This is an optimization exercise on Yosys and OpenROAD, whose aim is a short achievable clock period and few clock cycles, not a production implementation.
Only simulation tests tie the RTL to the original design; equivalence was not proved.
Some runs may be left out. An edit can pass the tests and still lose a function that they never use.
No activity file was given, so power comes from the tool's default toggle rates.

==> run_1/floorplan.png <==
Pins as bars on the die edge. Tap cells in grey.
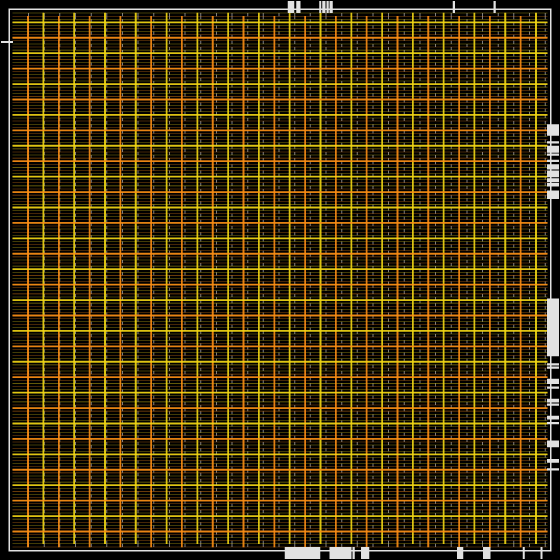
==> run_1/class_map.png <==
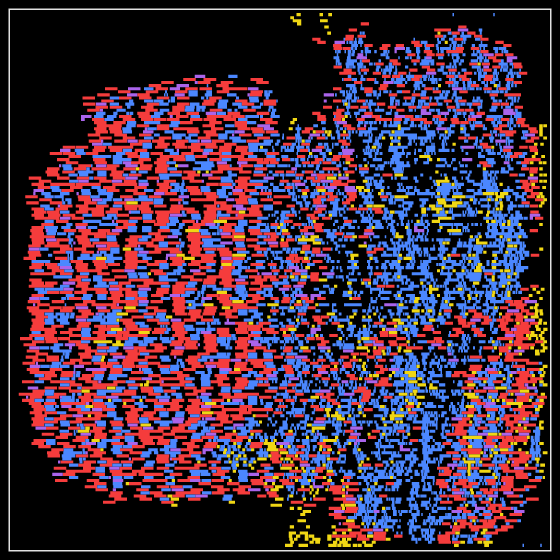
==> run_1/clock_wires.png <==
The bar under the picture is 100 um long.
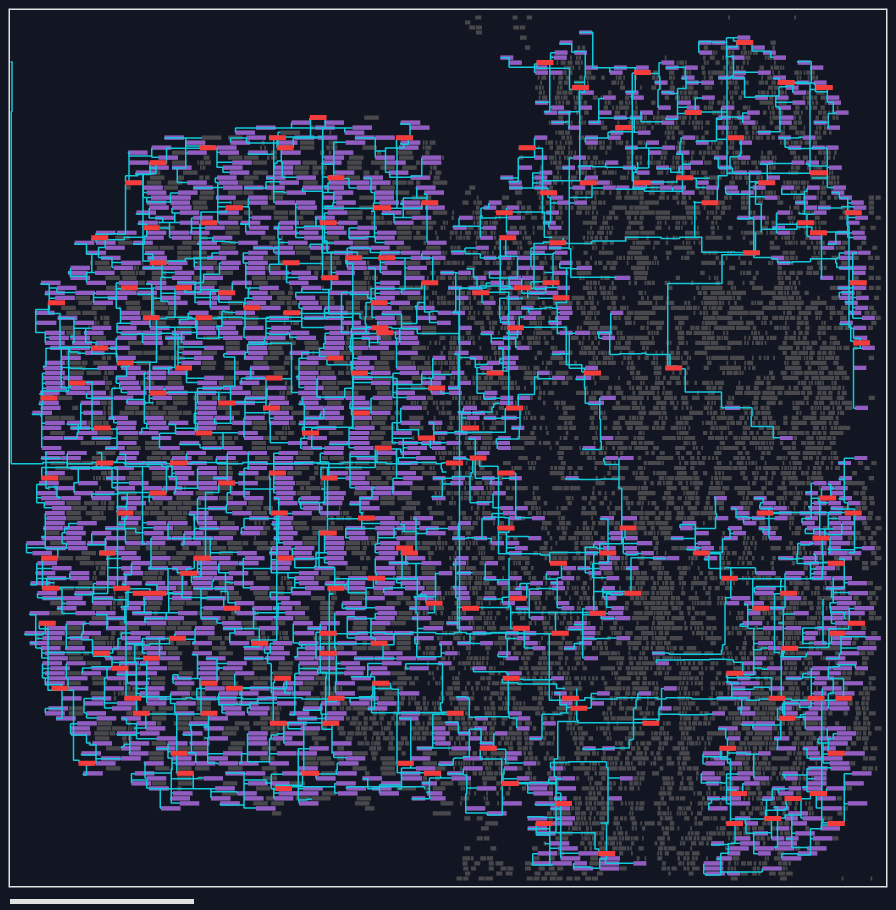
==> run_1/layers.png <==
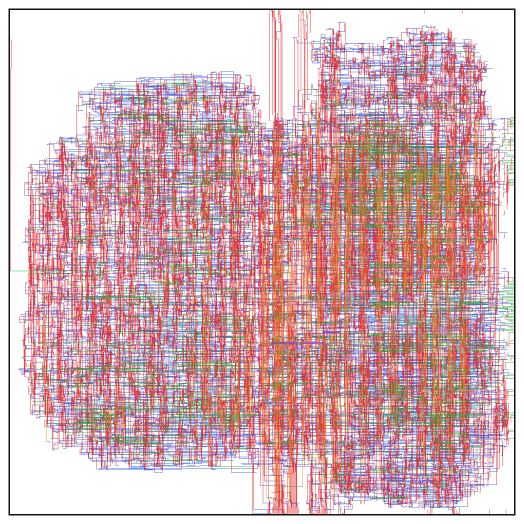
## flow/design.v

```verilog
module ALU (
  input  [10:0] op,     
  input         sra,    
  input  [31:0] in1,
  input  [31:0] in2,
  input  [2:0]  funct3,  
  output [31:0] sum,     
  output [31:0] ALUout,
  output        branch
);
  assign sum = in1 + in2;
  wire [32:0] minus = {1'b0, in1} - {1'b0, in2};
  wire LTU = minus[32];
  wire LT  = (in1[31] ^ in2[31]) ? in1[31] : minus[32];
  wire EQ  = (in1 == in2);
  wire [31:0] sll = in1 << in2[4:0];
  wire [31:0] sr  = $signed({sra & in1[31], in1}) >>> in2[4:0];
  assign ALUout = ({32{op[0]}} & sum)
                | ({32{op[1]}} & minus[31:0])
                | ({32{op[2]}} & sll)
                | ({32{op[3]}} & {31'b0, LT})
                | ({32{op[4]}} & {31'b0, LTU})
                | ({32{op[5]}} & (in1 ^ in2))
                | ({32{op[6]}} & sr)
                | ({32{op[7]}} & (in1 | in2))
                | ({32{op[8]}} & (in1 & in2));
  reg br;
  always @(*) case (funct3)
    3'b000:  br = EQ;
    3'b001:  br = !EQ;
    3'b100:  br = LT;
    3'b101:  br = !LT;
    3'b110:  br = LTU;
    3'b111:  br = !LTU;
    default: br = 1'b0;
  endcase
  assign branch = br;
endmodule
module registros (
  input         clk,
  input  [4:0]  readReg1,
  input  [4:0]  readReg2,
  output [31:0] reg1,
  output [31:0] reg2,
  input  [4:0]  wr_reg,    
  input  [31:0] wr_data
);
  reg [31:0] WORKREG [1:31];
  assign reg1 = (readReg1 == 5'd0) ? 32'b0 : WORKREG[readReg1];
  assign reg2 = (readReg2 == 5'd0) ? 32'b0 : WORKREG[readReg2];
  always @(posedge clk)
    if (wr_reg != 5'd0)
      WORKREG[wr_reg] <= wr_data;
endmodule
module LoadfromMEM (
  input  [1:0]  addr_LSB,
  input  [31:0] data_mem,
  input  [1:0]  data_width,  
  input         sin_signo,   
  output [31:0] data_readed
);
  wire [15:0] data_half = addr_LSB[1] ? data_mem[31:16] : data_mem[15:0];
  wire  [7:0] data_byte = addr_LSB[0] ? data_half[15:8] : data_half[7:0];
  wire signo_byte = !sin_signo & data_byte[7];
  wire signo_half = !sin_signo & data_half[15];
  assign data_readed = data_width[1] ? data_mem
                     : data_width[0] ? {{16{signo_half}}, data_half}
                     :                 {{24{signo_byte}}, data_byte};
endmodule
module RV32nexpo (
  input rst,
  input clk,
  output error,
  output end_prog,
  input  [31:0] InstrData,
  output [31:0] InstrAddr,
  input  [31:0] mem_in,
  output [31:0] mem_out,
  output [31:0] mem_address,
  output [3:0]  mem_mask,
  output mem_read,
  output mem_write
);
  reg rst_r;
  always @(posedge clk) rst_r <= rst;
  reg [31:2] f_pc;       
  reg        i_v;        
  reg [31:2] i_pc;       
  reg        d_v;
  reg [31:0] d_ir;
  reg [31:2] d_pc;
  reg        halt_end, halt_err;
  reg        i_fp, d_fp;   
  reg        lb_v;
  reg [31:2] lb_pc, lb_tgt;
  wire       F_hit = lb_v & (f_pc == lb_pc);
  wire [31:2] F_next = F_hit ? lb_tgt : f_pc + 30'd1;
  assign InstrAddr = {f_pc, 2'b00};
  assign end_prog  = halt_end;
  assign error     = halt_err;
  wire halted = halt_end | halt_err;
  wire [6:0] D_opcode = d_ir[6:0];
  wire [4:0] D_rd     = d_ir[11:7];
  wire [2:0] D_funct3 = d_ir[14:12];
  wire [4:0] D_rs1    = d_ir[19:15];
  wire [4:0] D_rs2    = d_ir[24:20];
  wire D_isLOAD   = (D_opcode == 7'b0000011);
  wire D_isFENCE  = (D_opcode == 7'b0001111);
  wire D_isALUimm = (D_opcode == 7'b0010011);
  wire D_isAUIPC  = (D_opcode == 7'b0010111);
  wire D_isSTORE  = (D_opcode == 7'b0100011);
  wire D_isALUreg = (D_opcode == 7'b0110011);
  wire D_isLUI    = (D_opcode == 7'b0110111);
  wire D_isBRANCH = (D_opcode == 7'b1100011);
  wire D_isJALR   = (D_opcode == 7'b1100111);
  wire D_isJAL    = (D_opcode == 7'b1101111);
  wire D_isSYSTEM = (D_opcode == 7'b1110011);
  wire D_f3zero   = (D_funct3 == 3'b000);
  wire D_isEBREAK = D_isSYSTEM & D_f3zero & d_ir[20];
  wire D_isCSR    = D_isSYSTEM & !D_f3zero;
  wire D_isILL    = !(D_isLOAD | D_isFENCE | D_isALUimm | D_isAUIPC | D_isSTORE |
                      D_isALUreg | D_isLUI | D_isBRANCH | D_isJALR | D_isJAL |
                      D_isSYSTEM) | (D_isSYSTEM & D_f3zero & !d_ir[20]);
  wire D_use1 = D_isLOAD | D_isALUimm | D_isSTORE | D_isALUreg | D_isBRANCH |
                D_isJALR | (D_isCSR & !D_funct3[2]);
  wire D_use2 = D_isSTORE | D_isALUreg | D_isBRANCH;
  wire D_wr   = D_isLOAD | D_isALUimm | D_isAUIPC | D_isALUreg | D_isLUI |
                D_isJAL | D_isJALR | D_isCSR;
  wire [4:0] D_rdw = D_wr ? D_rd : 5'd0;
  wire [4:0] D_rs1u = D_use1 ? D_rs1 : 5'd0;
  wire [4:0] D_rs2u = D_use2 ? D_rs2 : 5'd0;
  wire [31:0] D_Iimm = {{21{d_ir[31]}}, d_ir[30:20]};
  wire [31:0] D_Simm = {{21{d_ir[31]}}, d_ir[30:25], d_ir[11:7]};
  wire [31:0] D_Bimm = {{20{d_ir[31]}}, d_ir[7], d_ir[30:25], d_ir[11:8], 1'b0};
  wire [31:0] D_Jimm = {{12{d_ir[31]}}, d_ir[19:12], d_ir[20], d_ir[30:21], 1'b0};
  wire [31:0] D_Uimm = {d_ir[31:12], 12'b0};
  wire [31:0] D_aimm = D_isSTORE ? D_Simm : D_Iimm;      
  wire [31:2]  D_jtgt  = d_pc + D_Jimm[31:2];            
  wire [31:2]  D_btgt  = d_pc + D_Bimm[31:2];            
  wire [31:12] D_auhi  = d_pc[31:12] + d_ir[31:12];      
  wire [31:2]  D_tgt   = D_isJAL ? D_jtgt : D_btgt;
  wire [31:2]  D_link  = d_pc + 30'd1;                   
  wire D_brShort  = D_isBRANCH & !d_ir[31] & (d_ir[30:25] == 6'd0) & !d_ir[7] &
                    !d_ir[8] & (d_ir[11:9] != 3'd0) & (d_ir[11:9] <= 3'd4);
  wire [1:0] D_brK = d_ir[10:9] - 2'd1;    
  wire D_jalShort = D_isJAL & !d_ir[31] & (d_ir[30:24] == 7'd0) & (d_ir[19:12] == 8'd0) &
                    !d_ir[20] & !d_ir[21] & (d_ir[23:22] != 2'd0);
  wire [1:0] D_jalK = d_ir[23:22] - 2'd1;  
  wire D_predT = (D_isJAL & !D_jalShort) | (D_isBRANCH & d_ir[31]);
  wire [31:0] rf1, rf2;
  reg  [31:0] r_res;
  reg  [4:0]  r_rdw;
  registros reg32 (
    .clk(clk),
    .readReg1(D_rs1), .readReg2(D_rs2),
    .reg1(rf1), .reg2(rf2),
    .wr_reg(r_rdw), .wr_data(r_res));
  reg [4:0] e_rdw, m_rdw, w_rdw;
  reg       e_ld, m_ld, w_ld;
  reg       e_sq;    
  wire [4:0] e_rdwv = e_sq ? 5'd0 : e_rdw;
  wire       e_ldv  = e_ld & !e_sq;
  reg [31:0] m_res, w_res;
  wire h1E = (D_rs1u != 5'd0) & (D_rs1u == e_rdwv);
  wire h1M = (D_rs1u != 5'd0) & (D_rs1u == m_rdw);
  wire h1W = (D_rs1u != 5'd0) & (D_rs1u == w_rdw);
  wire h1R = (D_rs1  != 5'd0) & (D_rs1  == r_rdw);
  wire h2E = (D_rs2u != 5'd0) & (D_rs2u == e_rdwv);
  wire h2M = (D_rs2u != 5'd0) & (D_rs2u == m_rdw);
  wire h2W = (D_rs2u != 5'd0) & (D_rs2u == w_rdw);
  wire h2R = (D_rs2  != 5'd0) & (D_rs2  == r_rdw);
  reg  [1:0] kill_cnt;    
  wire D_stall = d_v & (kill_cnt == 2'd0) & (((h1E | h2E) & e_ldv) | ((h1M | h2M) & m_ld));
  reg [2:0]  w_f3;
  reg [1:0]  w_lo;
  wire [31:0] W_ldata;
  LoadfromMEM load (
    .addr_LSB(w_lo), .data_mem(mem_in), .data_width(w_f3[1:0]),
    .sin_signo(w_f3[2]), .data_readed(W_ldata));
  wire [31:0] W_val = w_ld ? W_ldata : w_res;    
  wire [31:0] E_res;
  wire [31:0] D_rs1m = h1M ? m_res : h1R ? r_res : rf1;
  wire [31:0] D_rs2m = h2M ? m_res : h2R ? r_res : rf2;
  wire        D_bimm = !(D_isALUreg | D_isBRANCH);   
  wire [31:0] D_bm   = D_bimm ? D_aimm : D_rs2m;
  wire [31:0] D_rs1v = h1E ? E_res : (h1W & !h1M) ? W_val : D_rs1m;
  wire [31:0] D_rs2v = h2E ? E_res : (h2W & !h2M) ? W_val : D_rs2m;
  wire [31:0] D_bv   = (h2E & !D_bimm) ? E_res : (h2W & !h2M & !D_bimm) ? W_val : D_bm;
  wire D_aluop = D_isALUreg | D_isALUimm;
  wire D_alt   = D_isALUreg ? d_ir[30] : (d_ir[30] & D_funct3 == 3'b101);
  wire [8:0] D_op;
  assign D_op[0] = (D_aluop & D_funct3 == 3'b000 & !(D_isALUreg & d_ir[30])) | D_isLOAD | D_isSTORE;
  assign D_op[1] = D_aluop & D_funct3 == 3'b000 & D_isALUreg & d_ir[30];
  assign D_op[2] = D_aluop & D_funct3 == 3'b001;
  assign D_op[3] = D_aluop & D_funct3 == 3'b010;
  assign D_op[4] = D_aluop & D_funct3 == 3'b011;
  assign D_op[5] = D_aluop & D_funct3 == 3'b100;
  assign D_op[6] = D_aluop & D_funct3 == 3'b101;
  assign D_op[7] = D_aluop & D_funct3 == 3'b110;
  assign D_op[8] = D_aluop & D_funct3 == 3'b111;
  wire D_usePres = D_isLUI | D_isAUIPC | D_isJAL | D_isJALR;
  wire [31:0] D_pres = D_isLUI ? D_Uimm : D_isAUIPC ? {D_auhi, d_pc[11:2], 2'b00} : {D_link, 2'b00};
  wire [11:0] D_csr = d_ir[31:20];
  wire [4:0] D_csrsel;
  assign D_csrsel[0] = D_csr == 12'h800;
  assign D_csrsel[1] = D_csr == 12'hC00 || D_csr == 12'hC01;
  assign D_csrsel[2] = D_csr == 12'hC80 || D_csr == 12'hC81;
  assign D_csrsel[3] = D_csr == 12'hC02;
  assign D_csrsel[4] = D_csr == 12'hC82;
  reg        e_brShort;
  reg [1:0]  e_brK;
  reg        e_v, e_isBr, e_isJALR, e_isStore, e_pred, e_isCSR, e_usePres, e_sra;
  reg [8:0]  e_op;
  reg [4:0]  e_csrsel;
  reg [2:0]  e_f3;
  reg [4:0]  e_zimm;
  reg [31:0] e_a, e_b, e_s, e_pres;
  reg [31:2] e_alt;
  wire [31:0] E_a = e_a;
  wire [31:0] E_b = e_b;
  wire [31:0] E_s = e_s;
  wire [31:0] E_sum, E_alu;
  wire        E_take;
  ALU alu (
    .op({2'b00, e_op}), .sra(e_sra), .in1(E_a), .in2(E_b), .funct3(e_f3),
    .sum(E_sum), .ALUout(E_alu), .branch(E_take));
  wire E_redirect = !e_sq & ((e_isBr & !e_brShort & (E_take ^ e_pred)) | e_isJALR);
  wire E_skip     = !e_sq & e_isBr & e_brShort & E_take & (e_brK != 2'd0);   
  wire [31:2] E_target = e_isJALR ? E_sum[31:2] : e_alt;
  reg [63:0] cycle, instret;
  reg [31:0] PWM_;
  wire [31:0] E_csrv = ({32{e_csrsel[0]}} & PWM_)
                     | ({32{e_csrsel[1]}} & cycle[31:0])
                     | ({32{e_csrsel[2]}} & cycle[63:32])
                     | ({32{e_csrsel[3]}} & instret[31:0])
                     | ({32{e_csrsel[4]}} & instret[63:32]);
  wire [31:0] E_csrsrc = e_f3[2] ? {27'b0, e_zimm} : E_a;
  wire [31:0] E_csrnew = (e_f3[1:0] == 2'b01) ? E_csrsrc
                       : (e_f3[1:0] == 2'b10) ? (PWM_ | E_csrsrc)
                       :                        (PWM_ & ~E_csrsrc);
  assign E_res = E_alu
                    | ({32{e_usePres}} & e_pres)
                    | ({32{e_isCSR}} & E_csrv);
  wire [31:0] E_sdata = e_f3[1] ? E_s : e_f3[0] ? {2{E_s[15:0]}} : {4{E_s[7:0]}};
  wire [3:0]  E_smask = e_f3[1] ? 4'b1111
                      : e_f3[0] ? (E_sum[1] ? 4'b1100 : 4'b0011)
                      : (4'b0001 << E_sum[1:0]);
  reg [31:2] m_addr;
  reg [31:0] m_sdata;
  reg [3:0]  m_mask;
  reg        m_rd, m_wr;
  reg [2:0]  m_f3;
  reg [1:0]  m_lo;
  assign mem_address = {m_addr, 2'b00};
  assign mem_out     = m_sdata;
  assign mem_mask    = m_mask;
  assign mem_read    = m_rd;
  assign mem_write   = m_wr;
  wire D_go   = d_v & !D_stall & !halted & (kill_cnt == 2'd0);
  wire D_kill = (kill_cnt != 2'd0) | E_skip;
  wire D_halt = D_go & !E_redirect & !E_skip & (D_isEBREAK | D_isILL);
  wire D_pass = D_go & !(D_isEBREAK | D_isILL);
  wire D_fpbad = d_fp & (D_kill | !(D_isBRANCH & d_ir[31]));
  wire D_redir = d_v & (D_fpbad | (D_predT & !d_fp & !D_kill));
  wire [31:2] D_rtgt = d_fp ? D_link : D_tgt;
  always @(posedge clk) begin
    if (rst_r) begin
      f_pc <= 30'd0;
      i_v  <= 1'b0;
      d_v  <= 1'b0;
    end else if (E_redirect) begin
      f_pc <= E_target;
      i_v  <= 1'b0;
      d_v  <= 1'b0;
    end else if (D_stall) begin
      if (i_v) begin            
        f_pc <= i_pc;
        i_v  <= 1'b0;
      end else begin
        f_pc <= F_next;
        i_v  <= 1'b1;
      end
    end else if (D_redir) begin
      f_pc <= D_rtgt;
      i_v  <= 1'b0;
      d_v  <= 1'b0;
    end else begin
      f_pc <= F_next;
      i_v  <= 1'b1;
      d_v  <= i_v & !halted;
    end
    i_pc <= f_pc;
    i_fp <= F_hit;
    if (!D_stall) begin
      d_ir <= InstrData;
      d_pc <= i_pc;
      d_fp <= i_fp;
    end
    if (rst_r)
      lb_v <= 1'b0;
    else if (d_v & D_isBRANCH & d_ir[31] & !d_fp) begin
      lb_v   <= 1'b1;
      lb_pc  <= d_pc;
      lb_tgt <= D_btgt;
    end
    e_a     <= D_rs1v;
    e_b     <= D_bv;
    e_s     <= D_rs2v;
    e_pres  <= D_pres;
    e_alt   <= D_predT ? D_link : D_btgt;
    e_pred  <= D_predT;
    e_op    <= D_op;
    e_sra   <= D_alt;
    e_f3    <= D_funct3;
    e_zimm  <= D_rs1;
    e_csrsel <= D_csrsel;
    e_usePres <= D_usePres;
    e_isCSR <= D_isCSR;
    if (rst_r | !D_pass) begin
      e_v       <= 1'b0;
      e_isBr    <= 1'b0;
      e_isJALR  <= 1'b0;
      e_isStore <= 1'b0;
      e_ld      <= 1'b0;
      e_rdw     <= 5'd0;
    end else begin
      e_v       <= 1'b1;
      e_isBr    <= D_isBRANCH;
      e_isJALR  <= D_isJALR;
      e_isStore <= D_isSTORE;
      e_ld      <= D_isLOAD;
      e_rdw     <= D_rdw;
    end
    e_sq <= !rst_r & (E_redirect | E_skip);
    if (rst_r | E_redirect)
      kill_cnt <= 2'd0;
    else if (E_skip)
      kill_cnt <= e_brK - {1'b0, d_v & !D_stall};
    else if (kill_cnt != 2'd0)
      kill_cnt <= kill_cnt - {1'b0, d_v & !halted};
    else if (D_pass & D_jalShort)
      kill_cnt <= D_jalK;
    e_brShort <= D_brShort;
    e_brK     <= D_brK;
    if (rst_r) begin
      halt_end <= 1'b0;
      halt_err <= 1'b0;
    end else if (D_halt) begin
      halt_end <= D_isEBREAK;
      halt_err <= D_isILL;
    end
    m_res   <= E_res;
    m_addr  <= E_sum[31:2];
    m_lo    <= E_sum[1:0];
    m_sdata <= E_sdata;
    m_mask  <= E_smask;
    m_f3    <= e_f3;
    if (rst_r) begin
      m_rd  <= 1'b0;
      m_wr  <= 1'b0;
      m_ld  <= 1'b0;
      m_rdw <= 5'd0;
    end else begin
      m_rd  <= e_ldv;
      m_wr  <= e_isStore & !e_sq;
      m_ld  <= e_ldv;
      m_rdw <= e_rdwv;
    end
    w_res <= m_res;
    w_f3  <= m_f3;
    w_lo  <= m_lo;
    w_ld  <= m_ld;
    w_rdw <= rst_r ? 5'd0 : m_rdw;
    r_res <= W_val;
    r_rdw <= rst_r ? 5'd0 : w_rdw;
    if (rst_r) begin
      PWM_    <= 32'b0;
      cycle   <= 64'b0;
      instret <= 64'b0;
    end else begin
      cycle <= cycle + 64'd1;
      if (e_v & !e_sq) instret <= instret + 64'd1;
      if (e_v & !e_sq & e_isCSR & e_csrsel[0] & (e_f3[1] | (e_zimm != 5'd0))) PWM_ <= E_csrnew;
    end
  end
endmodule
```

## flow/flow/run.sh

```bash
#!/bin/bash
# The standard layout (standard.sh: ORFS synthesis to final), with only
# the setup repair target raised: repair_timing works until the worst setup
# slack is SETUP_SLACK_MARGIN ns (or it can do no better). The clock, its
# period and the I/O constraints are the standard flow's, unchanged.
set -euo pipefail
bash standard.sh SETUP_SLACK_MARGIN=6.5 finish > orfs_make.log 2>&1
```

## flow/standard.sh

```bash
#!/bin/bash
# synth_recipe.tcl (not shown) runs the flow's synth.tcl, then flattens the netlist and writes it again
# the make line also repeats each setting of config.mk as NAME=value (left out here)
make -C /OpenROAD-flow-scripts/flow DESIGN_CONFIG=/design/flow/config.mk WORK_HOME=/design/flow/orfs CLKGATE_MAP_FILE= SYNTH_SCRIPT=/design/flow/synth_recipe.tcl "${@:-finish}"
```

## flow/config.mk

```make
export PLATFORM = sky130hd
export DESIGN_NAME = RV32nexpo
export DESIGN_NICKNAME = RV32nexpo
export VERILOG_FILES = /design/flow/design.v
export SDC_FILE = /design/flow/constraint.sdc
export NUM_CORES = 4
export LEC_CHECK = 0
export ABC_CLOCK_PERIOD_IN_PS = 2500
export CAP_MARGIN = 20
export CORE_MARGIN = 2
export CORE_UTILIZATION = 40
export SLEW_MARGIN = 20
```

## flow/constraint.sdc

```tcl
create_clock -name core_clock -period 10.0 [get_ports {clk}]
set_input_delay 2.0000 -clock core_clock [delete_from_list [all_inputs] [get_ports {clk}]]
set_output_delay 2.0000 -clock core_clock [all_outputs]
set_load 0.01 [all_outputs]
```

==> flow_metrics.py, run 1 <==
metrics = {
    "run_status": {
        "outcome": "no timing/DRC/antenna violations",
    },
    "grt": {
        "grt_pass1_vias": 65500,
        "antenna_found_initial": 11,
        "grt_overflow_total": 0,
        "grt_pass1_wl_um": 488000,
        "grt_max_degree": 90,
    },
    "floorplanning": {
        "die_area_um2": 227000,
        "start_util_pct": 40.2,
        "die_x_um": 476,
        "die_height_um": 476,
        "io_pins": 170,
    },
    "placed_design": {
        "hpwl_um": 219000,
        "place_area_um2": 94400,
        "port_buffers": 165,
        "place_congestion": 0.982,
    },
    "logic_synthesis": {
        "ys_top_cells_by_area": "edfxtp_1 38%, mux4_2 16%, dfxtp_1 14%",
        "synthDistinctLibCells": 103,
        "ys_ff_latch": 1740,
        "synth_edf_count": 1115,
        "avgSynthCellArea_um2": 12.4,
        "synthAdderAreaFrac_pct": 2.32,
        "synthSimpleGateAreaFrac_pct": 9.14,
        "synth_compound_area_share_pct": 11.2,
        "yosys.cell_count.top_type": "edfxtp_1",
        "synth_top_family_by_area": "multiplexers",
        "async_flop_share_pct": 0,
        "ys_seq_area_share_pct": 51.6,
        "synth.top_cells.by_count": "1,115 x edfxtp_1, 752 x nor2_1, 625 x dfxtp_1",
        "ys_warn_count": 3,
        "synth-xor-area-share_pct": 3.14,
        "synthesis.area_um2": 89100,
        "syn-instance-count": 7190,
        "yosysTopAreaCellShare_pct": 37.6,
        "synth_largest_area_cell": "edfxtp_1",
        "synth-main-ff-cell": "edfxtp_1",
        "synth_mux_area_share_pct": 19.4,
    },
    "final_layout": {
        "drive_above_1_share_pct": 28.1,
        "seq_area_um2": 46300,
        "area.growth.synth_to_final_pct": 22.2,
        "fillCellCount": 19000,
        "multi_input_area_um2": 44000,
        "nets": 7823,
    },
    "hold_path": {
        "hp-start": "m_f3[1]",
        "hp-class": "flop to flop",
        "hold_path_depth": 0,
        "hold-path-endpoint": "w_f3[1]",
    },
    "sta": {
        "setup_tns_ns": 0,
        "layout_min_cycle_time_ns": 3.93,
        "setup_viol": 0,
        "post-route-period-util_pct": 39.3,
        "fin_hold_ws_ns": 0.328,
        "slew_headroom_pct": 18.0,
        "drv_slew": 0,
        "rsz0062_at_grt": "true",
        "max_slew.worst_pin.slew_ns": 1.22,
        "hold_viol": 0,
        "clock.fmax_ghz": 0.254,
    },
    "clocking": {
        "h-tree-depth": 4,
        "hold_buffers": 0,
        "clock_tree.buffer_depth": 3,
        "cts_buffers": 187,
        "clock-sinks": 1740,
        "path_clk_slew_ns": 0.06,
        "tritoncts": "done",
        "root_buffer": "clkbuf_16",
    },
    "routing": {
        "first_pass_iters": 9,
        "drcViolationCount": 0,
        "drt_iter0_drc": 8972,
        "avgViaCountPerCell": 6.31,
        "final_antenna_net_count": 0,
    },
    "setup_path": {
        "reg2reg_setup_slack_ns": 6.07,
        "crit_fanout": 14,
        "r2r_end": "f_pc[15]",
        "start_kind": "flop",
        "required_ns": 10.76,
        "reg2reg_depth": 18,
        "critical_path.endpoint_type": "flop",
        "endpoint": "f_pc[15]",
        "criticalPathCategory": "flop to flop",
        "worstPathArrival_ns": 4.70,
        "r2r-start": "e_a[31]",
        "worstSetupStartpoint": "e_a[31]",
    },
    "power_and_ir_drop": {
        "p_total_mw": 18.6,
        "leakage_nw": 38.5,
        "power.density_nw_per_um2": 170,
    },
    "run": {
        "max_cap_viol_count": 0,
    },
}
Testbench counts for the RTL of run 1, summed over its fixed seeds: cycles 29,468.
Back to the opening pictures, floorplan.png:
Key: VDD = yellow; VSS = orange
34 straps on met5. 34 straps on met4. 2,975 tap cells. 170 signal pins sit on the boundary. The core has 173 rows.
Core ar.: 222,000 um2
Max VDD drop: 160 uV

Back to the opening pictures, class_map.png:
Key: remaining buffers and delay cells = yellow [cells 722]; remaining logic cells = blue [cells 4,944]; registers = red [cells 1,740]; clock drivers and dummy loads = purple [cells 345]
fraction of area in registers: 42.5%
row cnt: 173
final core occ: 49.1%
final non-filler cell area: 109,000 um2

Back to the opening pictures, clock_wires.png:
Key: flip-flops = purple [count 1,740]; clock wires = cyan [length 22.4 mm]; clock-net drivers = red [count 187]
Position of the flops: all over the die. There are 188 routed clock nets.
Worst-Skew Late Latency: 0.87 ns
clock skew after layout: 0.0697 ns
Clk network pwr share: 39.1%
P_clk: 7.26 mW

Back to the opening pictures, layers.png:
Key: M1 = blue [wire length 133 mm]; M3 = green [wire length 33.0 mm]; M4 = orange [wire length 24.9 mm]; M5 = purple [wire length 50.6 um]; M2 = red [wire length 160 mm]
WL/cell: 32.6 um
Total Wirelength: 350,000 um
routed vias: 67.7k
Total GRT Usage: 30.0%

[run 1: what timing repair did]
action	4_1_cts	5_1_grt
resized for setup	832	295
hold endpoints to repair	0	0
pin swaps	110	132
buffers inserted	245	108
endpoints found under the setup margin	394	198
gates cloned	31	9
[run 1: layer usage]
layer | track usage [%] | part of all wire (%)
met1 | 38.8 | 38
met2 | 47.1 | 46
met3 | 5.79 | 9.4
met4 | 17.6 | 7.1
met5 | 0 | 0.014
[run 1: metrics by stage]
| stage | instances | setup WS [ns] |
|---|---|---|
| 2_1_floorplan | 7193 | 6.31 |
| 3_3_place_gp | 9987 | 4.37 |
| 3_5_place_dp | 9988 | 4.36 |
| 4_1_cts | 10600 | 6.22 |
| 5_1_grt | 10700 | 6.01 |
| 6_report | 10700 | 6.07 |
[run 1: layout by cell type (no fill, tap or decap), drive strengths merged, types with 157 or more instances in the layout]
cell type / instances
dfxtp: 625
xnor2: 157
nor2: 752
buf: 541
o21ai: 284
nand2: 473
edfxtp: 1115
ha: 157
mux4: 614
a211oi: 178
mux2i: 293
a21oi: 463
inv: 189
clkbuf: 256
xor2: 162
[run 1: critical path, stage by stage (launching register included)]
cell and delay, ns:
dfxtp_1 0.37, buf_8 0.20, clkinvlp_4 0.27, ha_4 0.37
buf_4 0.15, a21oi_1 0.08, a211o_1 0.38, a22o_1 0.28
a211oi_4 0.22, buf_6 0.16, buf_4 0.12, nand3_4 0.09
a311oi_4 0.28, buf_6 0.18, buf_12 0.12, buf_12 0.10
buf_16 0.11, o221ai_4 0.09, o22ai_2 0.21
[run 1: report_power, final]
group	total, mW	switching [mW]	internal (mW)
combinational	3.07	1.80	1.27
sequential	8.22	0.329	7.89
clock	7.26	3.06	4.20
total	18.6	5.19	13.4
[run 1: state kept, by name, summed over array words and instances (netlist names), 32 cells and up, named ones only]
signal         cells
cycle             64
d_ir              32
e_a               32
e_b               32
e_s               32
instret           64
m_res             32
m_sdata           32
r_res             32
reg32.WORKREG    992
w_res             32
[run 1: final cells by class]
cell class | count | share of cell area (%)
antenna | 8 | 0.0184
clock buffer | 242 | 4.65
clock inverter | 103 | 1.21
inverter | 193 | 0.757
multi-input combinational | 4751 | 40.4
sequential | 1740 | 42.5
tap | 2975 | 3.42
timing repair buffer | 722 | 7.11
==> run_1/top_view.png <==
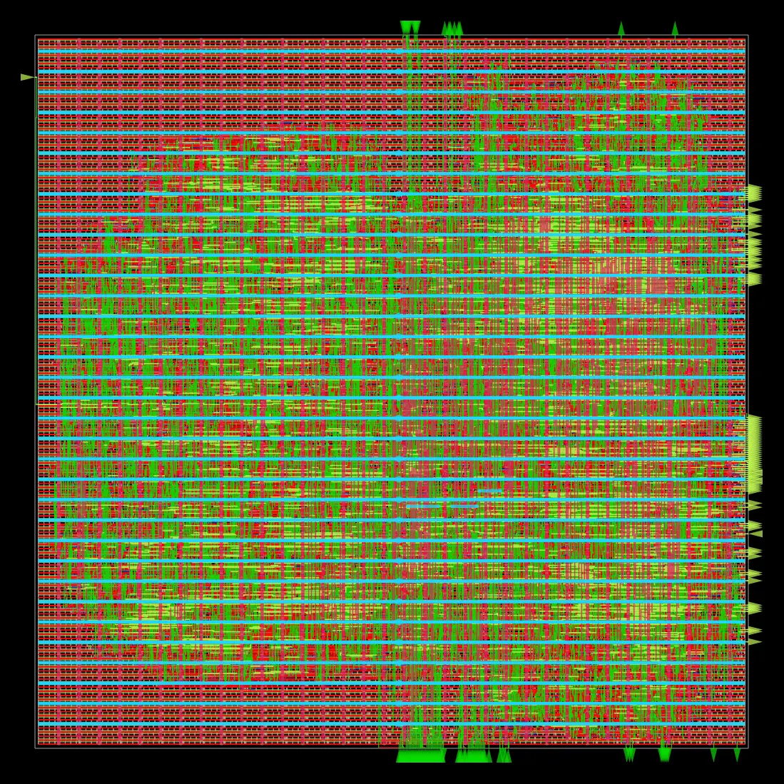

==> run 2: changes to the inputs <==
--- a/flow/design.v
+++ b/flow/design.v
@@ -55,15 +55,27 @@
 module LoadfromMEM (
-  input  [1:0]  addr_LSB,
-  input  [31:0] data_mem,
-  input  [1:0]  data_width,  
-  input         sin_signo,   
+  input  [31:0] data_mem,    
+  input  [31:0] other,       
+  input         use_other,
+  input  [3:0]  b0sel,       
+  input         b1m1,        
+  input         b1m3,        
+  input         b1s,         
+  input         b23m,        
+  input         b23s,        
+  input  [3:0]  sgsel,       
   output [31:0] data_readed
 );
-  wire [15:0] data_half = addr_LSB[1] ? data_mem[31:16] : data_mem[15:0];
-  wire  [7:0] data_byte = addr_LSB[0] ? data_half[15:8] : data_half[7:0];
-  wire signo_byte = !sin_signo & data_byte[7];
-  wire signo_half = !sin_signo & data_half[15];
-  assign data_readed = data_width[1] ? data_mem
-                     : data_width[0] ? {{16{signo_half}}, data_half}
-                     :                 {{24{signo_byte}}, data_byte};
+  wire sign = |(sgsel & {data_mem[31], data_mem[23], data_mem[15], data_mem[7]});
+  assign data_readed[7:0]   = ({8{b0sel[0]}} & data_mem[7:0])
+                            | ({8{b0sel[1]}} & data_mem[15:8])
+                            | ({8{b0sel[2]}} & data_mem[23:16])
+                            | ({8{b0sel[3]}} & data_mem[31:24])
+                            | ({8{use_other}} & other[7:0]);
+  assign data_readed[15:8]  = ({8{b1m1}} & data_mem[15:8])
+                            | ({8{b1m3}} & data_mem[31:24])
+                            | ({8{b1s & sign}})
+                            | ({8{use_other}} & other[15:8]);
+  assign data_readed[31:16] = ({16{b23m}} & data_mem[31:16])
+                            | ({16{b23s & sign}})
+                            | ({16{use_other}} & other[31:16]);
 endmodule
@@ -173,9 +185,9 @@
   wire D_stall = d_v & (kill_cnt == 2'd0) & (((h1E | h2E) & e_ldv) | ((h1M | h2M) & m_ld));
-  reg [2:0]  w_f3;
-  reg [1:0]  w_lo;
-  wire [31:0] W_ldata;
+  reg [3:0]  w_b0sel, w_sgsel;
+  reg        w_b1m1, w_b1m3, w_b1s, w_b23m, w_b23s;
+  wire [31:0] W_val;    
   LoadfromMEM load (
-    .addr_LSB(w_lo), .data_mem(mem_in), .data_width(w_f3[1:0]),
-    .sin_signo(w_f3[2]), .data_readed(W_ldata));
-  wire [31:0] W_val = w_ld ? W_ldata : w_res;    
+    .data_mem(mem_in), .other(w_res), .use_other(!w_ld),
+    .b0sel(w_b0sel), .b1m1(w_b1m1), .b1m3(w_b1m3), .b1s(w_b1s),
+    .b23m(w_b23m), .b23s(w_b23s), .sgsel(w_sgsel), .data_readed(W_val));
   wire [31:0] E_res;
@@ -258,4 +270,6 @@
   assign mem_write   = m_wr;
-  wire D_go   = d_v & !D_stall & !halted & (kill_cnt == 2'd0);
-  wire D_kill = (kill_cnt != 2'd0) | E_skip;
+  reg         r_redir;
+  reg  [31:2] r_tgt;
+  wire D_go   = d_v & !D_stall & !halted & !r_redir & (kill_cnt == 2'd0);
+  wire D_kill = kill_cnt != 2'd0;
   wire D_halt = D_go & !E_redirect & !E_skip & (D_isEBREAK | D_isILL);
@@ -265,2 +279,3 @@
   wire [31:2] D_rtgt = d_fp ? D_link : D_tgt;
+  wire E_recover = E_skip & d_v & !D_stall & (D_redir | d_fp);
   always @(posedge clk) begin
@@ -270,4 +285,4 @@
       d_v  <= 1'b0;
-    end else if (E_redirect) begin
-      f_pc <= E_target;
+    end else if (r_redir) begin
+      f_pc <= r_tgt;
       i_v  <= 1'b0;
@@ -293,2 +308,4 @@
     i_fp <= F_hit;
+    r_redir <= !rst_r & (E_redirect | E_recover);
+    r_tgt   <= E_redirect ? E_target : D_link;
     if (!D_stall) begin
@@ -339,3 +356,3 @@
     else if (kill_cnt != 2'd0)
-      kill_cnt <= kill_cnt - {1'b0, d_v & !halted};
+      kill_cnt <= kill_cnt - {1'b0, d_v & !halted & !r_redir};
     else if (D_pass & D_jalShort)
@@ -369,4 +386,12 @@
     w_res <= m_res;
-    w_f3  <= m_f3;
-    w_lo  <= m_lo;
+    w_b0sel <= !m_ld ? 4'b0000 : m_f3[1] ? 4'b0001 : m_f3[0] ? (m_lo[1] ? 4'b0100 : 4'b0001)
+                                                             : (4'b0001 << m_lo);
+    w_b1m1  <= m_ld & (m_f3[1] | (m_f3[0] & !m_lo[1]));
+    w_b1m3  <= m_ld & !m_f3[1] & m_f3[0] & m_lo[1];
+    w_b1s   <= m_ld & !m_f3[1] & !m_f3[0];
+    w_b23m  <= m_ld & m_f3[1];
+    w_b23s  <= m_ld & !m_f3[1];
+    w_sgsel <= (!m_ld | m_f3[1] | m_f3[2]) ? 4'b0000
+             : m_f3[0] ? (m_lo[1] ? 4'b1000 : 4'b0010)
+             :           (4'b0001 << m_lo);
     w_ld  <= m_ld;
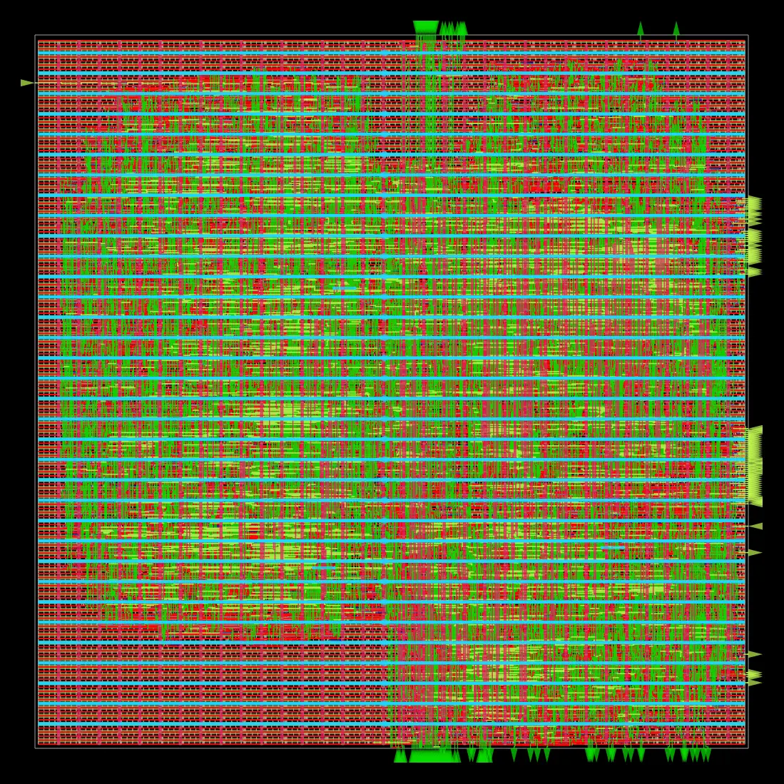
(run_2/top_view.png)
final non-filler cell total: 10.6k
final core occ: 48.6%
IO Pins: 170
Total Wirelength: 356,000 um

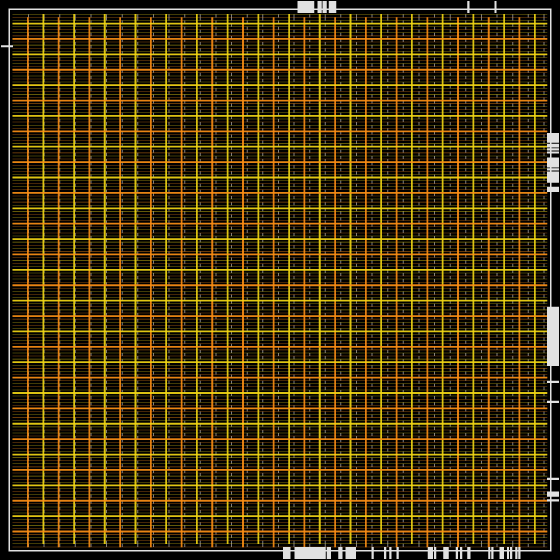
(run_2/floorplan.png)
Pins as bars on the die edge. Tap cells in grey.
Key: VDD = yellow; VSS = orange
2,975 tap cells. The core has 173 rows.
Max VDD drop: 130 uV
Die Width: 477 um
die height: 477 um
Core ar.: 222,000 um2

==> flow_metrics.py, run 2 <==
metrics = {
    "setup_path": {
        "reg2reg_setup_slack_ns": 6.31,
        "critical_path.endpoint_type": "flop",
        "start_kind": "flop",
        "worstPathArrival_ns": 4.43,
        "reg2reg_depth": 14,
        "worstSetupStartpoint": "e_b[4]",
        "endpoint": "e_s[24]",
        "r2r-start": "e_b[4]",
        "r2r_end": "e_s[24]",
        "required_ns": 10.74,
        "criticalPathCategory": "flop to flop",
        "crit_fanout": 6,
    },
    "clocking": {
        "root_buffer": "clkbuf_16",
        "tritoncts": "done",
        "clock-sinks": 1779,
        "cts_buffers": 192,
        "h-tree-depth": 4,
        "hold_buffers": 0,
        "clock_tree.buffer_depth": 3,
        "path_clk_slew_ns": 0.06,
    },
    "final_layout": {
        "drive_above_1_share_pct": 27.3,
        "regMostFlops": "reg32.WORKREG",
        "largest_reg_flops": 992,
        "nets": 7733,
        "seq_area_um2": 47100,
        "fillCellCount": 19400,
        "area.growth.synth_to_final_pct": 20.6,
        "mostFrequentLayoutCell": "edfxtp_1",
        "multi_input_area_um2": 42900,
        "final_cell_mix": "1,115 x edfxtp_1, 641 x mux4_2, 594 x nor2_1, 540 x dfxtp_1, 496 x nand2_1",
    },
    "floorplanning": {
        "start_util_pct": 40.3,
        "die_area_um2": 228000,
        "row_count": 173,
    },
    "routing": {
        "final_antenna_net_count": 0,
        "drt_iter0_drc": 9178,
        "first_pass_iters": 8,
        "routedWlPerCell_um": 33.5,
        "vias": 67300,
        "avgViaCountPerCell": 6.33,
        "drcViolationCount": 0,
    },
    "power_and_ir_drop": {
        "pwr.group.combinational_mw": 2.91,
        "swShare_pct": 27.8,
        "powerSeq_mw": 8.39,
        "switchingPower_mw": 5.13,
        "p_comb_share_pct": 15.8,
        "power_leader": "sequential cells",
        "leakage_nw": 38.1,
        "p_seq_share_pct": 45.5,
        "power.density_nw_per_um2": 171,
        "internal_power_mw": 13.3,
    },
    "run": {
        "max_cap_viol_count": 0,
    },
    "logic_synthesis": {
        "async_flop_share_pct": 0,
        "synth_largest_area_cell": "edfxtp_1",
        "avgSynthCellArea_um2": 12.6,
        "ys_top_cells_by_area": "edfxtp_1 37%, mux4_2 16%, dfxtp_1 15%",
        "yosys.cell_count.top_type": "edfxtp_1",
        "synth-main-ff-cell": "edfxtp_1",
        "synth.top_cells.by_count": "1,115 x edfxtp_1, 664 x dfxtp_1, 641 x mux4_2",
        "yosysTopAreaCellShare_pct": 37.4,
        "synth_edf_count": 1115,
        "ys_seq_area_share_pct": 52.2,
        "synthesis.area_um2": 89500,
        "syn-instance-count": 7102,
        "ys_ff_latch": 1779,
        "ys_warn_count": 3,
        "synthDistinctLibCells": 90,
    },
    "sta": {
        "setup_tns_ns": 0,
        "max_slew.worst_pin.slew_ns": 1.23,
        "drv_slew": 0,
        "slew_headroom_pct": 17.3,
        "post-route-period-util_pct": 36.9,
        "rsz0062_at_grt": "true",
        "layout_min_cycle_time_ns": 3.69,
        "setup_viol": 0,
        "fin_hold_ws_ns": 0.355,
        "clock.fmax_ghz": 0.271,
        "hold_viol": 0,
    },
    "grt": {
        "grt_pass1_vias": 65000,
        "grt_overflow_total": 0,
        "antenna_found_initial": 27,
        "grt_pass1_wl_um": 495000,
        "grt_max_degree": 93,
        "grt_use_total_pct": 30.3,
    },
    "placed_design": {
        "place_congestion": 0.998,
        "port_buffers": 165,
        "hpwl_um": 225000,
    },
    "run_status": {
        "outcome": "no timing/DRC/antenna violations",
    },
    "hold_path": {
        "hold_path_depth": 0,
        "hp-class": "flop to flop",
    },
}
Testbench counts for the RTL of run 2, summed over its fixed seeds: cycles 29,886.
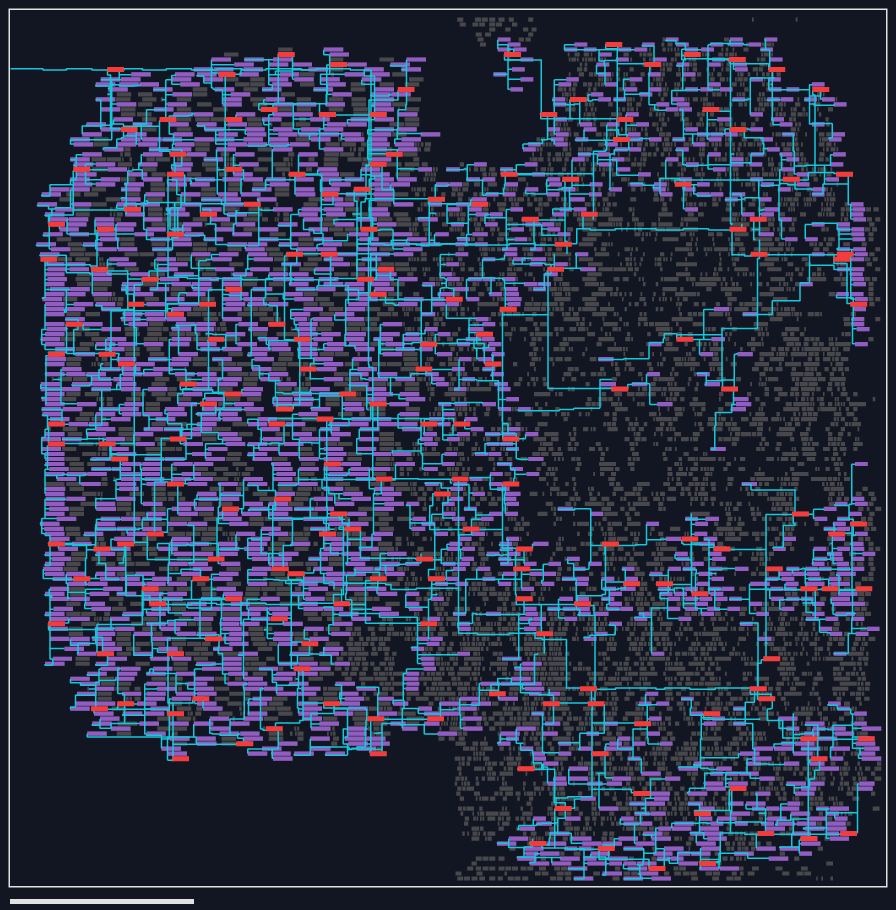
(run_2/clock_wires.png)
The bar under the picture is 100 um long.
Key: flip-flops = purple [count 1,779]; clock wires = cyan [length 22.8 mm]; clock-net drivers = red [count 192]
There are 193 routed clock nets. Position of the flops: all over the die.
P_clk: 7.15 mW
clock skew after layout: 0.0442 ns
Worst-Skew Late Latency: 0.88 ns
Clk network pwr share: 38.8%

==> run 2: cell types whose count changed in the layout (fill, tap and decap cells not counted), moves of 23 or more <==
cell / change
buf_6: -34
buf_4: +36
nor2_1: -96
o211ai_1: +35
dfxtp_4: +23
inv_1: +26
nand2_1: +33
mux4_2: +27
a211oi_1: -65
==> run 2: layout make-up <==
class                   instances  area share, %
diodes                          9         0.0209
clock buffers                 262           4.89
repair buffers                695           6.55
multi-input cells            4623           39.7
clock inverters                84          0.899
flip-flops and latches       1779           43.7
inverters                     212          0.815
repair inverters                2         0.0232
well taps                    2975           3.45
==> run 2: what timing repair did <==
action	in CTS	in global routing
gates resized for setup	718	237
pin swaps	72	104
buffers inserted	232	114
endpoints found under the setup margin	440	208
gates cloned	24	8
==> run 2: worst max-delay path: stages (launching register included) <==
cell and delay (ns):
dfxtp_4 0.36, buf_12 0.14, clkinv_16 0.06, ha_4 0.24
or4_4 0.45, a211oi_4 0.30, o311ai_4 0.18, nand4_1 0.19
buf_4 0.15, nand2_4 0.05, o211ai_1 0.48, a31oi_2 0.20
a221o_1 0.34, a21o_1 0.22, o21a_1 0.19
==> run 2: routing by layer <==
metal	part of all wire, %	up-vias	global-route usage (%)	wire (um)
li1	-	28200	-	-
met3	9.0	866	5.88	31900
met1	38	34400	38.9	135000
met2	46	3862	47.9	165000
met4	6.7	6	17.2	23700
met5	0.012	-	0	41
==> run 2: worst min path at each step <==
stage	end	startpoint	slack (ns)
after floorplan	m_f3[2]	e_f3[2]	0.33
after global placement	w_res[27]	m_res[27]	0.36
after detailed placement	w_res[30]	m_res[30]	0.36
after CTS	w_res[18]	m_res[18]	0.35
after global routing	w_res[24]	m_res[24]	0.35
final	w_res[24]	m_res[24]	0.36
==> run 2: kinds of logic after synthesis <==
logic type	Yosys count	share of synthesized area, %
fa+ha+maj	162	2.31
buf+inv	704	3.04
compound gates	1428	10.6
other cells	1	0.00419
xor+xnor	319	3.12
flops	1779	52.2
simple gates	1728	8.68
mux	981	20.0
==> run 2: metrics by stage <==
step	cell area [um2]	power, mW	instances	setup slack [ns]
after floorplan	89900	9.78	7105	6.45
after global placement	94700	10.9	9905	4.32
after detailed placement	94700	10.9	9908	4.66
after CTS	106000	18.3	10500	6.41
after global routing	108000	18.9	10600	6.28
final	108000	18.5	10600	6.31
==> run_2/class_map.png <==
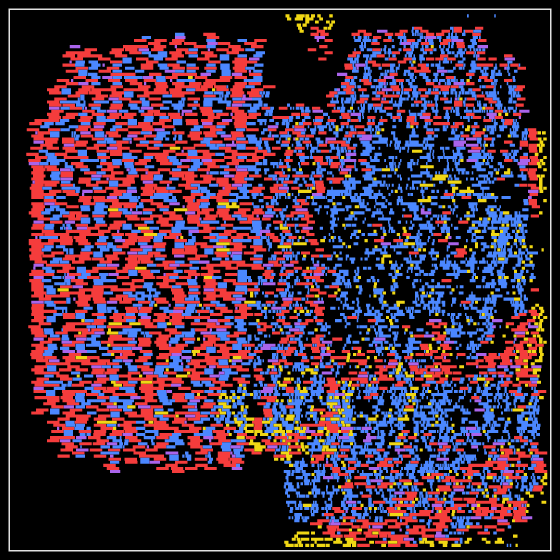

==> run 3: changes to the inputs <==
--- a/flow/design.v
+++ b/flow/design.v
@@ -38,2 +38,14 @@
 endmodule
+module SumEq (
+  input  [31:0] a,
+  input  [31:0] b,
+  input  [31:2] c,
+  output        eq
+);
+  wire [1:0]  lo = a[1:0] + b[1:0];
+  wire [31:0] nc = ~{c, lo};
+  wire [31:0] x  = a ^ b ^ nc;
+  wire [31:0] y  = {(a[30:0] & b[30:0]) | (a[30:0] & nc[30:0]) | (b[30:0] & nc[30:0]), 1'b0};
+  assign eq = &(x ^ y);
+endmodule
 module registros (
@@ -105,6 +117,11 @@
   reg        i_fp, d_fp;   
-  reg        lb_v;
-  reg [31:2] lb_pc, lb_tgt;
-  wire       F_hit = lb_v & (f_pc == lb_pc);
-  wire [31:2] F_next = F_hit ? lb_tgt : f_pc + 30'd1;
+  reg [31:2] i_ptgt, d_ptgt, e_ptgt;   
+  reg [15:0] bt_v;
+  reg        be_en, be_val, bd_en;
+  reg [31:2] be_pc, be_tgt, bd_pc, bd_tgt;
+  reg [11:6] bt_tag [0:15];
+  reg [31:2] bt_tgt [0:15];
+  wire [3:0] F_idx = f_pc[5:2];
+  wire       F_hit = bt_v[F_idx] & (bt_tag[F_idx] == f_pc[11:6]);
+  wire [31:2] F_next = F_hit ? bt_tgt[F_idx] : f_pc + 30'd1;
   assign InstrAddr = {f_pc, 2'b00};
@@ -161,2 +178,3 @@
   wire D_predT = (D_isJAL & !D_jalShort) | (D_isBRANCH & d_ir[31]);
+  wire D_pred  = d_fp | D_predT;    
   wire [31:0] rf1, rf2;
@@ -229,3 +247,4 @@
   reg [31:0] e_a, e_b, e_s, e_pres;
-  reg [31:2] e_alt;
+  reg [31:2] e_alt, e_pc, e_tgt;
+  reg        e_fp, e_isJAL;
   wire [31:0] E_a = e_a;
@@ -238,5 +257,11 @@
     .sum(E_sum), .ALUout(E_alu), .branch(E_take));
-  wire E_redirect = !e_sq & ((e_isBr & !e_brShort & (E_take ^ e_pred)) | e_isJALR);
+  wire E_jalrEq;
+  SumEq jalrcheck (.a(E_a), .b(E_b), .c(e_ptgt), .eq(E_jalrEq));
+  wire E_jalrOk   = e_pred & E_jalrEq;
+  wire E_fpMis    = !e_sq & e_fp & ((e_isBr & E_take) | e_isJAL) & (e_ptgt != e_tgt);
+  wire E_redirect = (!e_sq & ((e_isBr & !e_brShort & (E_take ^ e_pred)) | (e_isJALR & !E_jalrOk))) | E_fpMis;
   wire E_skip     = !e_sq & e_isBr & e_brShort & E_take & (e_brK != 2'd0);   
   wire [31:2] E_target = e_isJALR ? E_sum[31:2] : e_alt;
+  wire E_btIns = !e_sq & ((e_isBr & !e_pred & E_take) | (e_isJALR & !E_jalrOk));
+  wire E_btDel = (!e_sq & e_isBr & e_pred & !E_take) | E_fpMis;
   reg [63:0] cycle, instret;
@@ -270,5 +295,6 @@
   assign mem_write   = m_wr;
-  reg         r_redir;
-  reg  [31:2] r_tgt;
-  wire D_go   = d_v & !D_stall & !halted & !r_redir & (kill_cnt == 2'd0);
+  reg         r_redir, rd_redir;
+  reg  [31:2] r_tgt, rd_tgt, r_tgtB;
+  reg         r_useB;
+  wire D_go   = d_v & !D_stall & !halted & !r_redir & !rd_redir & (kill_cnt == 2'd0);
   wire D_kill = kill_cnt != 2'd0;
@@ -276,3 +302,3 @@
   wire D_pass = D_go & !(D_isEBREAK | D_isILL);
-  wire D_fpbad = d_fp & (D_kill | !(D_isBRANCH & d_ir[31]));
+  wire D_fpbad = d_fp & (D_kill | !(D_isBRANCH | D_isJAL | D_isJALR));
   wire D_redir = d_v & (D_fpbad | (D_predT & !d_fp & !D_kill));
@@ -280,9 +306,7 @@
   wire E_recover = E_skip & d_v & !D_stall & (D_redir | d_fp);
+  wire        F_alt   = rst_r | r_redir | rd_redir | (D_stall & i_v);
+  wire [31:2] F_altpc = rst_r ? 30'd0 : r_redir ? (r_useB ? r_tgtB : r_tgt) : rd_redir ? rd_tgt : i_pc;
   always @(posedge clk) begin
-    if (rst_r) begin
-      f_pc <= 30'd0;
-      i_v  <= 1'b0;
-      d_v  <= 1'b0;
-    end else if (r_redir) begin
-      f_pc <= r_tgt;
+    f_pc <= F_alt ? F_altpc : F_next;
+    if (rst_r | r_redir | rd_redir) begin
       i_v  <= 1'b0;
@@ -290,15 +314,4 @@
     end else if (D_stall) begin
-      if (i_v) begin            
-        f_pc <= i_pc;
-        i_v  <= 1'b0;
-      end else begin
-        f_pc <= F_next;
-        i_v  <= 1'b1;
-      end
-    end else if (D_redir) begin
-      f_pc <= D_rtgt;
-      i_v  <= 1'b0;
-      d_v  <= 1'b0;
+      i_v  <= !i_v;             
     end else begin
-      f_pc <= F_next;
       i_v  <= 1'b1;
@@ -308,4 +321,9 @@
     i_fp <= F_hit;
+    i_ptgt <= bt_tgt[F_idx];
     r_redir <= !rst_r & (E_redirect | E_recover);
-    r_tgt   <= E_redirect ? E_target : D_link;
+    rd_redir <= !rst_r & d_v & !r_redir & !rd_redir & !D_stall & D_redir;
+    rd_tgt   <= D_rtgt;
+    r_tgt   <= (e_isBr & e_brShort) ? D_link : E_target;   
+    r_tgtB  <= e_tgt;
+    r_useB  <= E_fpMis;
     if (!D_stall) begin
@@ -314,9 +332,21 @@
       d_fp <= i_fp;
+      d_ptgt <= i_ptgt;
     end
+    be_en  <= !rst_r & (E_btIns | E_btDel);
+    be_val <= E_btIns;
+    be_pc  <= e_pc;
+    be_tgt <= E_target;
+    bd_en  <= !rst_r & d_v & !d_fp & (D_isJAL | (D_isBRANCH & d_ir[31]));
+    bd_pc  <= d_pc;
+    bd_tgt <= D_tgt;
     if (rst_r)
-      lb_v <= 1'b0;
-    else if (d_v & D_isBRANCH & d_ir[31] & !d_fp) begin
-      lb_v   <= 1'b1;
-      lb_pc  <= d_pc;
-      lb_tgt <= D_btgt;
+      bt_v <= 16'd0;
+    else if (be_en) begin
+      bt_v[be_pc[5:2]]   <= be_val;
+      bt_tag[be_pc[5:2]] <= be_pc[11:6];
+      bt_tgt[be_pc[5:2]] <= be_tgt;
+    end else if (bd_en) begin
+      bt_v[bd_pc[5:2]]   <= 1'b1;
+      bt_tag[bd_pc[5:2]] <= bd_pc[11:6];
+      bt_tgt[bd_pc[5:2]] <= bd_tgt;
     end
@@ -326,4 +356,8 @@
     e_pres  <= D_pres;
-    e_alt   <= D_predT ? D_link : D_btgt;
-    e_pred  <= D_predT;
+    e_alt   <= D_pred ? D_link : D_btgt;
+    e_pred  <= D_pred;
+    e_pc    <= d_pc;
+    e_tgt   <= D_tgt;
+    e_fp    <= d_fp;
+    e_ptgt  <= d_ptgt;
     e_op    <= D_op;
@@ -339,2 +373,3 @@
       e_isJALR  <= 1'b0;
+      e_isJAL   <= 1'b0;
       e_isStore <= 1'b0;
@@ -346,2 +381,3 @@
       e_isJALR  <= D_isJALR;
+      e_isJAL   <= D_isJAL;
       e_isStore <= D_isSTORE;
@@ -356,6 +392,6 @@
     else if (kill_cnt != 2'd0)
-      kill_cnt <= kill_cnt - {1'b0, d_v & !halted & !r_redir};
-    else if (D_pass & D_jalShort)
+      kill_cnt <= kill_cnt - {1'b0, d_v & !halted & !r_redir & !rd_redir};
+    else if (D_pass & D_jalShort & !d_fp)
       kill_cnt <= D_jalK;
-    e_brShort <= D_brShort;
+    e_brShort <= D_brShort & !d_fp;
     e_brK     <= D_brK;
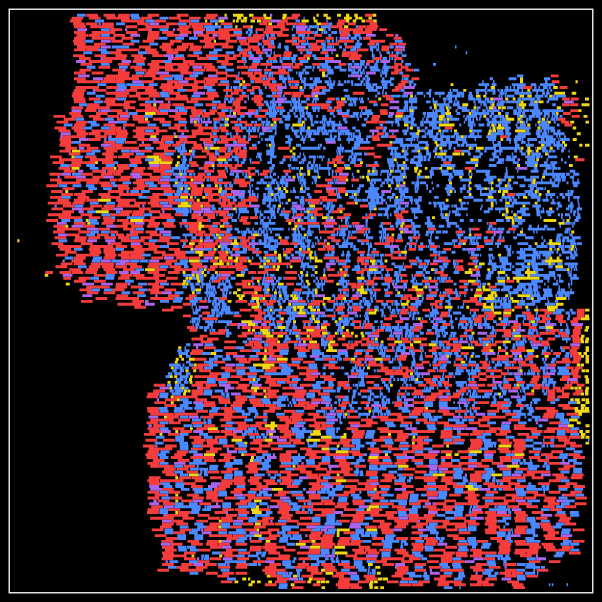
(run_3/class_map.png)
Key: remaining buffers and delay cells = yellow [cells 844]; clock drivers and dummy loads = purple [cells 496]; remaining logic cells = blue [cells 5,391]; registers = red [cells 2,547]
Core ar.: 294,000 um2
final core occ: 48.8%

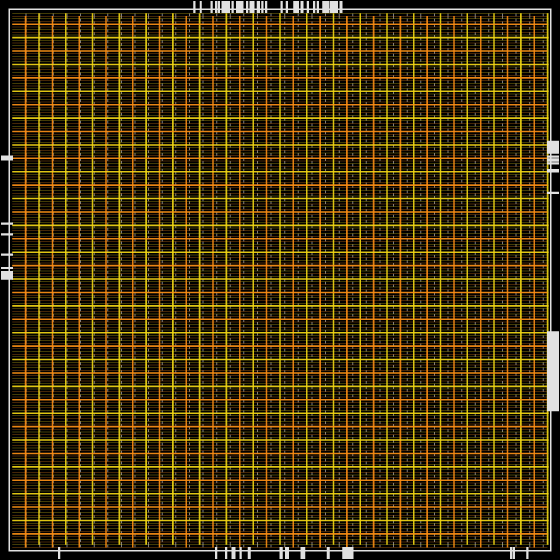
(run_3/floorplan.png)
Pins as bars on the die edge. Tap cells in grey.
Key: VDD = yellow; VSS = orange
39 straps on met5. 40 straps on met4. The core has 199 rows. 200 met1 rails follow the rows. 170 signal pins sit on the boundary.
die height: 548 um
Die Width: 548 um
Max VDD drop: 146 uV

==> flow_metrics.py, run 3 <==
metrics = {
    "logic_synthesis": {
        "avgSynthCellArea_um2": 13.9,
        "syn-instance-count": 8508,
        "synth_edf_count": 1661,
        "synthDistinctLibCells": 104,
        "synth.top_cells.by_count": "1,661 x edfxtp_1, 886 x dfxtp_1, 803 x mux4_2",
        "yosys.cell_count.top_type": "edfxtp_1",
        "synth-main-ff-cell": "edfxtp_1",
        "async_flop_share_pct": 0,
        "ys_top_cells_by_area": "edfxtp_1 42%, mux4_2 15%, dfxtp_1 15%",
        "ys_ff_latch": 2547,
        "ys_seq_area_share_pct": 57.2,
        "yosysTopAreaCellShare_pct": 42.2,
        "ys_warn_count": 3,
        "synth_largest_area_cell": "edfxtp_1",
        "synthesis.area_um2": 118000,
    },
    "routing": {
        "first_pass_iters": 9,
        "final_antenna_net_count": 0,
        "routed-wl-met3_um": 51600,
        "avgViaCountPerCell": 6.36,
        "wirelength_um": 464000,
        "drcViolationCount": 0,
        "dr_wl_met2_um": 203000,
        "drt-met1-wl_um": 182000,
        "drt_iter0_drc": 12600,
        "vias": 84000,
        "routedWlPerCell_um": 35.1,
        "top_layer": "met5",
    },
    "run_status": {
        "outcome": "no timing/DRC/antenna violations",
    },
    "sta": {
        "post-route-period-util_pct": 37.4,
        "hold_viol": 0,
        "rsz0062_at_grt": "true",
        "slew_headroom_pct": 20.4,
        "layout_min_cycle_time_ns": 3.74,
        "max_slew.worst_pin.slew_ns": 1.19,
        "setup_tns_ns": 0,
        "drv_slew": 0,
        "clock.fmax_ghz": 0.267,
        "setup_viol": 0,
    },
    "clocking": {
        "root_buffer": "clkbuf_16",
        "h-tree-depth": 5,
        "tritoncts": "done",
        "clock_tree.buffer_depth": 4,
        "cts_buffers": 280,
        "path_clk_slew_ns": 0.06,
        "clock-sinks": 2547,
    },
    "grt": {
        "grt_use_total_pct": 29.9,
        "antenna_found_initial": 42,
        "grt_overflow_total": 0,
        "grt_pass1_wl_um": 635000,
        "grt_pass1_vias": 80400,
        "grt_max_degree": 72,
    },
    "setup_path": {
        "cp_common_cell": "buf_4",
        "crit_chain": "buf_12, inv_6, ha_4, a211o_1, buf_4, a221o_1, xnor2_2, a221oi_4, buf_4, nand2_1, nor2_1, a21oi_1, mux2_2",
        "reg2reg_depth": 13,
        "start_kind": "flop",
        "critical_path.endpoint_type": "flop",
        "required_ns": 10.79,
        "worstPathArrival_ns": 4.53,
        "crit_fanout": 6,
        "cp_slowest_stage_delay_ns": 0.92,
        "criticalPathCategory": "flop to flop",
        "crit_path_top_delay_cell": "xnor2_2",
    },
    "power_and_ir_drop": {
        "leakage_nw": 49.6,
        "power.density_nw_per_um2": 191,
    },
    "final_layout": {
        "seq_area_um2": 67800,
        "regMostFlops": "reg32.WORKREG",
        "final_cell_mix": "1,661 x edfxtp_1, 808 x mux4_2, 780 x dfxtp_1, 575 x nor2_1, 526 x nand2_1",
        "nets": 9329,
        "area.growth.synth_to_final_pct": 21.2,
        "multi_input_area_um2": 51400,
        "stdcell_area_um2": 143000,
        "instances_no_fill": 13200,
        "drive_above_1_share_pct": 29.3,
        "mostFrequentLayoutCell": "edfxtp_1",
        "fillCellCount": 25000,
        "largest_reg_flops": 992,
    },
    "placed_design": {
        "place_congestion": 1.02,
        "hpwl_um": 291000,
        "port_buffers": 165,
        "place_area_um2": 125000,
        "place_inst": 12200,
    },
    "hold_path": {
        "hp-class": "flop to flop",
        "hold_path_depth": 0,
    },
    "floorplanning": {
        "io_pins": 170,
        "start_util_pct": 40.2,
        "row_count": 199,
        "die_area_um2": 300000,
    },
    "run": {
        "max_cap_viol_count": 0,
    },
}
Testbench counts for the RTL of run 3, summed over its fixed seeds: cycles 28,893.
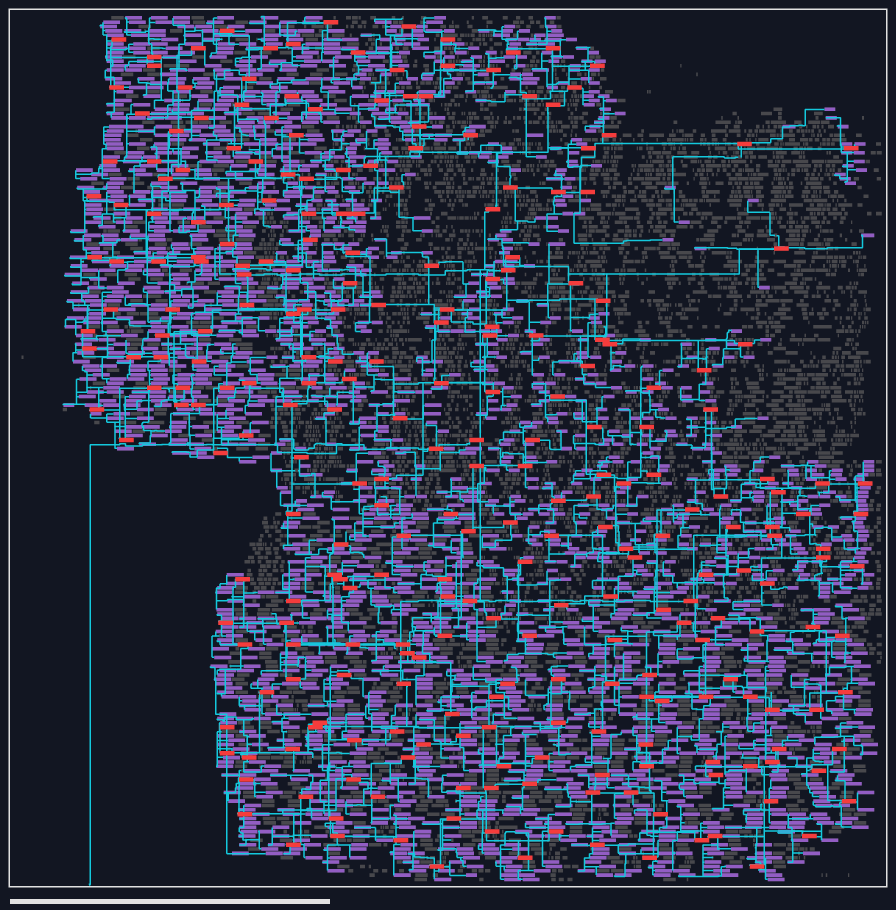
(run_3/clock_wires.png)
The bar under the picture is 200 um long.
Key: flip-flops = purple [count 2,547]; clock wires = cyan [length 31.6 mm]; clock-net drivers = red [count 280]
There are 281 routed clock nets. Position of the flops: all over the die.
P_clk: 10.3 mW
Worst-Skew Late Latency: 0.87 ns
clock skew after layout: 0.0570 ns
Clk network pwr share: 37.9%

==> run 3: area by class of cell <==
| cell class | instances | share of cell area (%) |
|---|---|---|
| sequential | 2547 | 47.4 |
| multi-input combinational | 5161 | 35.9 |
| timing repair buffer | 844 | 6.34 |
| clock buffer | 373 | 5.45 |
| tap | 3919 | 3.42 |
| clock inverter | 123 | 0.839 |
| inverter | 228 | 0.661 |
| antenna | 19 | 0.0332 |
| timing repair inverter | 2 | 0.0122 |
==> run 3: what timing repair did <==
item,in CTS,in global routing
gates resized for setup,893,336
hold buffers,0,0
pin swaps,96,155
setup buffers,250,183
gates cloned,28,13
endpoints found under the setup margin,560,253
==> run 3: power by group <==
| group | internal [mW] | leakage, nW | switching (mW) |
|---|---|---|---|
| combinational | 1.94 | 22.8 | 2.81 |
| sequential | 11.7 | 22.4 | 0.483 |
| clock | 6.02 | 4.41 | 4.33 |
| total | 19.7 | 49.6 | 7.62 |
==> run 3: logic make-up (layout without fill, tap and decap cells) <==
family | Yosys count | count (layout) | synth area share, %
muxes | 1232 | 1232 | 19.2
buffers and inverters | 804 | 1570 | 2.72
AOI/OAI and AO/OA | 1545 | 1545 | 8.82
DFF | 2547 | 2547 | 57.2
adders and majority gates | 199 | 199 | 2.32
other | 1 | 23 | 0.00317
xor gates and xnor gates | 359 | 359 | 2.66
and+or+nand+nor | 1821 | 1822 | 7.05
==> run 3: path summary, 6_finish.rpt <==
check        startpoint        end  slack [ns]
min reg2reg   d_ptgt[7]  e_ptgt[7]        0.34
max reg2reg      e_b[1]     e_b[5]        6.26
max              e_b[1]     e_b[5]        6.26
min           d_ptgt[7]  e_ptgt[7]        0.34
==> run 3: critical path: cells and delay by family, from the launching register on <==
family          cells  cell delay, ns
fa+ha+maj           1            0.27
flops               1            0.41
mux                 1            0.18
buf+inv             4            0.58
xor+xnor            1            0.92
simple gates        2            0.20
compound gates      4            1.13
==> run 3: routing by layer <==
layer / GRT usage (%) / vias up
li1: - / 34300
met3: 7.06 / 1036
met4: 15.6 / 12
met1: 41.2 / 43400
met5: 0 / -
met2: 44.2 / 5338
==> run 3: metrics by stage <==
step                hold slack [ns]  total power, mW  setup slack (ns)
finish                        0.338             27.3              6.26
global route                  0.334             28.0              6.23
CTS                           0.335             26.9              6.31
detailed placement            0.327             16.1              4.63
global placement              0.325             16.1              4.61
floorplan                     0.323             14.3              6.46
==> run_3/top_view.png <==
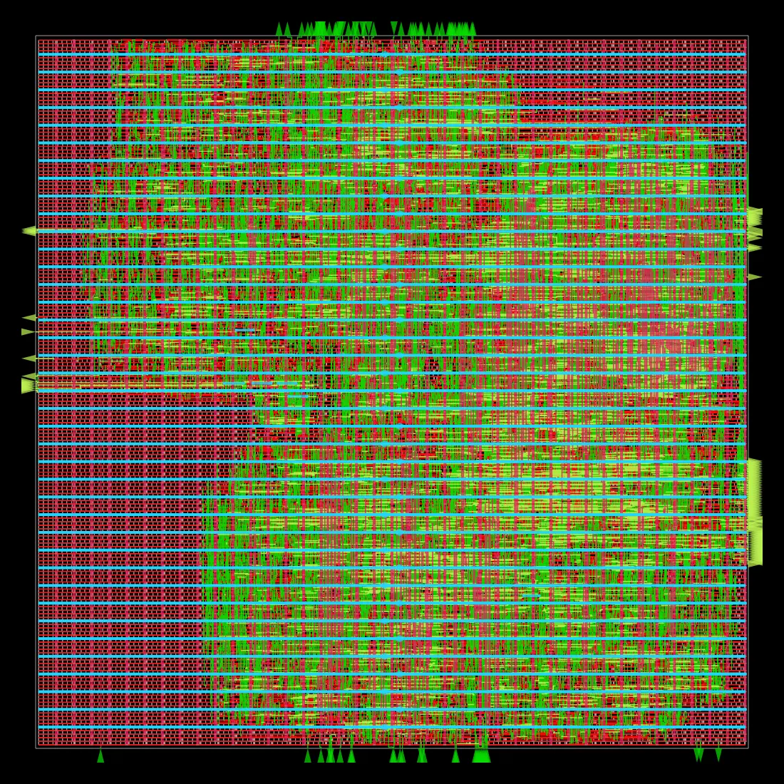

==> run 4: changes to the inputs <==
--- a/flow/design.v
+++ b/flow/design.v
@@ -119,2 +119,3 @@
   reg [15:0] bt_v;
+  integer    bj;
   reg        be_en, be_val, bd_en;
@@ -177,4 +178,2 @@
   wire [1:0] D_jalK = d_ir[23:22] - 2'd1;  
-  wire D_predT = (D_isJAL & !D_jalShort) | (D_isBRANCH & d_ir[31]);
-  wire D_pred  = d_fp | D_predT;    
   wire [31:0] rf1, rf2;
@@ -192,2 +191,11 @@
   wire       e_ldv  = e_ld & !e_sq;
+  reg        e_isAUIPC, e_auz;
+  reg [31:0] e_pres;
+  wire        D_jrKnown = D_isJALR & e_isAUIPC & !e_sq & (D_rs1 != 5'd0) & (D_rs1 == e_rdw);
+  wire [31:2] D_jrTgt   = e_pres[31:2] + D_Iimm[31:2];
+  wire        D_jrShort = D_jrKnown & e_auz & !d_ir[31] & (d_ir[30:25] == 6'd0) &
+                          (d_ir[21:20] == 2'd0) & (d_ir[24:22] >= 3'd2) & (d_ir[24:22] <= 3'd4);
+  wire [1:0]  D_jrK = d_ir[23:22] - 2'd2;    
+  wire D_predT = (D_isJAL & !D_jalShort) | (D_isBRANCH & d_ir[31]) | (D_jrKnown & !D_jrShort);
+  wire D_pred  = d_fp | D_predT | D_jrShort;    
   reg [31:0] m_res, w_res;
@@ -246,3 +254,3 @@
   reg [4:0]  e_zimm;
-  reg [31:0] e_a, e_b, e_s, e_pres;
+  reg [31:0] e_a, e_b, e_s;
   reg [31:2] e_alt, e_pc, e_tgt;
@@ -304,3 +312,3 @@
   wire D_redir = d_v & (D_fpbad | (D_predT & !d_fp & !D_kill));
-  wire [31:2] D_rtgt = d_fp ? D_link : D_tgt;
+  wire [31:2] D_rtgt = d_fp ? D_link : D_isJALR ? D_jrTgt : D_tgt;
   wire E_recover = E_skip & d_v & !D_stall & (D_redir | d_fp);
@@ -338,9 +346,6 @@
     be_tgt <= E_target;
-    bd_en  <= !rst_r & d_v & !d_fp & (D_isJAL | (D_isBRANCH & d_ir[31]));
+    bd_en  <= !rst_r & d_v & !d_fp & (D_isJAL | (D_isBRANCH & d_ir[31]) | D_jrKnown);
     bd_pc  <= d_pc;
-    bd_tgt <= D_tgt;
-    if (rst_r)
-      bt_v <= 16'd0;
-    else if (be_en) begin
-      bt_v[be_pc[5:2]]   <= be_val;
+    bd_tgt <= D_isJALR ? D_jrTgt : D_tgt;
+    if (be_en) begin
       bt_tag[be_pc[5:2]] <= be_pc[11:6];
@@ -348,3 +353,2 @@
     end else if (bd_en) begin
-      bt_v[bd_pc[5:2]]   <= 1'b1;
       bt_tag[bd_pc[5:2]] <= bd_pc[11:6];
@@ -352,2 +356,7 @@
     end
+    for (bj = 0; bj < 16; bj = bj + 1)
+      if (rst_r)
+        bt_v[bj] <= 1'b0;
+      else if (be_en ? (be_pc[5:2] == bj) : (bd_en & (bd_pc[5:2] == bj)))
+        bt_v[bj] <= be_en ? be_val : 1'b1;
     e_a     <= D_rs1v;
@@ -361,3 +370,3 @@
     e_fp    <= d_fp;
-    e_ptgt  <= d_ptgt;
+    e_ptgt  <= d_fp ? d_ptgt : D_jrShort ? d_pc + {28'd0, D_jrK} + 30'd1 : D_jrTgt;
     e_op    <= D_op;
@@ -374,2 +383,4 @@
       e_isJAL   <= 1'b0;
+      e_isAUIPC <= 1'b0;
+      e_auz     <= 1'b0;
       e_isStore <= 1'b0;
@@ -382,2 +393,4 @@
       e_isJAL   <= D_isJAL;
+      e_isAUIPC <= D_isAUIPC;
+      e_auz     <= D_isAUIPC & (d_ir[31:12] == 20'd0);
       e_isStore <= D_isSTORE;
@@ -393,4 +406,4 @@
       kill_cnt <= kill_cnt - {1'b0, d_v & !halted & !r_redir & !rd_redir};
-    else if (D_pass & D_jalShort & !d_fp)
-      kill_cnt <= D_jalK;
+    else if (D_pass & !d_fp & (D_jalShort | D_jrShort))
+      kill_cnt <= D_jalShort ? D_jalK : D_jrK;
     e_brShort <= D_brShort & !d_fp;
==> flow/flow/run.sh (replaced) <==
#!/bin/bash
# The standard layout (standard.sh: ORFS synthesis to final) with two
# layout settings changed; the clock, its period and the I/O constraints are
# the standard flow's, unchanged:
# - SETUP_SLACK_MARGIN: repair_timing works until the worst setup slack is
#   this many ns (or it can do no better);
# - BUFFER_PORTS_ARGS: every input and output port still gets a buffer, a
#   buf_4 instead of the default delay buffer.
# ORFS writes each step's full log under orfs/logs/; make's own output goes
# to orfs_make.log here.
set -euo pipefail
bash standard.sh SETUP_SLACK_MARGIN=6.5 "BUFFER_PORTS_ARGS=-buffer_cell sky130_fd_sc_hd__buf_4" finish > orfs_make.log 2>&1
--- a/flow/config.mk
+++ b/flow/config.mk
@@ -10,3 +10,3 @@
 export CORE_MARGIN = 2
-export CORE_UTILIZATION = 40
+export CORE_UTILIZATION = 55
 export SLEW_MARGIN = 20
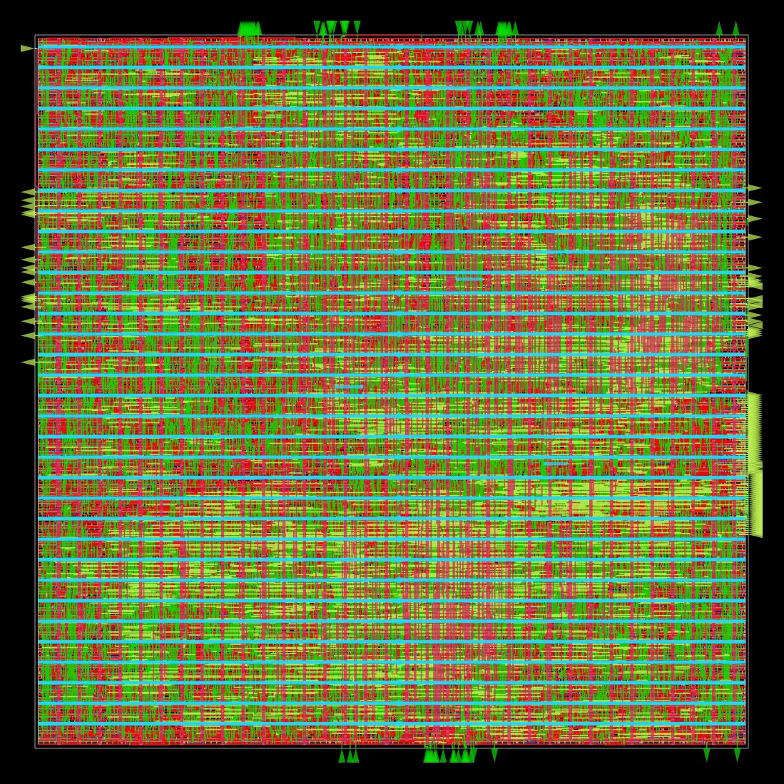
(run_4/top_view.png)
Die Width: 473 um
total die area: 224,000 um2

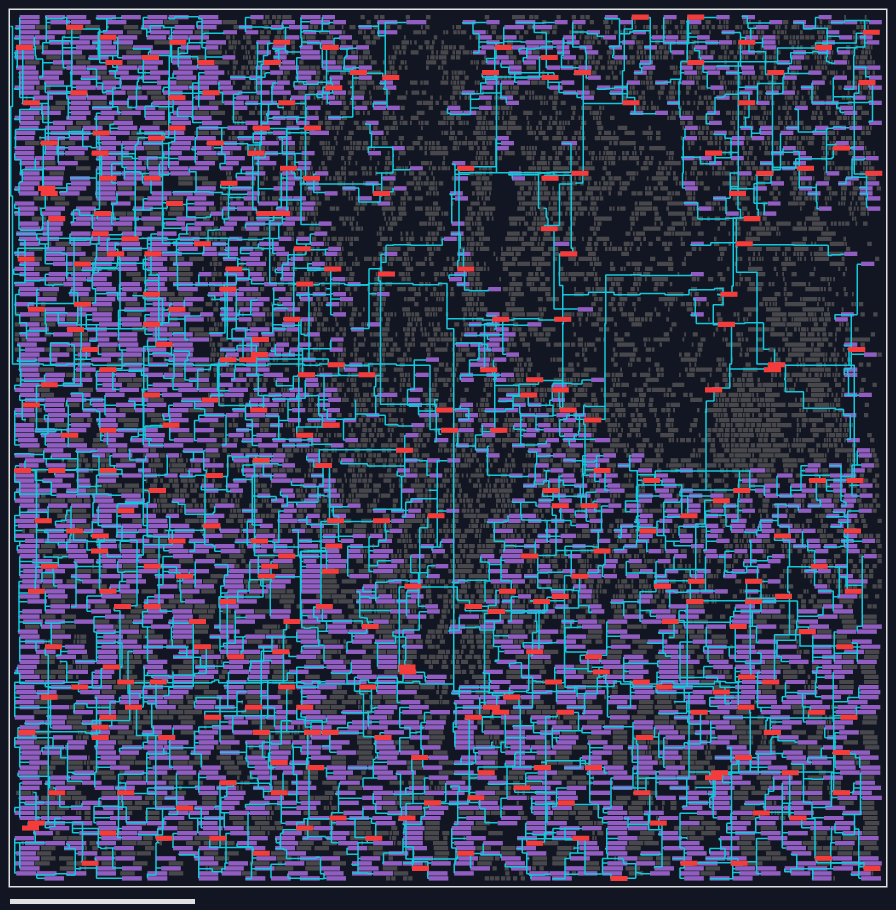
(run_4/clock_wires.png)
The bar under the picture is 100 um long.
Key: clock wires = cyan [length 31.1 mm]; clock-net drivers = red [count 287]; flip-flops = purple [count 2,579]
There are 288 routed clock nets.
Clk network pwr share: 37.8%
clock skew after layout: 0.0833 ns

==> flow_metrics.py, run 4 <==
metrics = {
    "run_status": {
        "outcome": "no timing/DRC/antenna violations",
    },
    "setup_path": {
        "reg2reg_depth": 14,
        "worstPathArrival_ns": 4.35,
        "worst-path-stages": 14,
        "critical_path.endpoint_type": "flop",
        "cp_common_cell": "buf_4",
        "crit_fanout": 5,
        "required_ns": 10.68,
        "cp_slowest_stage_delay_ns": 0.66,
        "crit_chain": "buf_4, ha_4, fa_2, a21o_1, a21oi_4, o21bai_4, a31oi_4, buf_4, o22ai_1, o21a_1, nor2_1, xnor2_1, a221oi_2, a221oi_1",
        "crit_path_top_delay_cell": "a221oi_2",
        "start_kind": "flop",
        "worst-path-buf-inv": 2,
        "criticalPathCategory": "flop to flop",
        "r2r-start": "e_b[0]",
        "reg2reg_setup_slack_ns": 6.33,
        "path_delay_family": "compound AO/OA/AOI/OAI gates",
        "r2r_end": "e_b[16]",
        "worstSetupStartpoint": "e_b[0]",
    },
    "power_and_ir_drop": {
        "power.density_nw_per_um2": 188,
        "worst_ir_drop_vdd_uv": 212,
        "leakage_nw": 50.0,
    },
    "grt": {
        "grt_max_degree": 88,
        "grt_pass1_vias": 81900,
        "antenna_found_initial": 31,
        "grt_pass1_wl_um": 615000,
        "grt_overflow_total": 0,
    },
    "routing": {
        "first_pass_iters": 8,
        "drt_iter0_drc": 12900,
        "drcViolationCount": 0,
        "avgViaCountPerCell": 6.92,
        "final_antenna_net_count": 0,
    },
    "floorplanning": {
        "io_pins": 170,
        "start_util_pct": 55.2,
        "coreArea_um2": 219000,
        "row_count": 172,
    },
    "sta": {
        "layout_min_cycle_time_ns": 3.67,
        "setup_ws_ns": 6.33,
        "drv_slew": 0,
        "post-route-period-util_pct": 36.7,
        "clock.fmax_ghz": 0.272,
        "max_slew.worst_pin.slew_ns": 1.33,
        "setup_tns_ns": 0,
        "slew_headroom_pct": 10.5,
        "hold_viol": 0,
        "setup_viol": 0,
        "rsz0062_at_grt": "true",
    },
    "logic_synthesis": {
        "synthesis.area_um2": 121000,
        "ys_warn_count": 3,
        "synth_largest_area_cell": "edfxtp_1",
        "ys_seq_area_share_pct": 56.4,
        "ys_top_cells_by_area": "edfxtp_1 41%, mux4_2 15%, dfxtp_1 15%",
        "synth_edf_count": 1661,
        "synth.top_cells.by_count": "1,661 x edfxtp_1, 918 x dfxtp_1, 824 x mux4_2",
        "yosys.cell_count.top_type": "edfxtp_1",
        "async_flop_share_pct": 0,
        "synthDistinctLibCells": 99,
        "syn-instance-count": 8882,
        "synth-main-ff-cell": "edfxtp_1",
        "avgSynthCellArea_um2": 13.6,
        "yosysTopAreaCellShare_pct": 41.2,
        "ys_ff_latch": 2579,
    },
    "placed_design": {
        "port_buffers": 165,
        "preCtsSetupSlack_ns": 4.89,
        "place_area_um2": 126000,
        "hpwl_um": 276000,
        "place_congestion": 1.00,
    },
    "clocking": {
        "worstSkewPairLatency_ns": 0.95,
        "hold_buffers": 0,
        "tritoncts": "done",
        "clock_tree.buffer_depth": 4,
        "path_clk_slew_ns": 0.07,
        "cts_buffers": 287,
        "h-tree-depth": 5,
        "clock-sinks": 2579,
        "root_buffer": "clkbuf_16",
    },
    "hold_path": {
        "hold_path_depth": 0,
        "hold-path-endpoint": "w_res[11]",
        "hp-start": "m_res[11]",
        "hp-class": "flop to flop",
    },
    "final_layout": {
        "nets": 9602,
        "drive_above_1_share_pct": 28.2,
        "mostFrequentLayoutCell": "edfxtp_1",
        "area.growth.synth_to_final_pct": 17.2,
        "regMostFlops": "reg32.WORKREG",
        "final_cell_mix": "1,661 x edfxtp_1, 824 x mux4_2, 818 x dfxtp_1, 729 x nor2_1, 563 x buf_4",
        "stdcell_area_um2": 142000,
        "largest_reg_flops": 992,
    },
    "run": {
        "max_cap_viol_count": 0,
    },
}
Testbench counts for the RTL of run 4, summed over its fixed seeds: cycles 28,519.
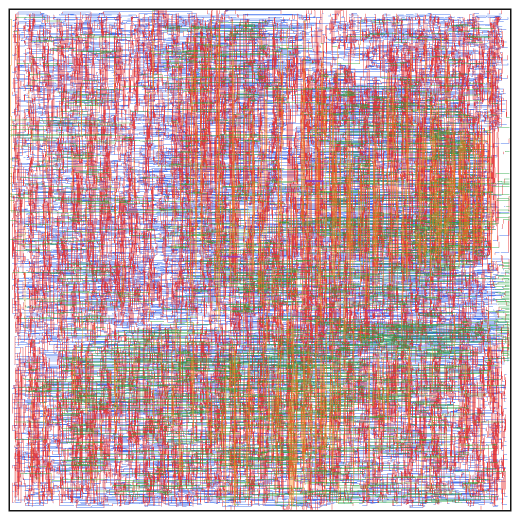
(run_4/layers.png)
Key: M3 = green [wire length 54.5 mm]; M2 = red [wire length 190 mm]; M4 = orange [wire length 26.7 mm]; M5 = purple [wire length 46.0 um]; M1 = blue [wire length 174 mm]
Total Wirelength: 446,000 um
Total GRT Usage: 38.8%
routed vias: 85.7k
WL/cell: 36.0 um

==> run 4: logic make-up after synthesis <==
| logic type | share of synthesized area [%] |
|---|---|
| multiplexers | 18.7 |
| AO/OA/AOI/OAI | 9.09 |
| flip-flops | 56.4 |
| XOR/XNOR | 2.95 |
| buffers and inverters | 2.76 |
| other | 0.00310 |
| adder cells (fa/ha/maj) | 2.55 |
| AND/OR/NAND/NOR | 7.52 |
==> run 4: worst max path at each step <==
stage	slack (ns)	end
2_1_floorplan	6.43	bd_tgt[27]
3_3_place_gp	4.90	e_b[24]
3_5_place_dp	4.89	e_b[24]
4_1_cts	6.39	rd_tgt[30]
5_1_grt	6.35	e_b[29]
6_report	6.33	e_b[16]
==> run 4: cell type report <==
class	instances	area, um2
Sequential cell	2579	68500
Inverter	246	1010
Clock buffer	387	7950
Timing Repair inverter	3	27.5
Antenna cell	7	17.5
Clock inverter	101	797
Timing Repair Buffer	722	7570
Fill cell	16000	77400
Tap cell	2871	3590
Multi-Input combinational cell	5472	52400
==> run 4: report_power, final <==
group,internal (mW),switching (mW)
clock,5.80,4.28
sequential,11.9,0.402
combinational,1.76,2.53
total,19.4,7.22
==> run 4: per-stage QoR <==
step | std cells | power (mW) | utilization (%) | hold slack (ns)
after floorplan | 8885 | 14.4 | - | 0.326
after global placement | 11500 | 15.9 | 57.3 | 0.335
after detailed placement | 11500 | 16.0 | 57.3 | 0.332
after CTS | 12200 | 26.3 | 63.5 | 0.319
after global routing | 12400 | 27.3 | 64.7 | 0.329
final | 12400 | 26.6 | 64.7 | 0.321
==> run 4: metal layers <==
metal / global-route usage (%) / part of all wire, %
met1: 54.9 / 39
met2: 56.0 / 43
met3: 10.3 / 12
met4: 18.4 / 6.0
met5: 0 / 0.010
==> run 4: timing repair <==
action,CTS,global route
gates cloned,33,18
setup buffers,179,121
pin swaps,58,90
resized for setup,544,273
endpoints found under the setup margin,505,280
==> run 4: worst register-to-register path, cell delays in order (launching register included) <==
cell	delay, ns
dfxtp_4	0.38
buf_4	0.15
ha_4	0.18
fa_2	0.41
a21o_1	0.23
a21oi_4	0.19
o21bai_4	0.09
a31oi_4	0.26
buf_4	0.17
o22ai_1	0.09
o21a_1	0.19
nor2_1	0.11
xnor2_1	0.15
a221oi_2	0.66
a221oi_1	0.20
==> run_4/class_map.png <==
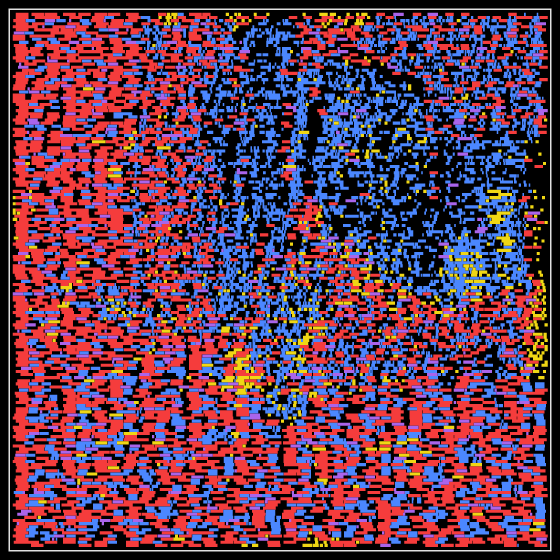

==> run 5: changes to the inputs <==
--- a/flow/config.mk
+++ b/flow/config.mk
@@ -10,3 +10,3 @@
 export CORE_MARGIN = 2
-export CORE_UTILIZATION = 55
+export CORE_UTILIZATION = 40
 export SLEW_MARGIN = 20
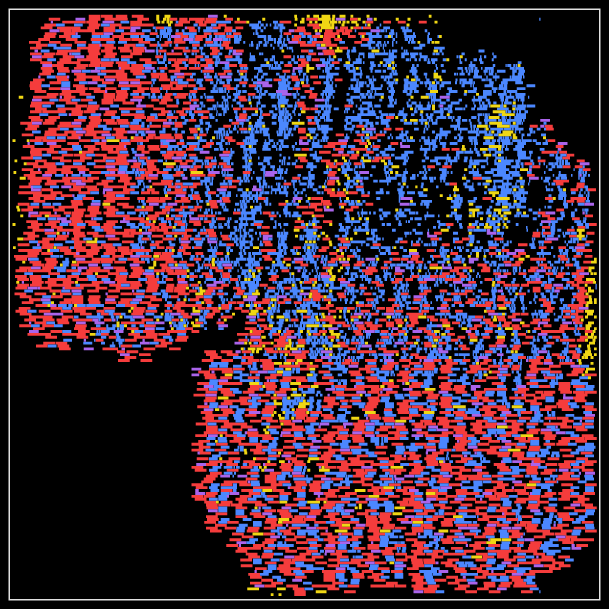
(run_5/class_map.png)
Key: registers = red [cells 2,579]; remaining logic cells = blue [cells 5,718]; remaining buffers and delay cells = yellow [cells 715]; clock drivers and dummy loads = purple [cells 521]
fraction of area in registers: 47.5%
Core ar.: 301,000 um2
final core occ: 48.0%
final non-filler cell area: 144,000 um2
row cnt: 201

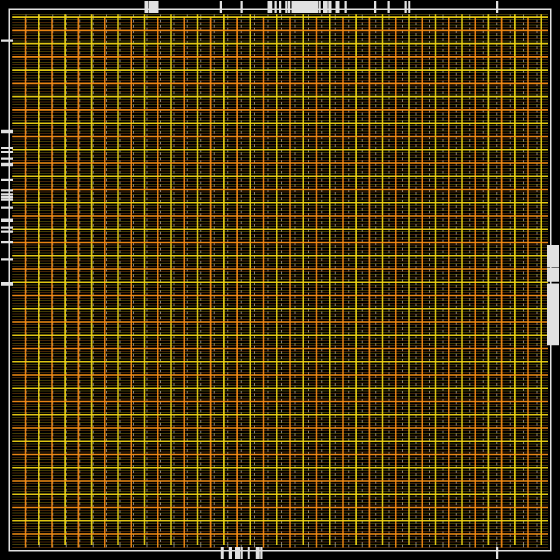
(run_5/floorplan.png)
Pins as bars on the die edge. Tap cells in grey.
Key: VDD = yellow; VSS = orange
40 straps on met5. 202 met1 rails follow the rows. 170 signal pins sit on the boundary. 40 straps on met4.
Die Width: 554 um
Max VDD drop: 143 uV
die height: 554 um

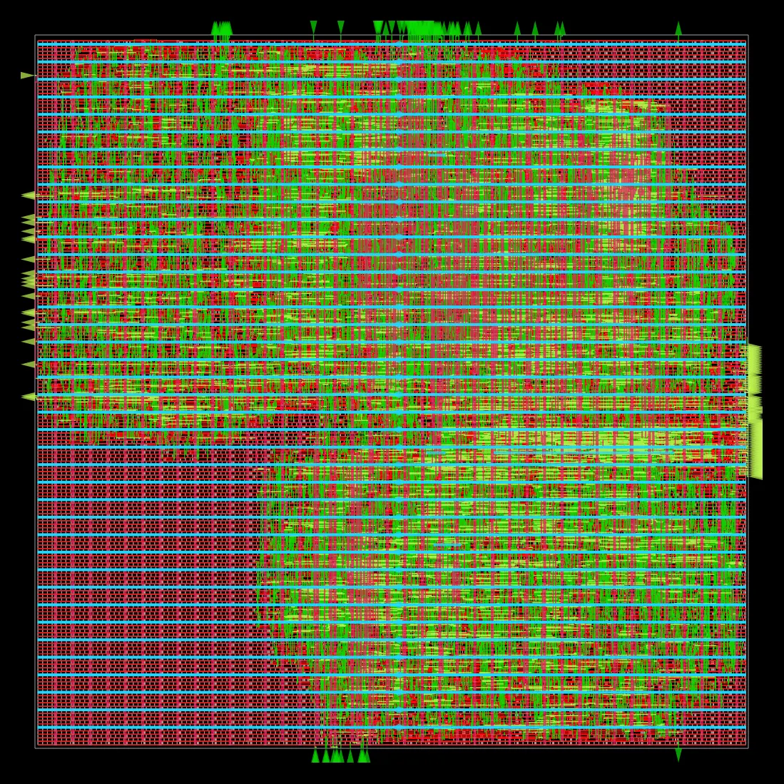
(run_5/top_view.png)
final non-filler cell total: 13.5k
total die area: 307,000 um2
Total Wirelength: 467,000 um

==> flow_metrics.py, run 5 <==
metrics = {
    "sta": {
        "setup_tns_ns": 0,
        "hold_viol": 0,
        "rsz0062_at_grt": "true",
        "setup_viol": 0,
        "fin_worst_skew_ns": 0.0811,
        "max_slew.worst_pin.slew_ns": 1.37,
        "post-route-period-util_pct": 37.4,
        "layout_min_cycle_time_ns": 3.74,
        "slew_headroom_pct": 7.68,
        "clock.fmax_ghz": 0.268,
        "drv_slew": 0,
    },
    "logic_synthesis": {
        "syn-instance-count": 8882,
        "avgSynthCellArea_um2": 13.6,
        "synth-main-ff-cell": "edfxtp_1",
        "async_flop_share_pct": 0,
        "yosys.cell_count.top_type": "edfxtp_1",
        "synth_largest_area_cell": "edfxtp_1",
        "ys_ff_latch": 2579,
        "synth_edf_count": 1661,
        "synthesis.area_um2": 121000,
        "yosysTopAreaCellShare_pct": 41.2,
        "synth.top_cells.by_count": "1,661 x edfxtp_1, 918 x dfxtp_1, 824 x mux4_2",
        "ys_seq_area_share_pct": 56.4,
        "ys_top_cells_by_area": "edfxtp_1 41%, mux4_2 15%, dfxtp_1 15%",
        "synthDistinctLibCells": 99,
        "ys_warn_count": 3,
    },
    "routing": {
        "drt_iter0_drc": 12400,
        "avgViaCountPerCell": 6.34,
        "drcViolationCount": 0,
        "first_pass_iters": 9,
        "vias": 85600,
        "routedWlPerCell_um": 34.6,
        "final_antenna_net_count": 0,
    },
    "final_layout": {
        "final_cell_mix": "1,661 x edfxtp_1, 824 x mux4_2, 816 x dfxtp_1, 726 x nor2_1, 536 x buf_4",
        "largest_reg_flops": 992,
        "fillCellCount": 25900,
        "multi_input_area_um2": 53000,
        "mostFrequentLayoutCell": "edfxtp_1",
        "nets": 9590,
        "seq_area_um2": 68500,
        "drive_above_1_share_pct": 29.0,
        "regMostFlops": "reg32.WORKREG",
        "area.growth.synth_to_final_pct": 19.3,
    },
    "placed_design": {
        "place_inst": 12600,
        "port_buffers": 165,
        "place_congestion": 1.01,
        "hpwl_um": 299000,
    },
    "hold_path": {
        "hp-class": "flop to flop",
    },
    "power_and_ir_drop": {
        "power.density_nw_per_um2": 188,
        "leakage_nw": 50.3,
    },
    "clocking": {
        "clock_tree.buffer_depth": 4,
        "clock-sinks": 2579,
        "root_buffer": "clkbuf_16",
        "cts_buffers": 285,
        "path_clk_slew_ns": 0.06,
        "tritoncts": "done",
        "worstSkewPairLatency_ns": 0.92,
        "h-tree-depth": 5,
        "hold_buffers": 0,
    },
    "grt": {
        "antenna_found_initial": 27,
        "grt_pass1_wl_um": 643000,
        "grt_overflow_total": 0,
        "grt_max_degree": 90,
        "grt_use_total_pct": 29.5,
        "grt_pass1_vias": 82700,
    },
    "setup_path": {
        "criticalPathCategory": "flop to flop",
        "worstPathArrival_ns": 4.53,
        "required_ns": 10.79,
        "start_kind": "flop",
        "crit_fanout": 32,
        "critical_path.endpoint_type": "flop",
    },
    "floorplanning": {
        "start_util_pct": 40.3,
        "io_pins": 170,
    },
    "run": {
        "max_cap_viol_count": 0,
    },
    "run_status": {
        "outcome": "no timing/DRC/antenna violations",
    },
}
==> run 5: cell counts after synthesis <==
Identical to the previous run, type by type.
==> run 5: layer usage <==
layer | track usage, % | vias up | part of all wire, %
met1 | 40.7 | 44000 | 40
met3 | 5.58 | 983 | 10
li1 | - | 35200 | -
met5 | 0.328 | - | 0.039
met2 | 44.1 | 5349 | 44
met4 | 15.5 | 8 | 6.2
==> run 5: timing repair <==
item / in CTS / in global routing
pin swaps: 78 / 105
setup buffers: 194 / 94
gates resized for setup: 629 / 248
setup endpoints to repair: 548 / 240
cloned: 37 / 14
==> run 5: worst paths after layout <==
kind	cells past startpoint	slack (ns)	endpoint	startpoint
setup / recovery	11	6.26	e_b[0]	e_op[7]
hold / removal	0	0.35	be_pc[9]	bd_pc[9]
setup reg to reg	11	6.26	e_b[0]	e_op[7]
hold reg to reg	0	0.35	be_pc[9]	bd_pc[9]
==> run 5: per-stage QoR <==
step	power (mW)	hold WS (ns)	setup WS (ns)	cell area, um2
finish	27.1	0.352	6.26	144000
detailed placement	16.0	0.341	4.56	127000
CTS	27.0	0.354	6.36	142000
global route	27.8	0.363	6.32	144000
floorplan	14.4	0.326	6.43	121000
global placement	16.0	0.336	4.46	127000
==> run 5: cells by family (layout without fill, tap and decap cells) <==
group	Yosys count	in the layout	share of synthesized area [%]
muxes	1210	1210	18.7
other	1	18	0.00310
xor gates and xnor gates	408	408	2.95
buffers and inverters	837	1484	2.76
adders and majority gates	225	225	2.55
AOI/OAI and AO/OA	1626	1626	9.09
DFF	2579	2579	56.4
and+or+nand+nor	1996	1997	7.52
==> run 5: final cells by class <==
type	count	area share, %
well taps	3958	3.43
clock buffers	384	5.49
multi-input cells	5470	36.7
repair buffers	715	5.24
diodes	14	0.0243
inverters	246	0.681
repair inverters	2	0.0121
clock inverters	137	0.943
flip-flops and latches	2579	47.5
==> run 5: power breakdown <==
part	switching (mW)	total, mW	internal [mW]
Sequential	0.466	12.3	11.9
Combinational	2.53	4.27	1.74
Clock	4.55	10.5	5.99
==> run 5: critical path, stage by stage, from the launching register on <==
cell and delay, ns:
dfxtp_1 0.29, inv_1 0.04, buf_4 0.48, o21ai_0 0.52
a31oi_1 0.69, o211ai_1 0.42, a21oi_1 0.38, o211a_1 0.26
a21oi_1 0.10, nand2_1 0.10, o21ai_0 0.09, buf_4 0.17
==> run_5/clock_wires.png <==
The bar under the picture is 200 um long.
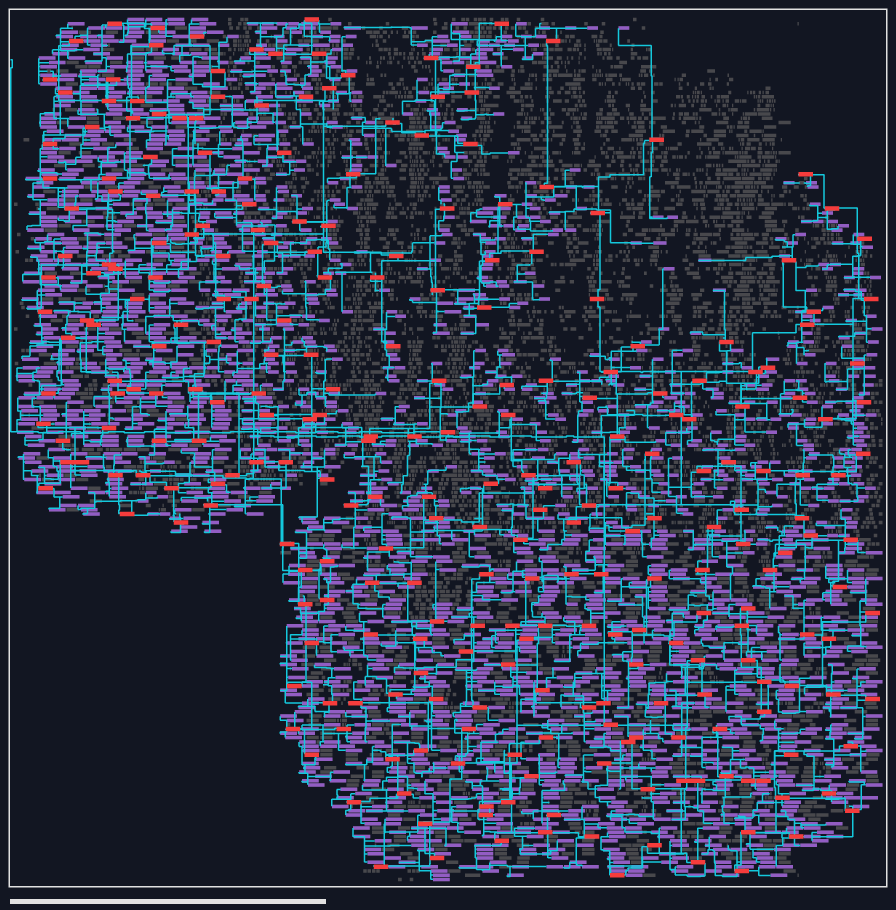

==> run 6: changes to the inputs <==
--- a/flow/design.v
+++ b/flow/design.v
@@ -167,4 +167,10 @@
   wire [31:0] D_aimm = D_isSTORE ? D_Simm : D_Iimm;      
-  wire [31:2]  D_jtgt  = d_pc + D_Jimm[31:2];            
-  wire [31:2]  D_btgt  = d_pc + D_Bimm[31:2];            
+  wire [31:0]  I_Bimm = {{20{InstrData[31]}}, InstrData[7], InstrData[30:25], InstrData[11:8], 1'b0};
+  wire [31:0]  I_Jimm = {{12{InstrData[31]}}, InstrData[19:12], InstrData[20], InstrData[30:21], 1'b0};
+  reg  [11:0]  d_blo, d_jlo;                             
+  wire [31:13] D_bhi = d_ir[31] ? (d_blo[11] ? d_pc[31:13] : d_pc[31:13] - 19'd1)
+                                : (d_blo[11] ? d_pc[31:13] + 19'd1 : d_pc[31:13]);
+  wire [31:13] D_jhi = d_pc[31:13] + {{12{d_ir[31]}}, d_ir[19:13]} + {18'd0, d_jlo[11]};
+  wire [31:2]  D_jtgt  = {D_jhi, d_jlo[10:0]};           
+  wire [31:2]  D_btgt  = {D_bhi, d_blo[10:0]};           
   wire [31:12] D_auhi  = d_pc[31:12] + d_ir[31:12];      
@@ -311,10 +317,13 @@
   wire D_fpbad = d_fp & (D_kill | !(D_isBRANCH | D_isJAL | D_isJALR));
-  wire D_redir = d_v & (D_fpbad | (D_predT & !d_fp & !D_kill));
-  wire [31:2] D_rtgt = d_fp ? D_link : D_isJALR ? D_jrTgt : D_tgt;
-  wire E_recover = E_skip & d_v & !D_stall & (D_redir | d_fp);
-  wire        F_alt   = rst_r | r_redir | rd_redir | (D_stall & i_v);
-  wire [31:2] F_altpc = rst_r ? 30'd0 : r_redir ? (r_useB ? r_tgtB : r_tgt) : rd_redir ? rd_tgt : i_pc;
+  wire D_fastC = d_v & !D_kill & !d_fp & ((D_isJAL & !D_jalShort) | (D_isBRANCH & d_ir[31]));
+  wire D_fast  = D_fastC & !r_redir & !rd_redir & !D_stall;
+  wire D_redir = d_v & (D_fpbad | (D_jrKnown & !D_jrShort & !d_fp & !D_kill));
+  wire [31:2] D_rtgt = d_fp ? D_link : D_jrTgt;
+  wire E_recover = E_skip & d_v & !D_stall & (D_redir | D_fastC | d_fp);
+  wire        F_alt   = rst_r | r_redir | rd_redir | (D_stall & i_v) | D_fast;
+  wire [31:2] F_altpc = rst_r ? 30'd0 : r_redir ? (r_useB ? r_tgtB : r_tgt) : rd_redir ? rd_tgt :
+                        D_fast ? D_tgt : i_pc;
   always @(posedge clk) begin
     f_pc <= F_alt ? F_altpc : F_next;
-    if (rst_r | r_redir | rd_redir) begin
+    if (rst_r | r_redir | rd_redir | D_fast) begin
       i_v  <= 1'b0;
@@ -340,2 +349,4 @@
       d_fp <= i_fp;
+      d_blo <= {1'b0, i_pc[12:2]} + {1'b0, I_Bimm[12:2]};
+      d_jlo <= {1'b0, i_pc[12:2]} + {1'b0, I_Jimm[12:2]};
       d_ptgt <= i_ptgt;
--- a/flow/config.mk
+++ b/flow/config.mk
@@ -10,3 +10,3 @@
 export CORE_MARGIN = 2
-export CORE_UTILIZATION = 40
+export CORE_UTILIZATION = 55
 export SLEW_MARGIN = 20
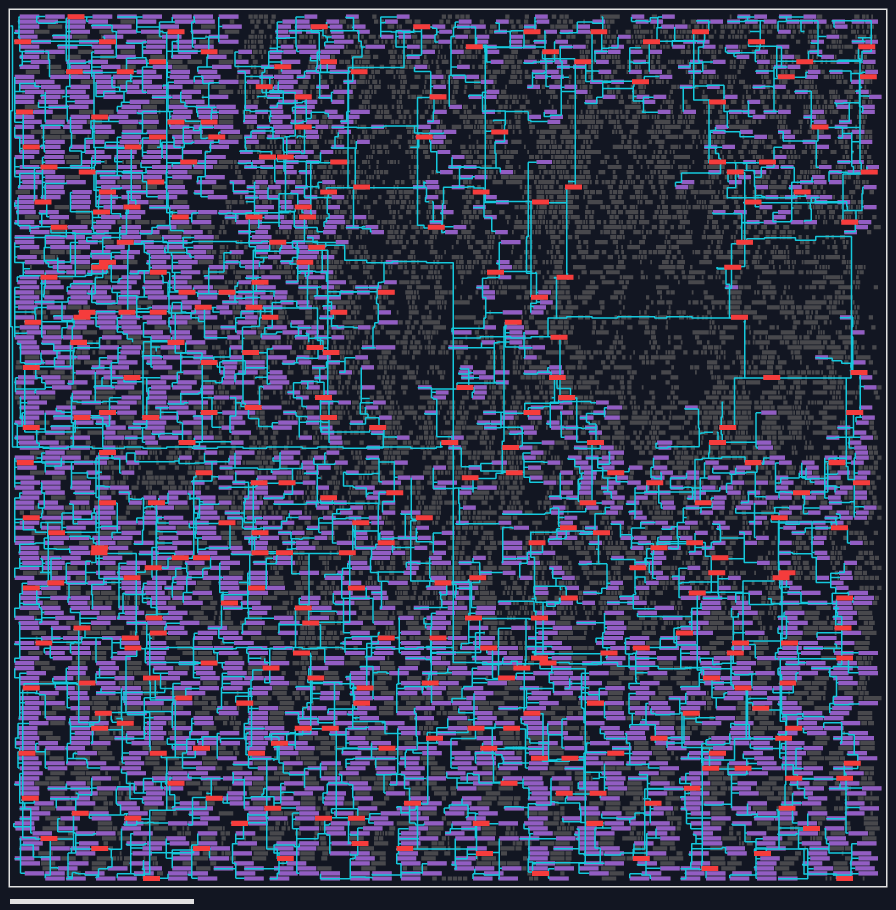
(run_6/clock_wires.png)
The bar under the picture is 100 um long.
Key: flip-flops = purple [count 2,603]; clock-net drivers = red [count 290]; clock wires = cyan [length 31.0 mm]
There are 291 routed clock nets. Position of the flops: all over the die.
clock skew after layout: 0.0970 ns
Clk network pwr share: 39.6%
Worst-Skew Late Latency: 0.96 ns

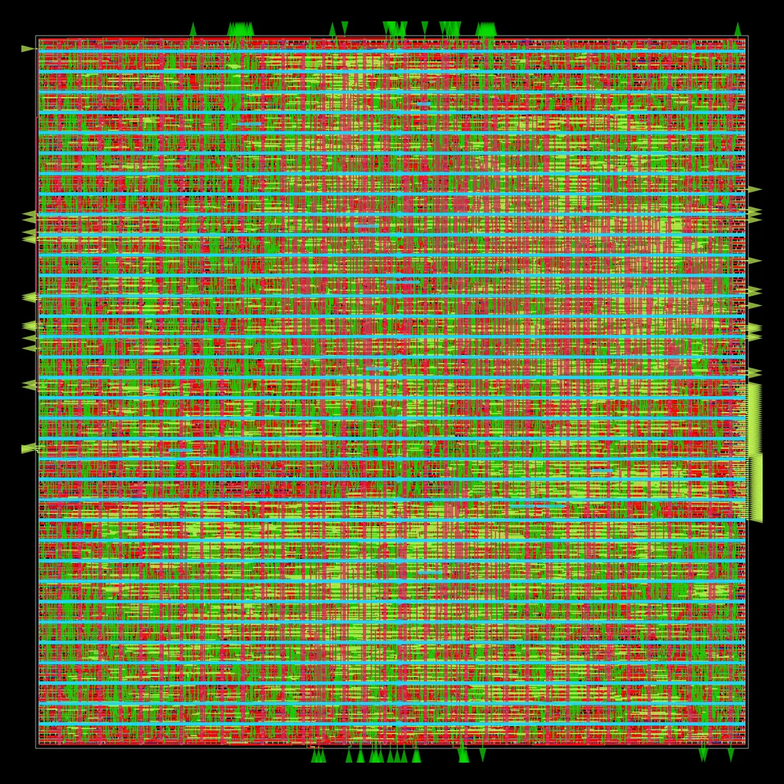
(run_6/top_view.png)
row cnt: 173
final non-filler cell total: 12.7k
final core occ: 64.7%
die height: 476 um
total die area: 226,000 um2

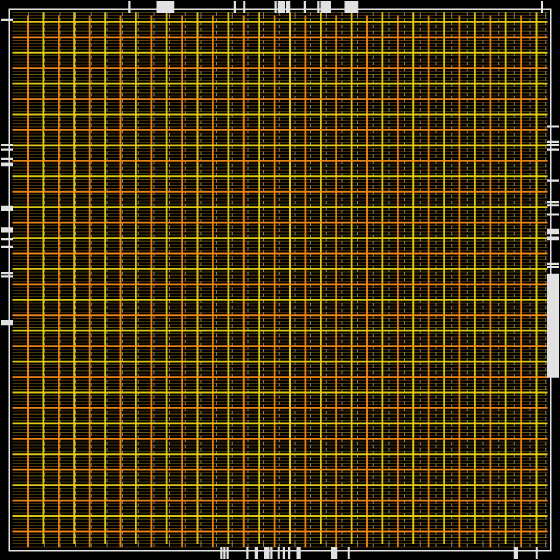
(run_6/floorplan.png)
Pins as bars on the die edge. Tap cells in grey.
Key: VDD = yellow; VSS = orange
34 straps on met5. 2,975 tap cells. 34 straps on met4. The core has 173 rows.
Core ar.: 222,000 um2
Max VDD drop: 178 uV
Die Width: 476 um

==> flow_metrics.py, run 6 <==
metrics = {
    "final_layout": {
        "regMostFlops": "reg32.WORKREG",
        "fillCellCount": 16500,
        "seq_area_um2": 69200,
        "final_cell_mix": "1,685 x edfxtp_1, 817 x dfxtp_1, 794 x mux4_2, 698 x nor2_1, 581 x buf_4",
        "mostFrequentLayoutCell": "edfxtp_1",
        "drive_above_1_share_pct": 27.3,
        "largest_reg_flops": 992,
        "nets": 9767,
        "multi_input_area_um2": 52700,
        "area.growth.synth_to_final_pct": 17.2,
    },
    "routing": {
        "final_antenna_net_count": 0,
        "avgViaCountPerCell": 6.89,
        "wirelength_um": 454000,
        "first_pass_iters": 10,
        "vias": 87400,
        "routedWlPerCell_um": 35.8,
        "drcViolationCount": 0,
        "drt_iter0_drc": 14100,
    },
    "logic_synthesis": {
        "synth.top_cells.by_count": "1,685 x edfxtp_1, 918 x dfxtp_1, 794 x mux4_2",
        "avgSynthCellArea_um2": 13.5,
        "ys_top_cells_by_area": "edfxtp_1 41%, dfxtp_1 15%, mux4_2 15%",
        "ys_ff_latch": 2603,
        "yosysTopAreaCellShare_pct": 41.4,
        "synth_largest_area_cell": "edfxtp_1",
        "synth_edf_count": 1685,
        "synth-main-ff-cell": "edfxtp_1",
        "synthesis.area_um2": 122000,
        "syn-instance-count": 9069,
        "async_flop_share_pct": 0,
        "synthDistinctLibCells": 110,
        "yosys.cell_count.top_type": "edfxtp_1",
        "ys_seq_area_share_pct": 56.4,
        "ys_warn_count": 3,
    },
    "run_status": {
        "outcome": "no timing/DRC/antenna violations",
    },
    "setup_path": {
        "cp_slowest_stage_delay_ns": 0.82,
        "start_kind": "flop",
        "cp_common_cell": "nor2_1",
        "crit_fanout": 7,
        "crit_chain": "inv_6, buf_12, ha_4, o211ai_1, o21ai_2, a32oi_4, buf_4, a21o_1, xnor2_1, nor2_1, nor2_1, nand2_1, o21ai_0",
        "worstPathArrival_ns": 4.52,
        "worst-path-buf-inv": 3,
        "crit_path_top_delay_cell": "xnor2_1",
        "criticalPathCategory": "flop to flop",
        "critical_path.endpoint_type": "flop",
        "required_ns": 10.82,
        "path_delay_family": "compound AO/OA/AOI/OAI gates",
    },
    "sta": {
        "hold_viol": 0,
        "clock.fmax_ghz": 0.270,
        "post-route-period-util_pct": 37.1,
        "slew_headroom_pct": 19.6,
        "rsz0062_at_grt": "true",
        "fin_hold_ws_ns": 0.332,
        "setup_tns_ns": 0,
        "setup_viol": 0,
        "max_slew.worst_pin.slew_ns": 1.20,
        "layout_min_cycle_time_ns": 3.71,
        "drv_slew": 0,
    },
    "power_and_ir_drop": {
        "p_comb_share_pct": 14.1,
        "pg_clk_mw": 10.4,
        "pwr.group.combinational_mw": 3.71,
        "powerSeq_mw": 12.1,
        "p_seq_share_pct": 46.3,
        "internal_power_mw": 19.4,
        "swShare_pct": 26.2,
        "power_leader": "sequential cells",
        "power.density_nw_per_um2": 183,
        "switchingPower_mw": 6.87,
        "leakage_nw": 50.5,
    },
    "grt": {
        "grt_use_total_pct": 39.3,
        "grt_pass1_wl_um": 626000,
        "grt_pass1_vias": 82600,
        "grt_overflow_total": 0,
        "grtUsageMet2_pct": 54.9,
        "grt_util_met1_pct": 56.1,
        "grt_use_met3_pct": 10.7,
        "grt_max_degree": 164,
        "globalRoute.busiestLayer": "met1",
        "antenna_found_initial": 43,
    },
    "run": {
        "max_cap_viol_count": 0,
    },
    "placed_design": {
        "hpwl_um": 286000,
        "place_congestion": 1.02,
        "port_buffers": 165,
    },
    "hold_path": {
        "hp-class": "flop to flop",
    },
    "clocking": {
        "root_buffer": "clkbuf_16",
        "path_clk_slew_ns": 0.06,
        "h-tree-depth": 5,
        "clock_tree.buffer_depth": 4,
        "cts_buffers": 290,
        "tritoncts": "done",
        "clock-sinks": 2603,
    },
    "floorplanning": {
        "io_pins": 170,
        "start_util_pct": 55.2,
    },
}
Testbench counts for the RTL of run 6, summed over its fixed seeds: cycles 28,327.
[run 6: cell count changes in the layout (fill, tap and decap cells not counted), sizes merged, moves of 30 or more]
cell / change
mux2: -44
o21ai: +66
mux4: -30
mux2i: +97
nor2: -33
a211oi: +76
a221oi: -46
a21o: -36
a21oi: +34
[run 6: worst reg2reg max path, cell delays in order (launching register included)]
cell	delay (ns)
dfxtp_4	0.39
inv_6	0.04
buf_12	0.12
ha_4	0.31
o211ai_1	0.19
o21ai_2	0.30
a32oi_4	0.20
buf_4	0.18
a21o_1	0.22
xnor2_1	0.82
nor2_1	0.30
nor2_1	0.33
nand2_1	0.11
o21ai_0	0.12
[run 6: worst paths after layout]
path	startpoint	end	slack (ns)	cells after the start
min	m_res[22]	w_res[22]	0.33	0
max	e_b[3]	r_tgt[15]	6.29	13
min reg2reg	m_res[22]	w_res[22]	0.33	0
max reg2reg	e_b[3]	r_tgt[15]	6.29	13
[run 6: what timing repair did]
item | CTS | global route
buffers inserted | 228 | 102
cloned | 22 | 14
hold endpoints to repair | 0 | 0
hold buffers | 0 | 0
resized for setup | 538 | 206
pin swaps | 80 | 91
endpoints found under the setup margin | 521 | 342
[run 6: cells by family after synthesis]
family                   synth area share, %
flip-flops                              56.4
AND/OR/NAND/NOR                         7.47
AO/OA/AOI/OAI                           9.31
multiplexers                            18.4
buffers and inverters                   2.91
XOR/XNOR                                3.03
adder cells (fa/ha/maj)                 2.51
other                                0.00307
[run 6: layer usage]
metal | wire length [um] | vias up
met5 | 138 | -
met4 | 28200 | 20
met3 | 58300 | 1182
met2 | 191000 | 6031
met1 | 176000 | 44300
li1 | - | 35900
[run 6: layout make-up]
type | instances | share of cell area [%]
clock inverters | 140 | 0.848
diodes | 17 | 0.0297
clock buffers | 365 | 5.50
well taps | 2975 | 2.60
repair buffers | 740 | 5.29
multi-input cells | 5588 | 36.7
repair inverters | 3 | 0.0157
inverters | 252 | 0.704
flip-flops and latches | 2603 | 48.3
[run 6: metrics by stage]
| step | std cells | power, mW | cell area (um2) | setup slack [ns] |
|---|---|---|---|---|
| floorplan | 9072 | 14.0 | 123000 | 5.99 |
| global placement | 11800 | 15.4 | 127000 | 5.04 |
| detailed placement | 11800 | 15.4 | 127000 | 5.03 |
| CTS | 12600 | 26.0 | 141000 | 6.40 |
| global route | 12700 | 26.9 | 143000 | 6.30 |
| finish | 12700 | 26.2 | 143000 | 6.29 |
==> run_6/layers.png <==
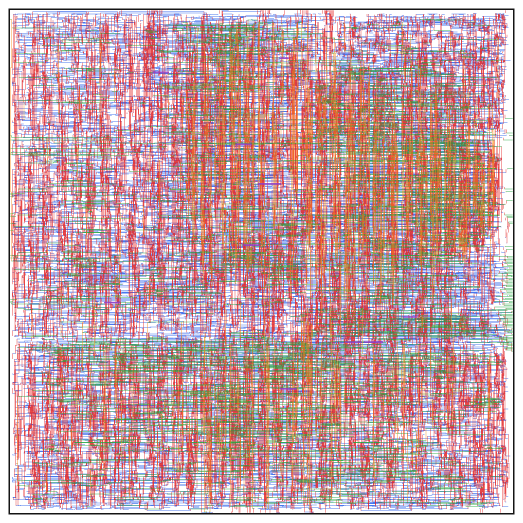

==> run 7: changes to the inputs <==
--- a/flow/design.v
+++ b/flow/design.v
@@ -197,3 +197,4 @@
   wire       e_ldv  = e_ld & !e_sq;
-  reg        e_isAUIPC, e_auz;
+  reg        e_isAUIPC, e_auz, e_isAdd;
+  reg [31:0] e_a, e_b;
   reg [31:0] e_pres;
@@ -205,3 +206,7 @@
   wire D_predT = (D_isJAL & !D_jalShort) | (D_isBRANCH & d_ir[31]) | (D_jrKnown & !D_jrShort);
-  wire D_pred  = d_fp | D_predT | D_jrShort;    
+  wire        D_early = D_isBRANCH & d_ir[31] & (D_funct3[2:1] == 2'b00) & (D_rs2 == 5'd0) &
+                        e_isAdd & !e_sq & (D_rs1 != 5'd0) & (D_rs1 == e_rdw);
+  wire        E_zero  = ((e_a ^ e_b) == {e_a[30:0] | e_b[30:0], 1'b0});
+  wire        D_earlyNT = D_early & !(D_funct3[0] ^ E_zero);   
+  wire D_pred  = D_earlyNT ? 1'b0 : (d_fp | D_predT | D_jrShort);    
   reg [31:0] m_res, w_res;
@@ -260,3 +265,3 @@
   reg [4:0]  e_zimm;
-  reg [31:0] e_a, e_b, e_s;
+  reg [31:0] e_s;
   reg [31:2] e_alt, e_pc, e_tgt;
@@ -317,3 +322,4 @@
   wire D_fpbad = d_fp & (D_kill | !(D_isBRANCH | D_isJAL | D_isJALR));
-  wire D_fastC = d_v & !D_kill & !d_fp & ((D_isJAL & !D_jalShort) | (D_isBRANCH & d_ir[31]));
+  wire D_fastC = d_v & !D_kill & ((!d_fp & ((D_isJAL & !D_jalShort) | (D_isBRANCH & d_ir[31] & !D_earlyNT))) |
+                                  (d_fp & D_earlyNT));
   wire D_fast  = D_fastC & !r_redir & !rd_redir & !D_stall;
@@ -324,3 +330,3 @@
   wire [31:2] F_altpc = rst_r ? 30'd0 : r_redir ? (r_useB ? r_tgtB : r_tgt) : rd_redir ? rd_tgt :
-                        D_fast ? D_tgt : i_pc;
+                        D_fast ? (D_earlyNT ? D_link : D_tgt) : i_pc;
   always @(posedge clk) begin
@@ -357,3 +363,3 @@
     be_tgt <= E_target;
-    bd_en  <= !rst_r & d_v & !d_fp & (D_isJAL | (D_isBRANCH & d_ir[31]) | D_jrKnown);
+    bd_en  <= !rst_r & d_v & !d_fp & (D_isJAL | (D_isBRANCH & d_ir[31] & !D_earlyNT) | D_jrKnown);
     bd_pc  <= d_pc;
@@ -396,2 +402,3 @@
       e_auz     <= 1'b0;
+      e_isAdd   <= 1'b0;
       e_isStore <= 1'b0;
@@ -406,2 +413,3 @@
       e_auz     <= D_isAUIPC & (d_ir[31:12] == 20'd0);
+      e_isAdd   <= D_aluop & D_op[0];
       e_isStore <= D_isSTORE;
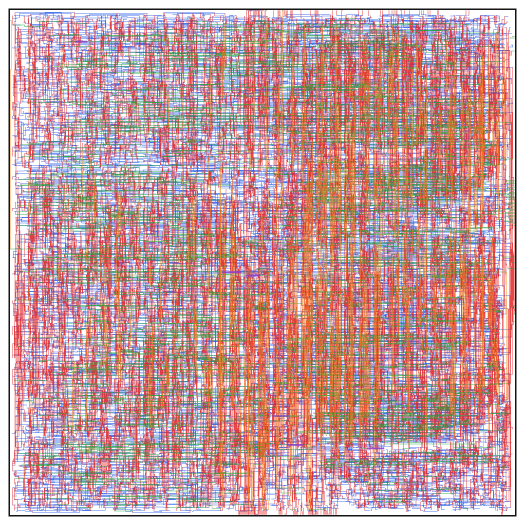
(run_7/layers.png)
Key: M1 = blue [wire length 178 mm]; M5 = purple [wire length 80.0 um]; M2 = red [wire length 208 mm]; M4 = orange [wire length 38.5 mm]; M3 = green [wire length 56.8 mm]
routed vias: 89.5k
WL/cell: 37.4 um

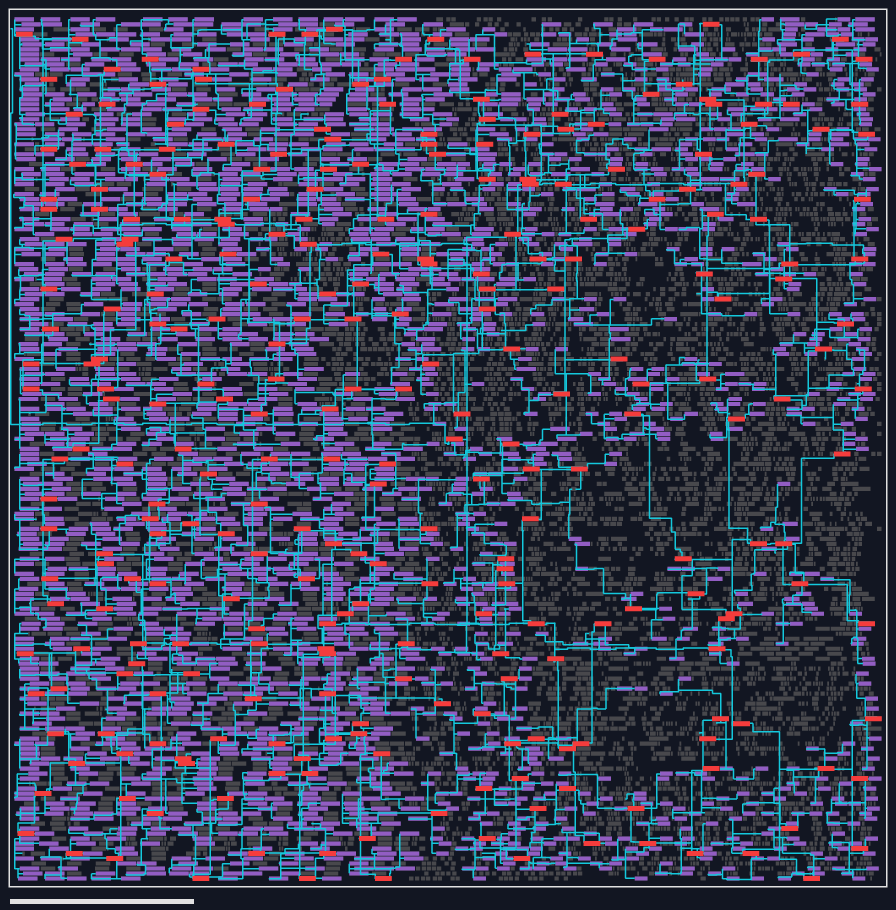
(run_7/clock_wires.png)
The bar under the picture is 100 um long.
Key: flip-flops = purple [count 2,604]; clock-net drivers = red [count 292]; clock wires = cyan [length 31.8 mm]
Position of the flops: all over the die. There are 293 routed clock nets.
Clk network pwr share: 38.6%
clock skew after layout: 0.120 ns
P_clk: 10.5 mW

==> flow_metrics.py, run 7 <==
metrics = {
    "run_status": {
        "outcome": "no timing/DRC/antenna violations",
    },
    "sta": {
        "clock.fmax_ghz": 0.252,
        "setup_tns_ns": 0,
    },
    "logic_synthesis": {
        "yosys.cell_count.top_type": "edfxtp_1",
    },
    "hold_path": {
        "hold_path_depth": 0,
    },
    "setup_path": {
        "criticalPathCategory": "flop to flop",
    },
    "power_and_ir_drop": {
        "worst_ir_drop_vdd_uv": 151,
    },
    "routing": {
        "routed-wl-met3_um": 56800,
    },
    "floorplanning": {
        "start_util_pct": 55.4,
    },
    "placed_design": {
        "hpwl_um": 300000,
    },
    "grt": {
        "globalRoute.busiestLayer": "met2",
    },
}
Testbench counts for the RTL of run 7, summed over its fixed seeds: cycles 27,945.
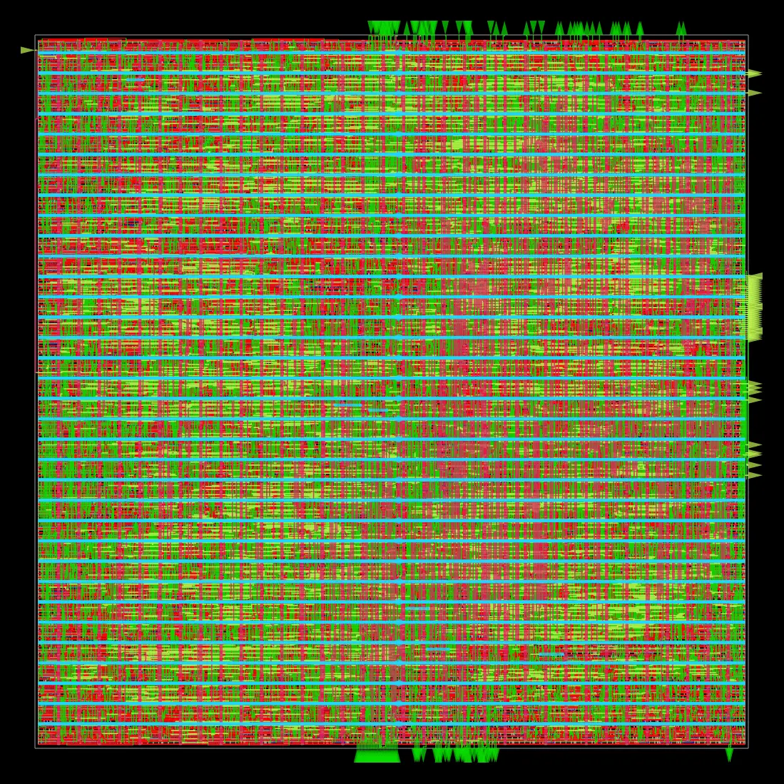
(run_7/top_view.png)
total die area: 228,000 um2
Total Wirelength: 482,000 um
final non-filler cell area: 147,000 um2

==> run 7: cell types whose count changed in the layout (fill, tap and decap cells not counted), sizes merged, moves of 24 or more <==
cell,delta
o211ai,+29
a211oi,-103
nor2,+45
a21oi,-28
clkbuf,+24
buf,+63
xor2,+43
nand2,+77
==> run 7: area by class of cell <==
type | instances | area (um2) | share of cell area (%)
multi-input cells | 5707 | 54900 | 37.4
clock buffers | 388 | 8040 | 5.48
diodes | 32 | 80.1 | 0.0546
repair buffers | 806 | 8420 | 5.74
repair inverters | 4 | 45.0 | 0.0307
flip-flops and latches | 2604 | 69300 | 47.3
inverters | 253 | 1040 | 0.707
well taps | 2975 | 3720 | 2.54
clock inverters | 119 | 1070 | 0.733

==> gallery <==
Routed metal, one colour a layer.
image #1
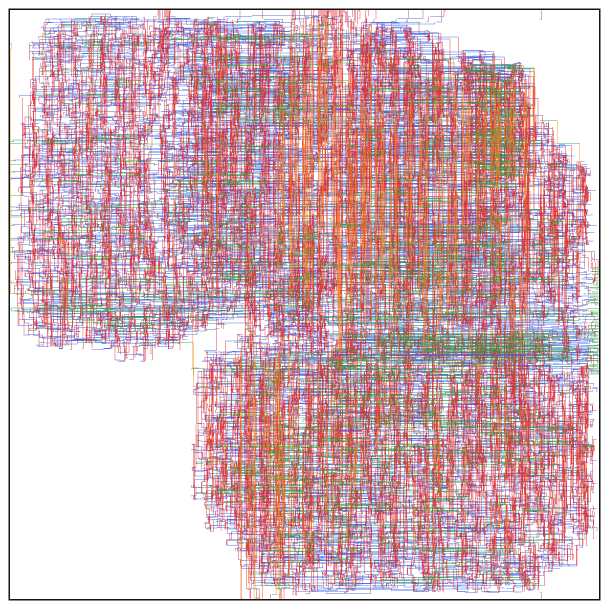
image #2
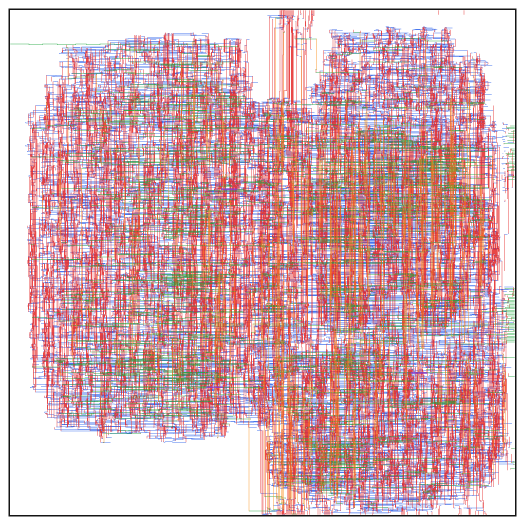
Run 2 is image #2.
Run 5 is image #1.
The one with the most wire is image #1.

what the ideal ports hide:
How much do the figures lean on ideal ports? The routed layouts below were timed once more, with nothing changed but the port constraints. Step 1, drivers: a clkbuf_16 drives clk and a buf_2 each remaining input, both assumed. Step 2 times the ports against the registers' clock, not the clock port: input delays grow and output delays shrink by t, the midpoint of the rising clock arrivals with the driver on. Slacks: no drivers / after step 1 / after step 2; pairs: no drivers / after step 1.
run	shift t [ns]	setup WS [ns]	clock arrival spread, ns
run 1	0.918	6.067 / 6.067 / 5.620	0.074 / 0.074
run 2	0.943	6.306 / 6.306 / 5.503	0.053 / 0.053
run 3	0.934	6.256 / 6.256 / 5.655	0.076 / 0.076
run 4	1.008	6.326 / 6.326 / 5.715	0.090 / 0.091
run 5	0.971	6.263 / 6.263 / 5.799	0.098 / 0.098
run 6	1.006	6.294 / 6.294 / 5.583	0.101 / 0.101
run 7	0.991	6.026 / 6.026 / 5.376	0.123 / 0.124
After both steps every run listed still meets setup and hold. The setup slack of run 2, which loses most, moves by 0.000 ns with the drivers and by -0.803 ns with both steps.
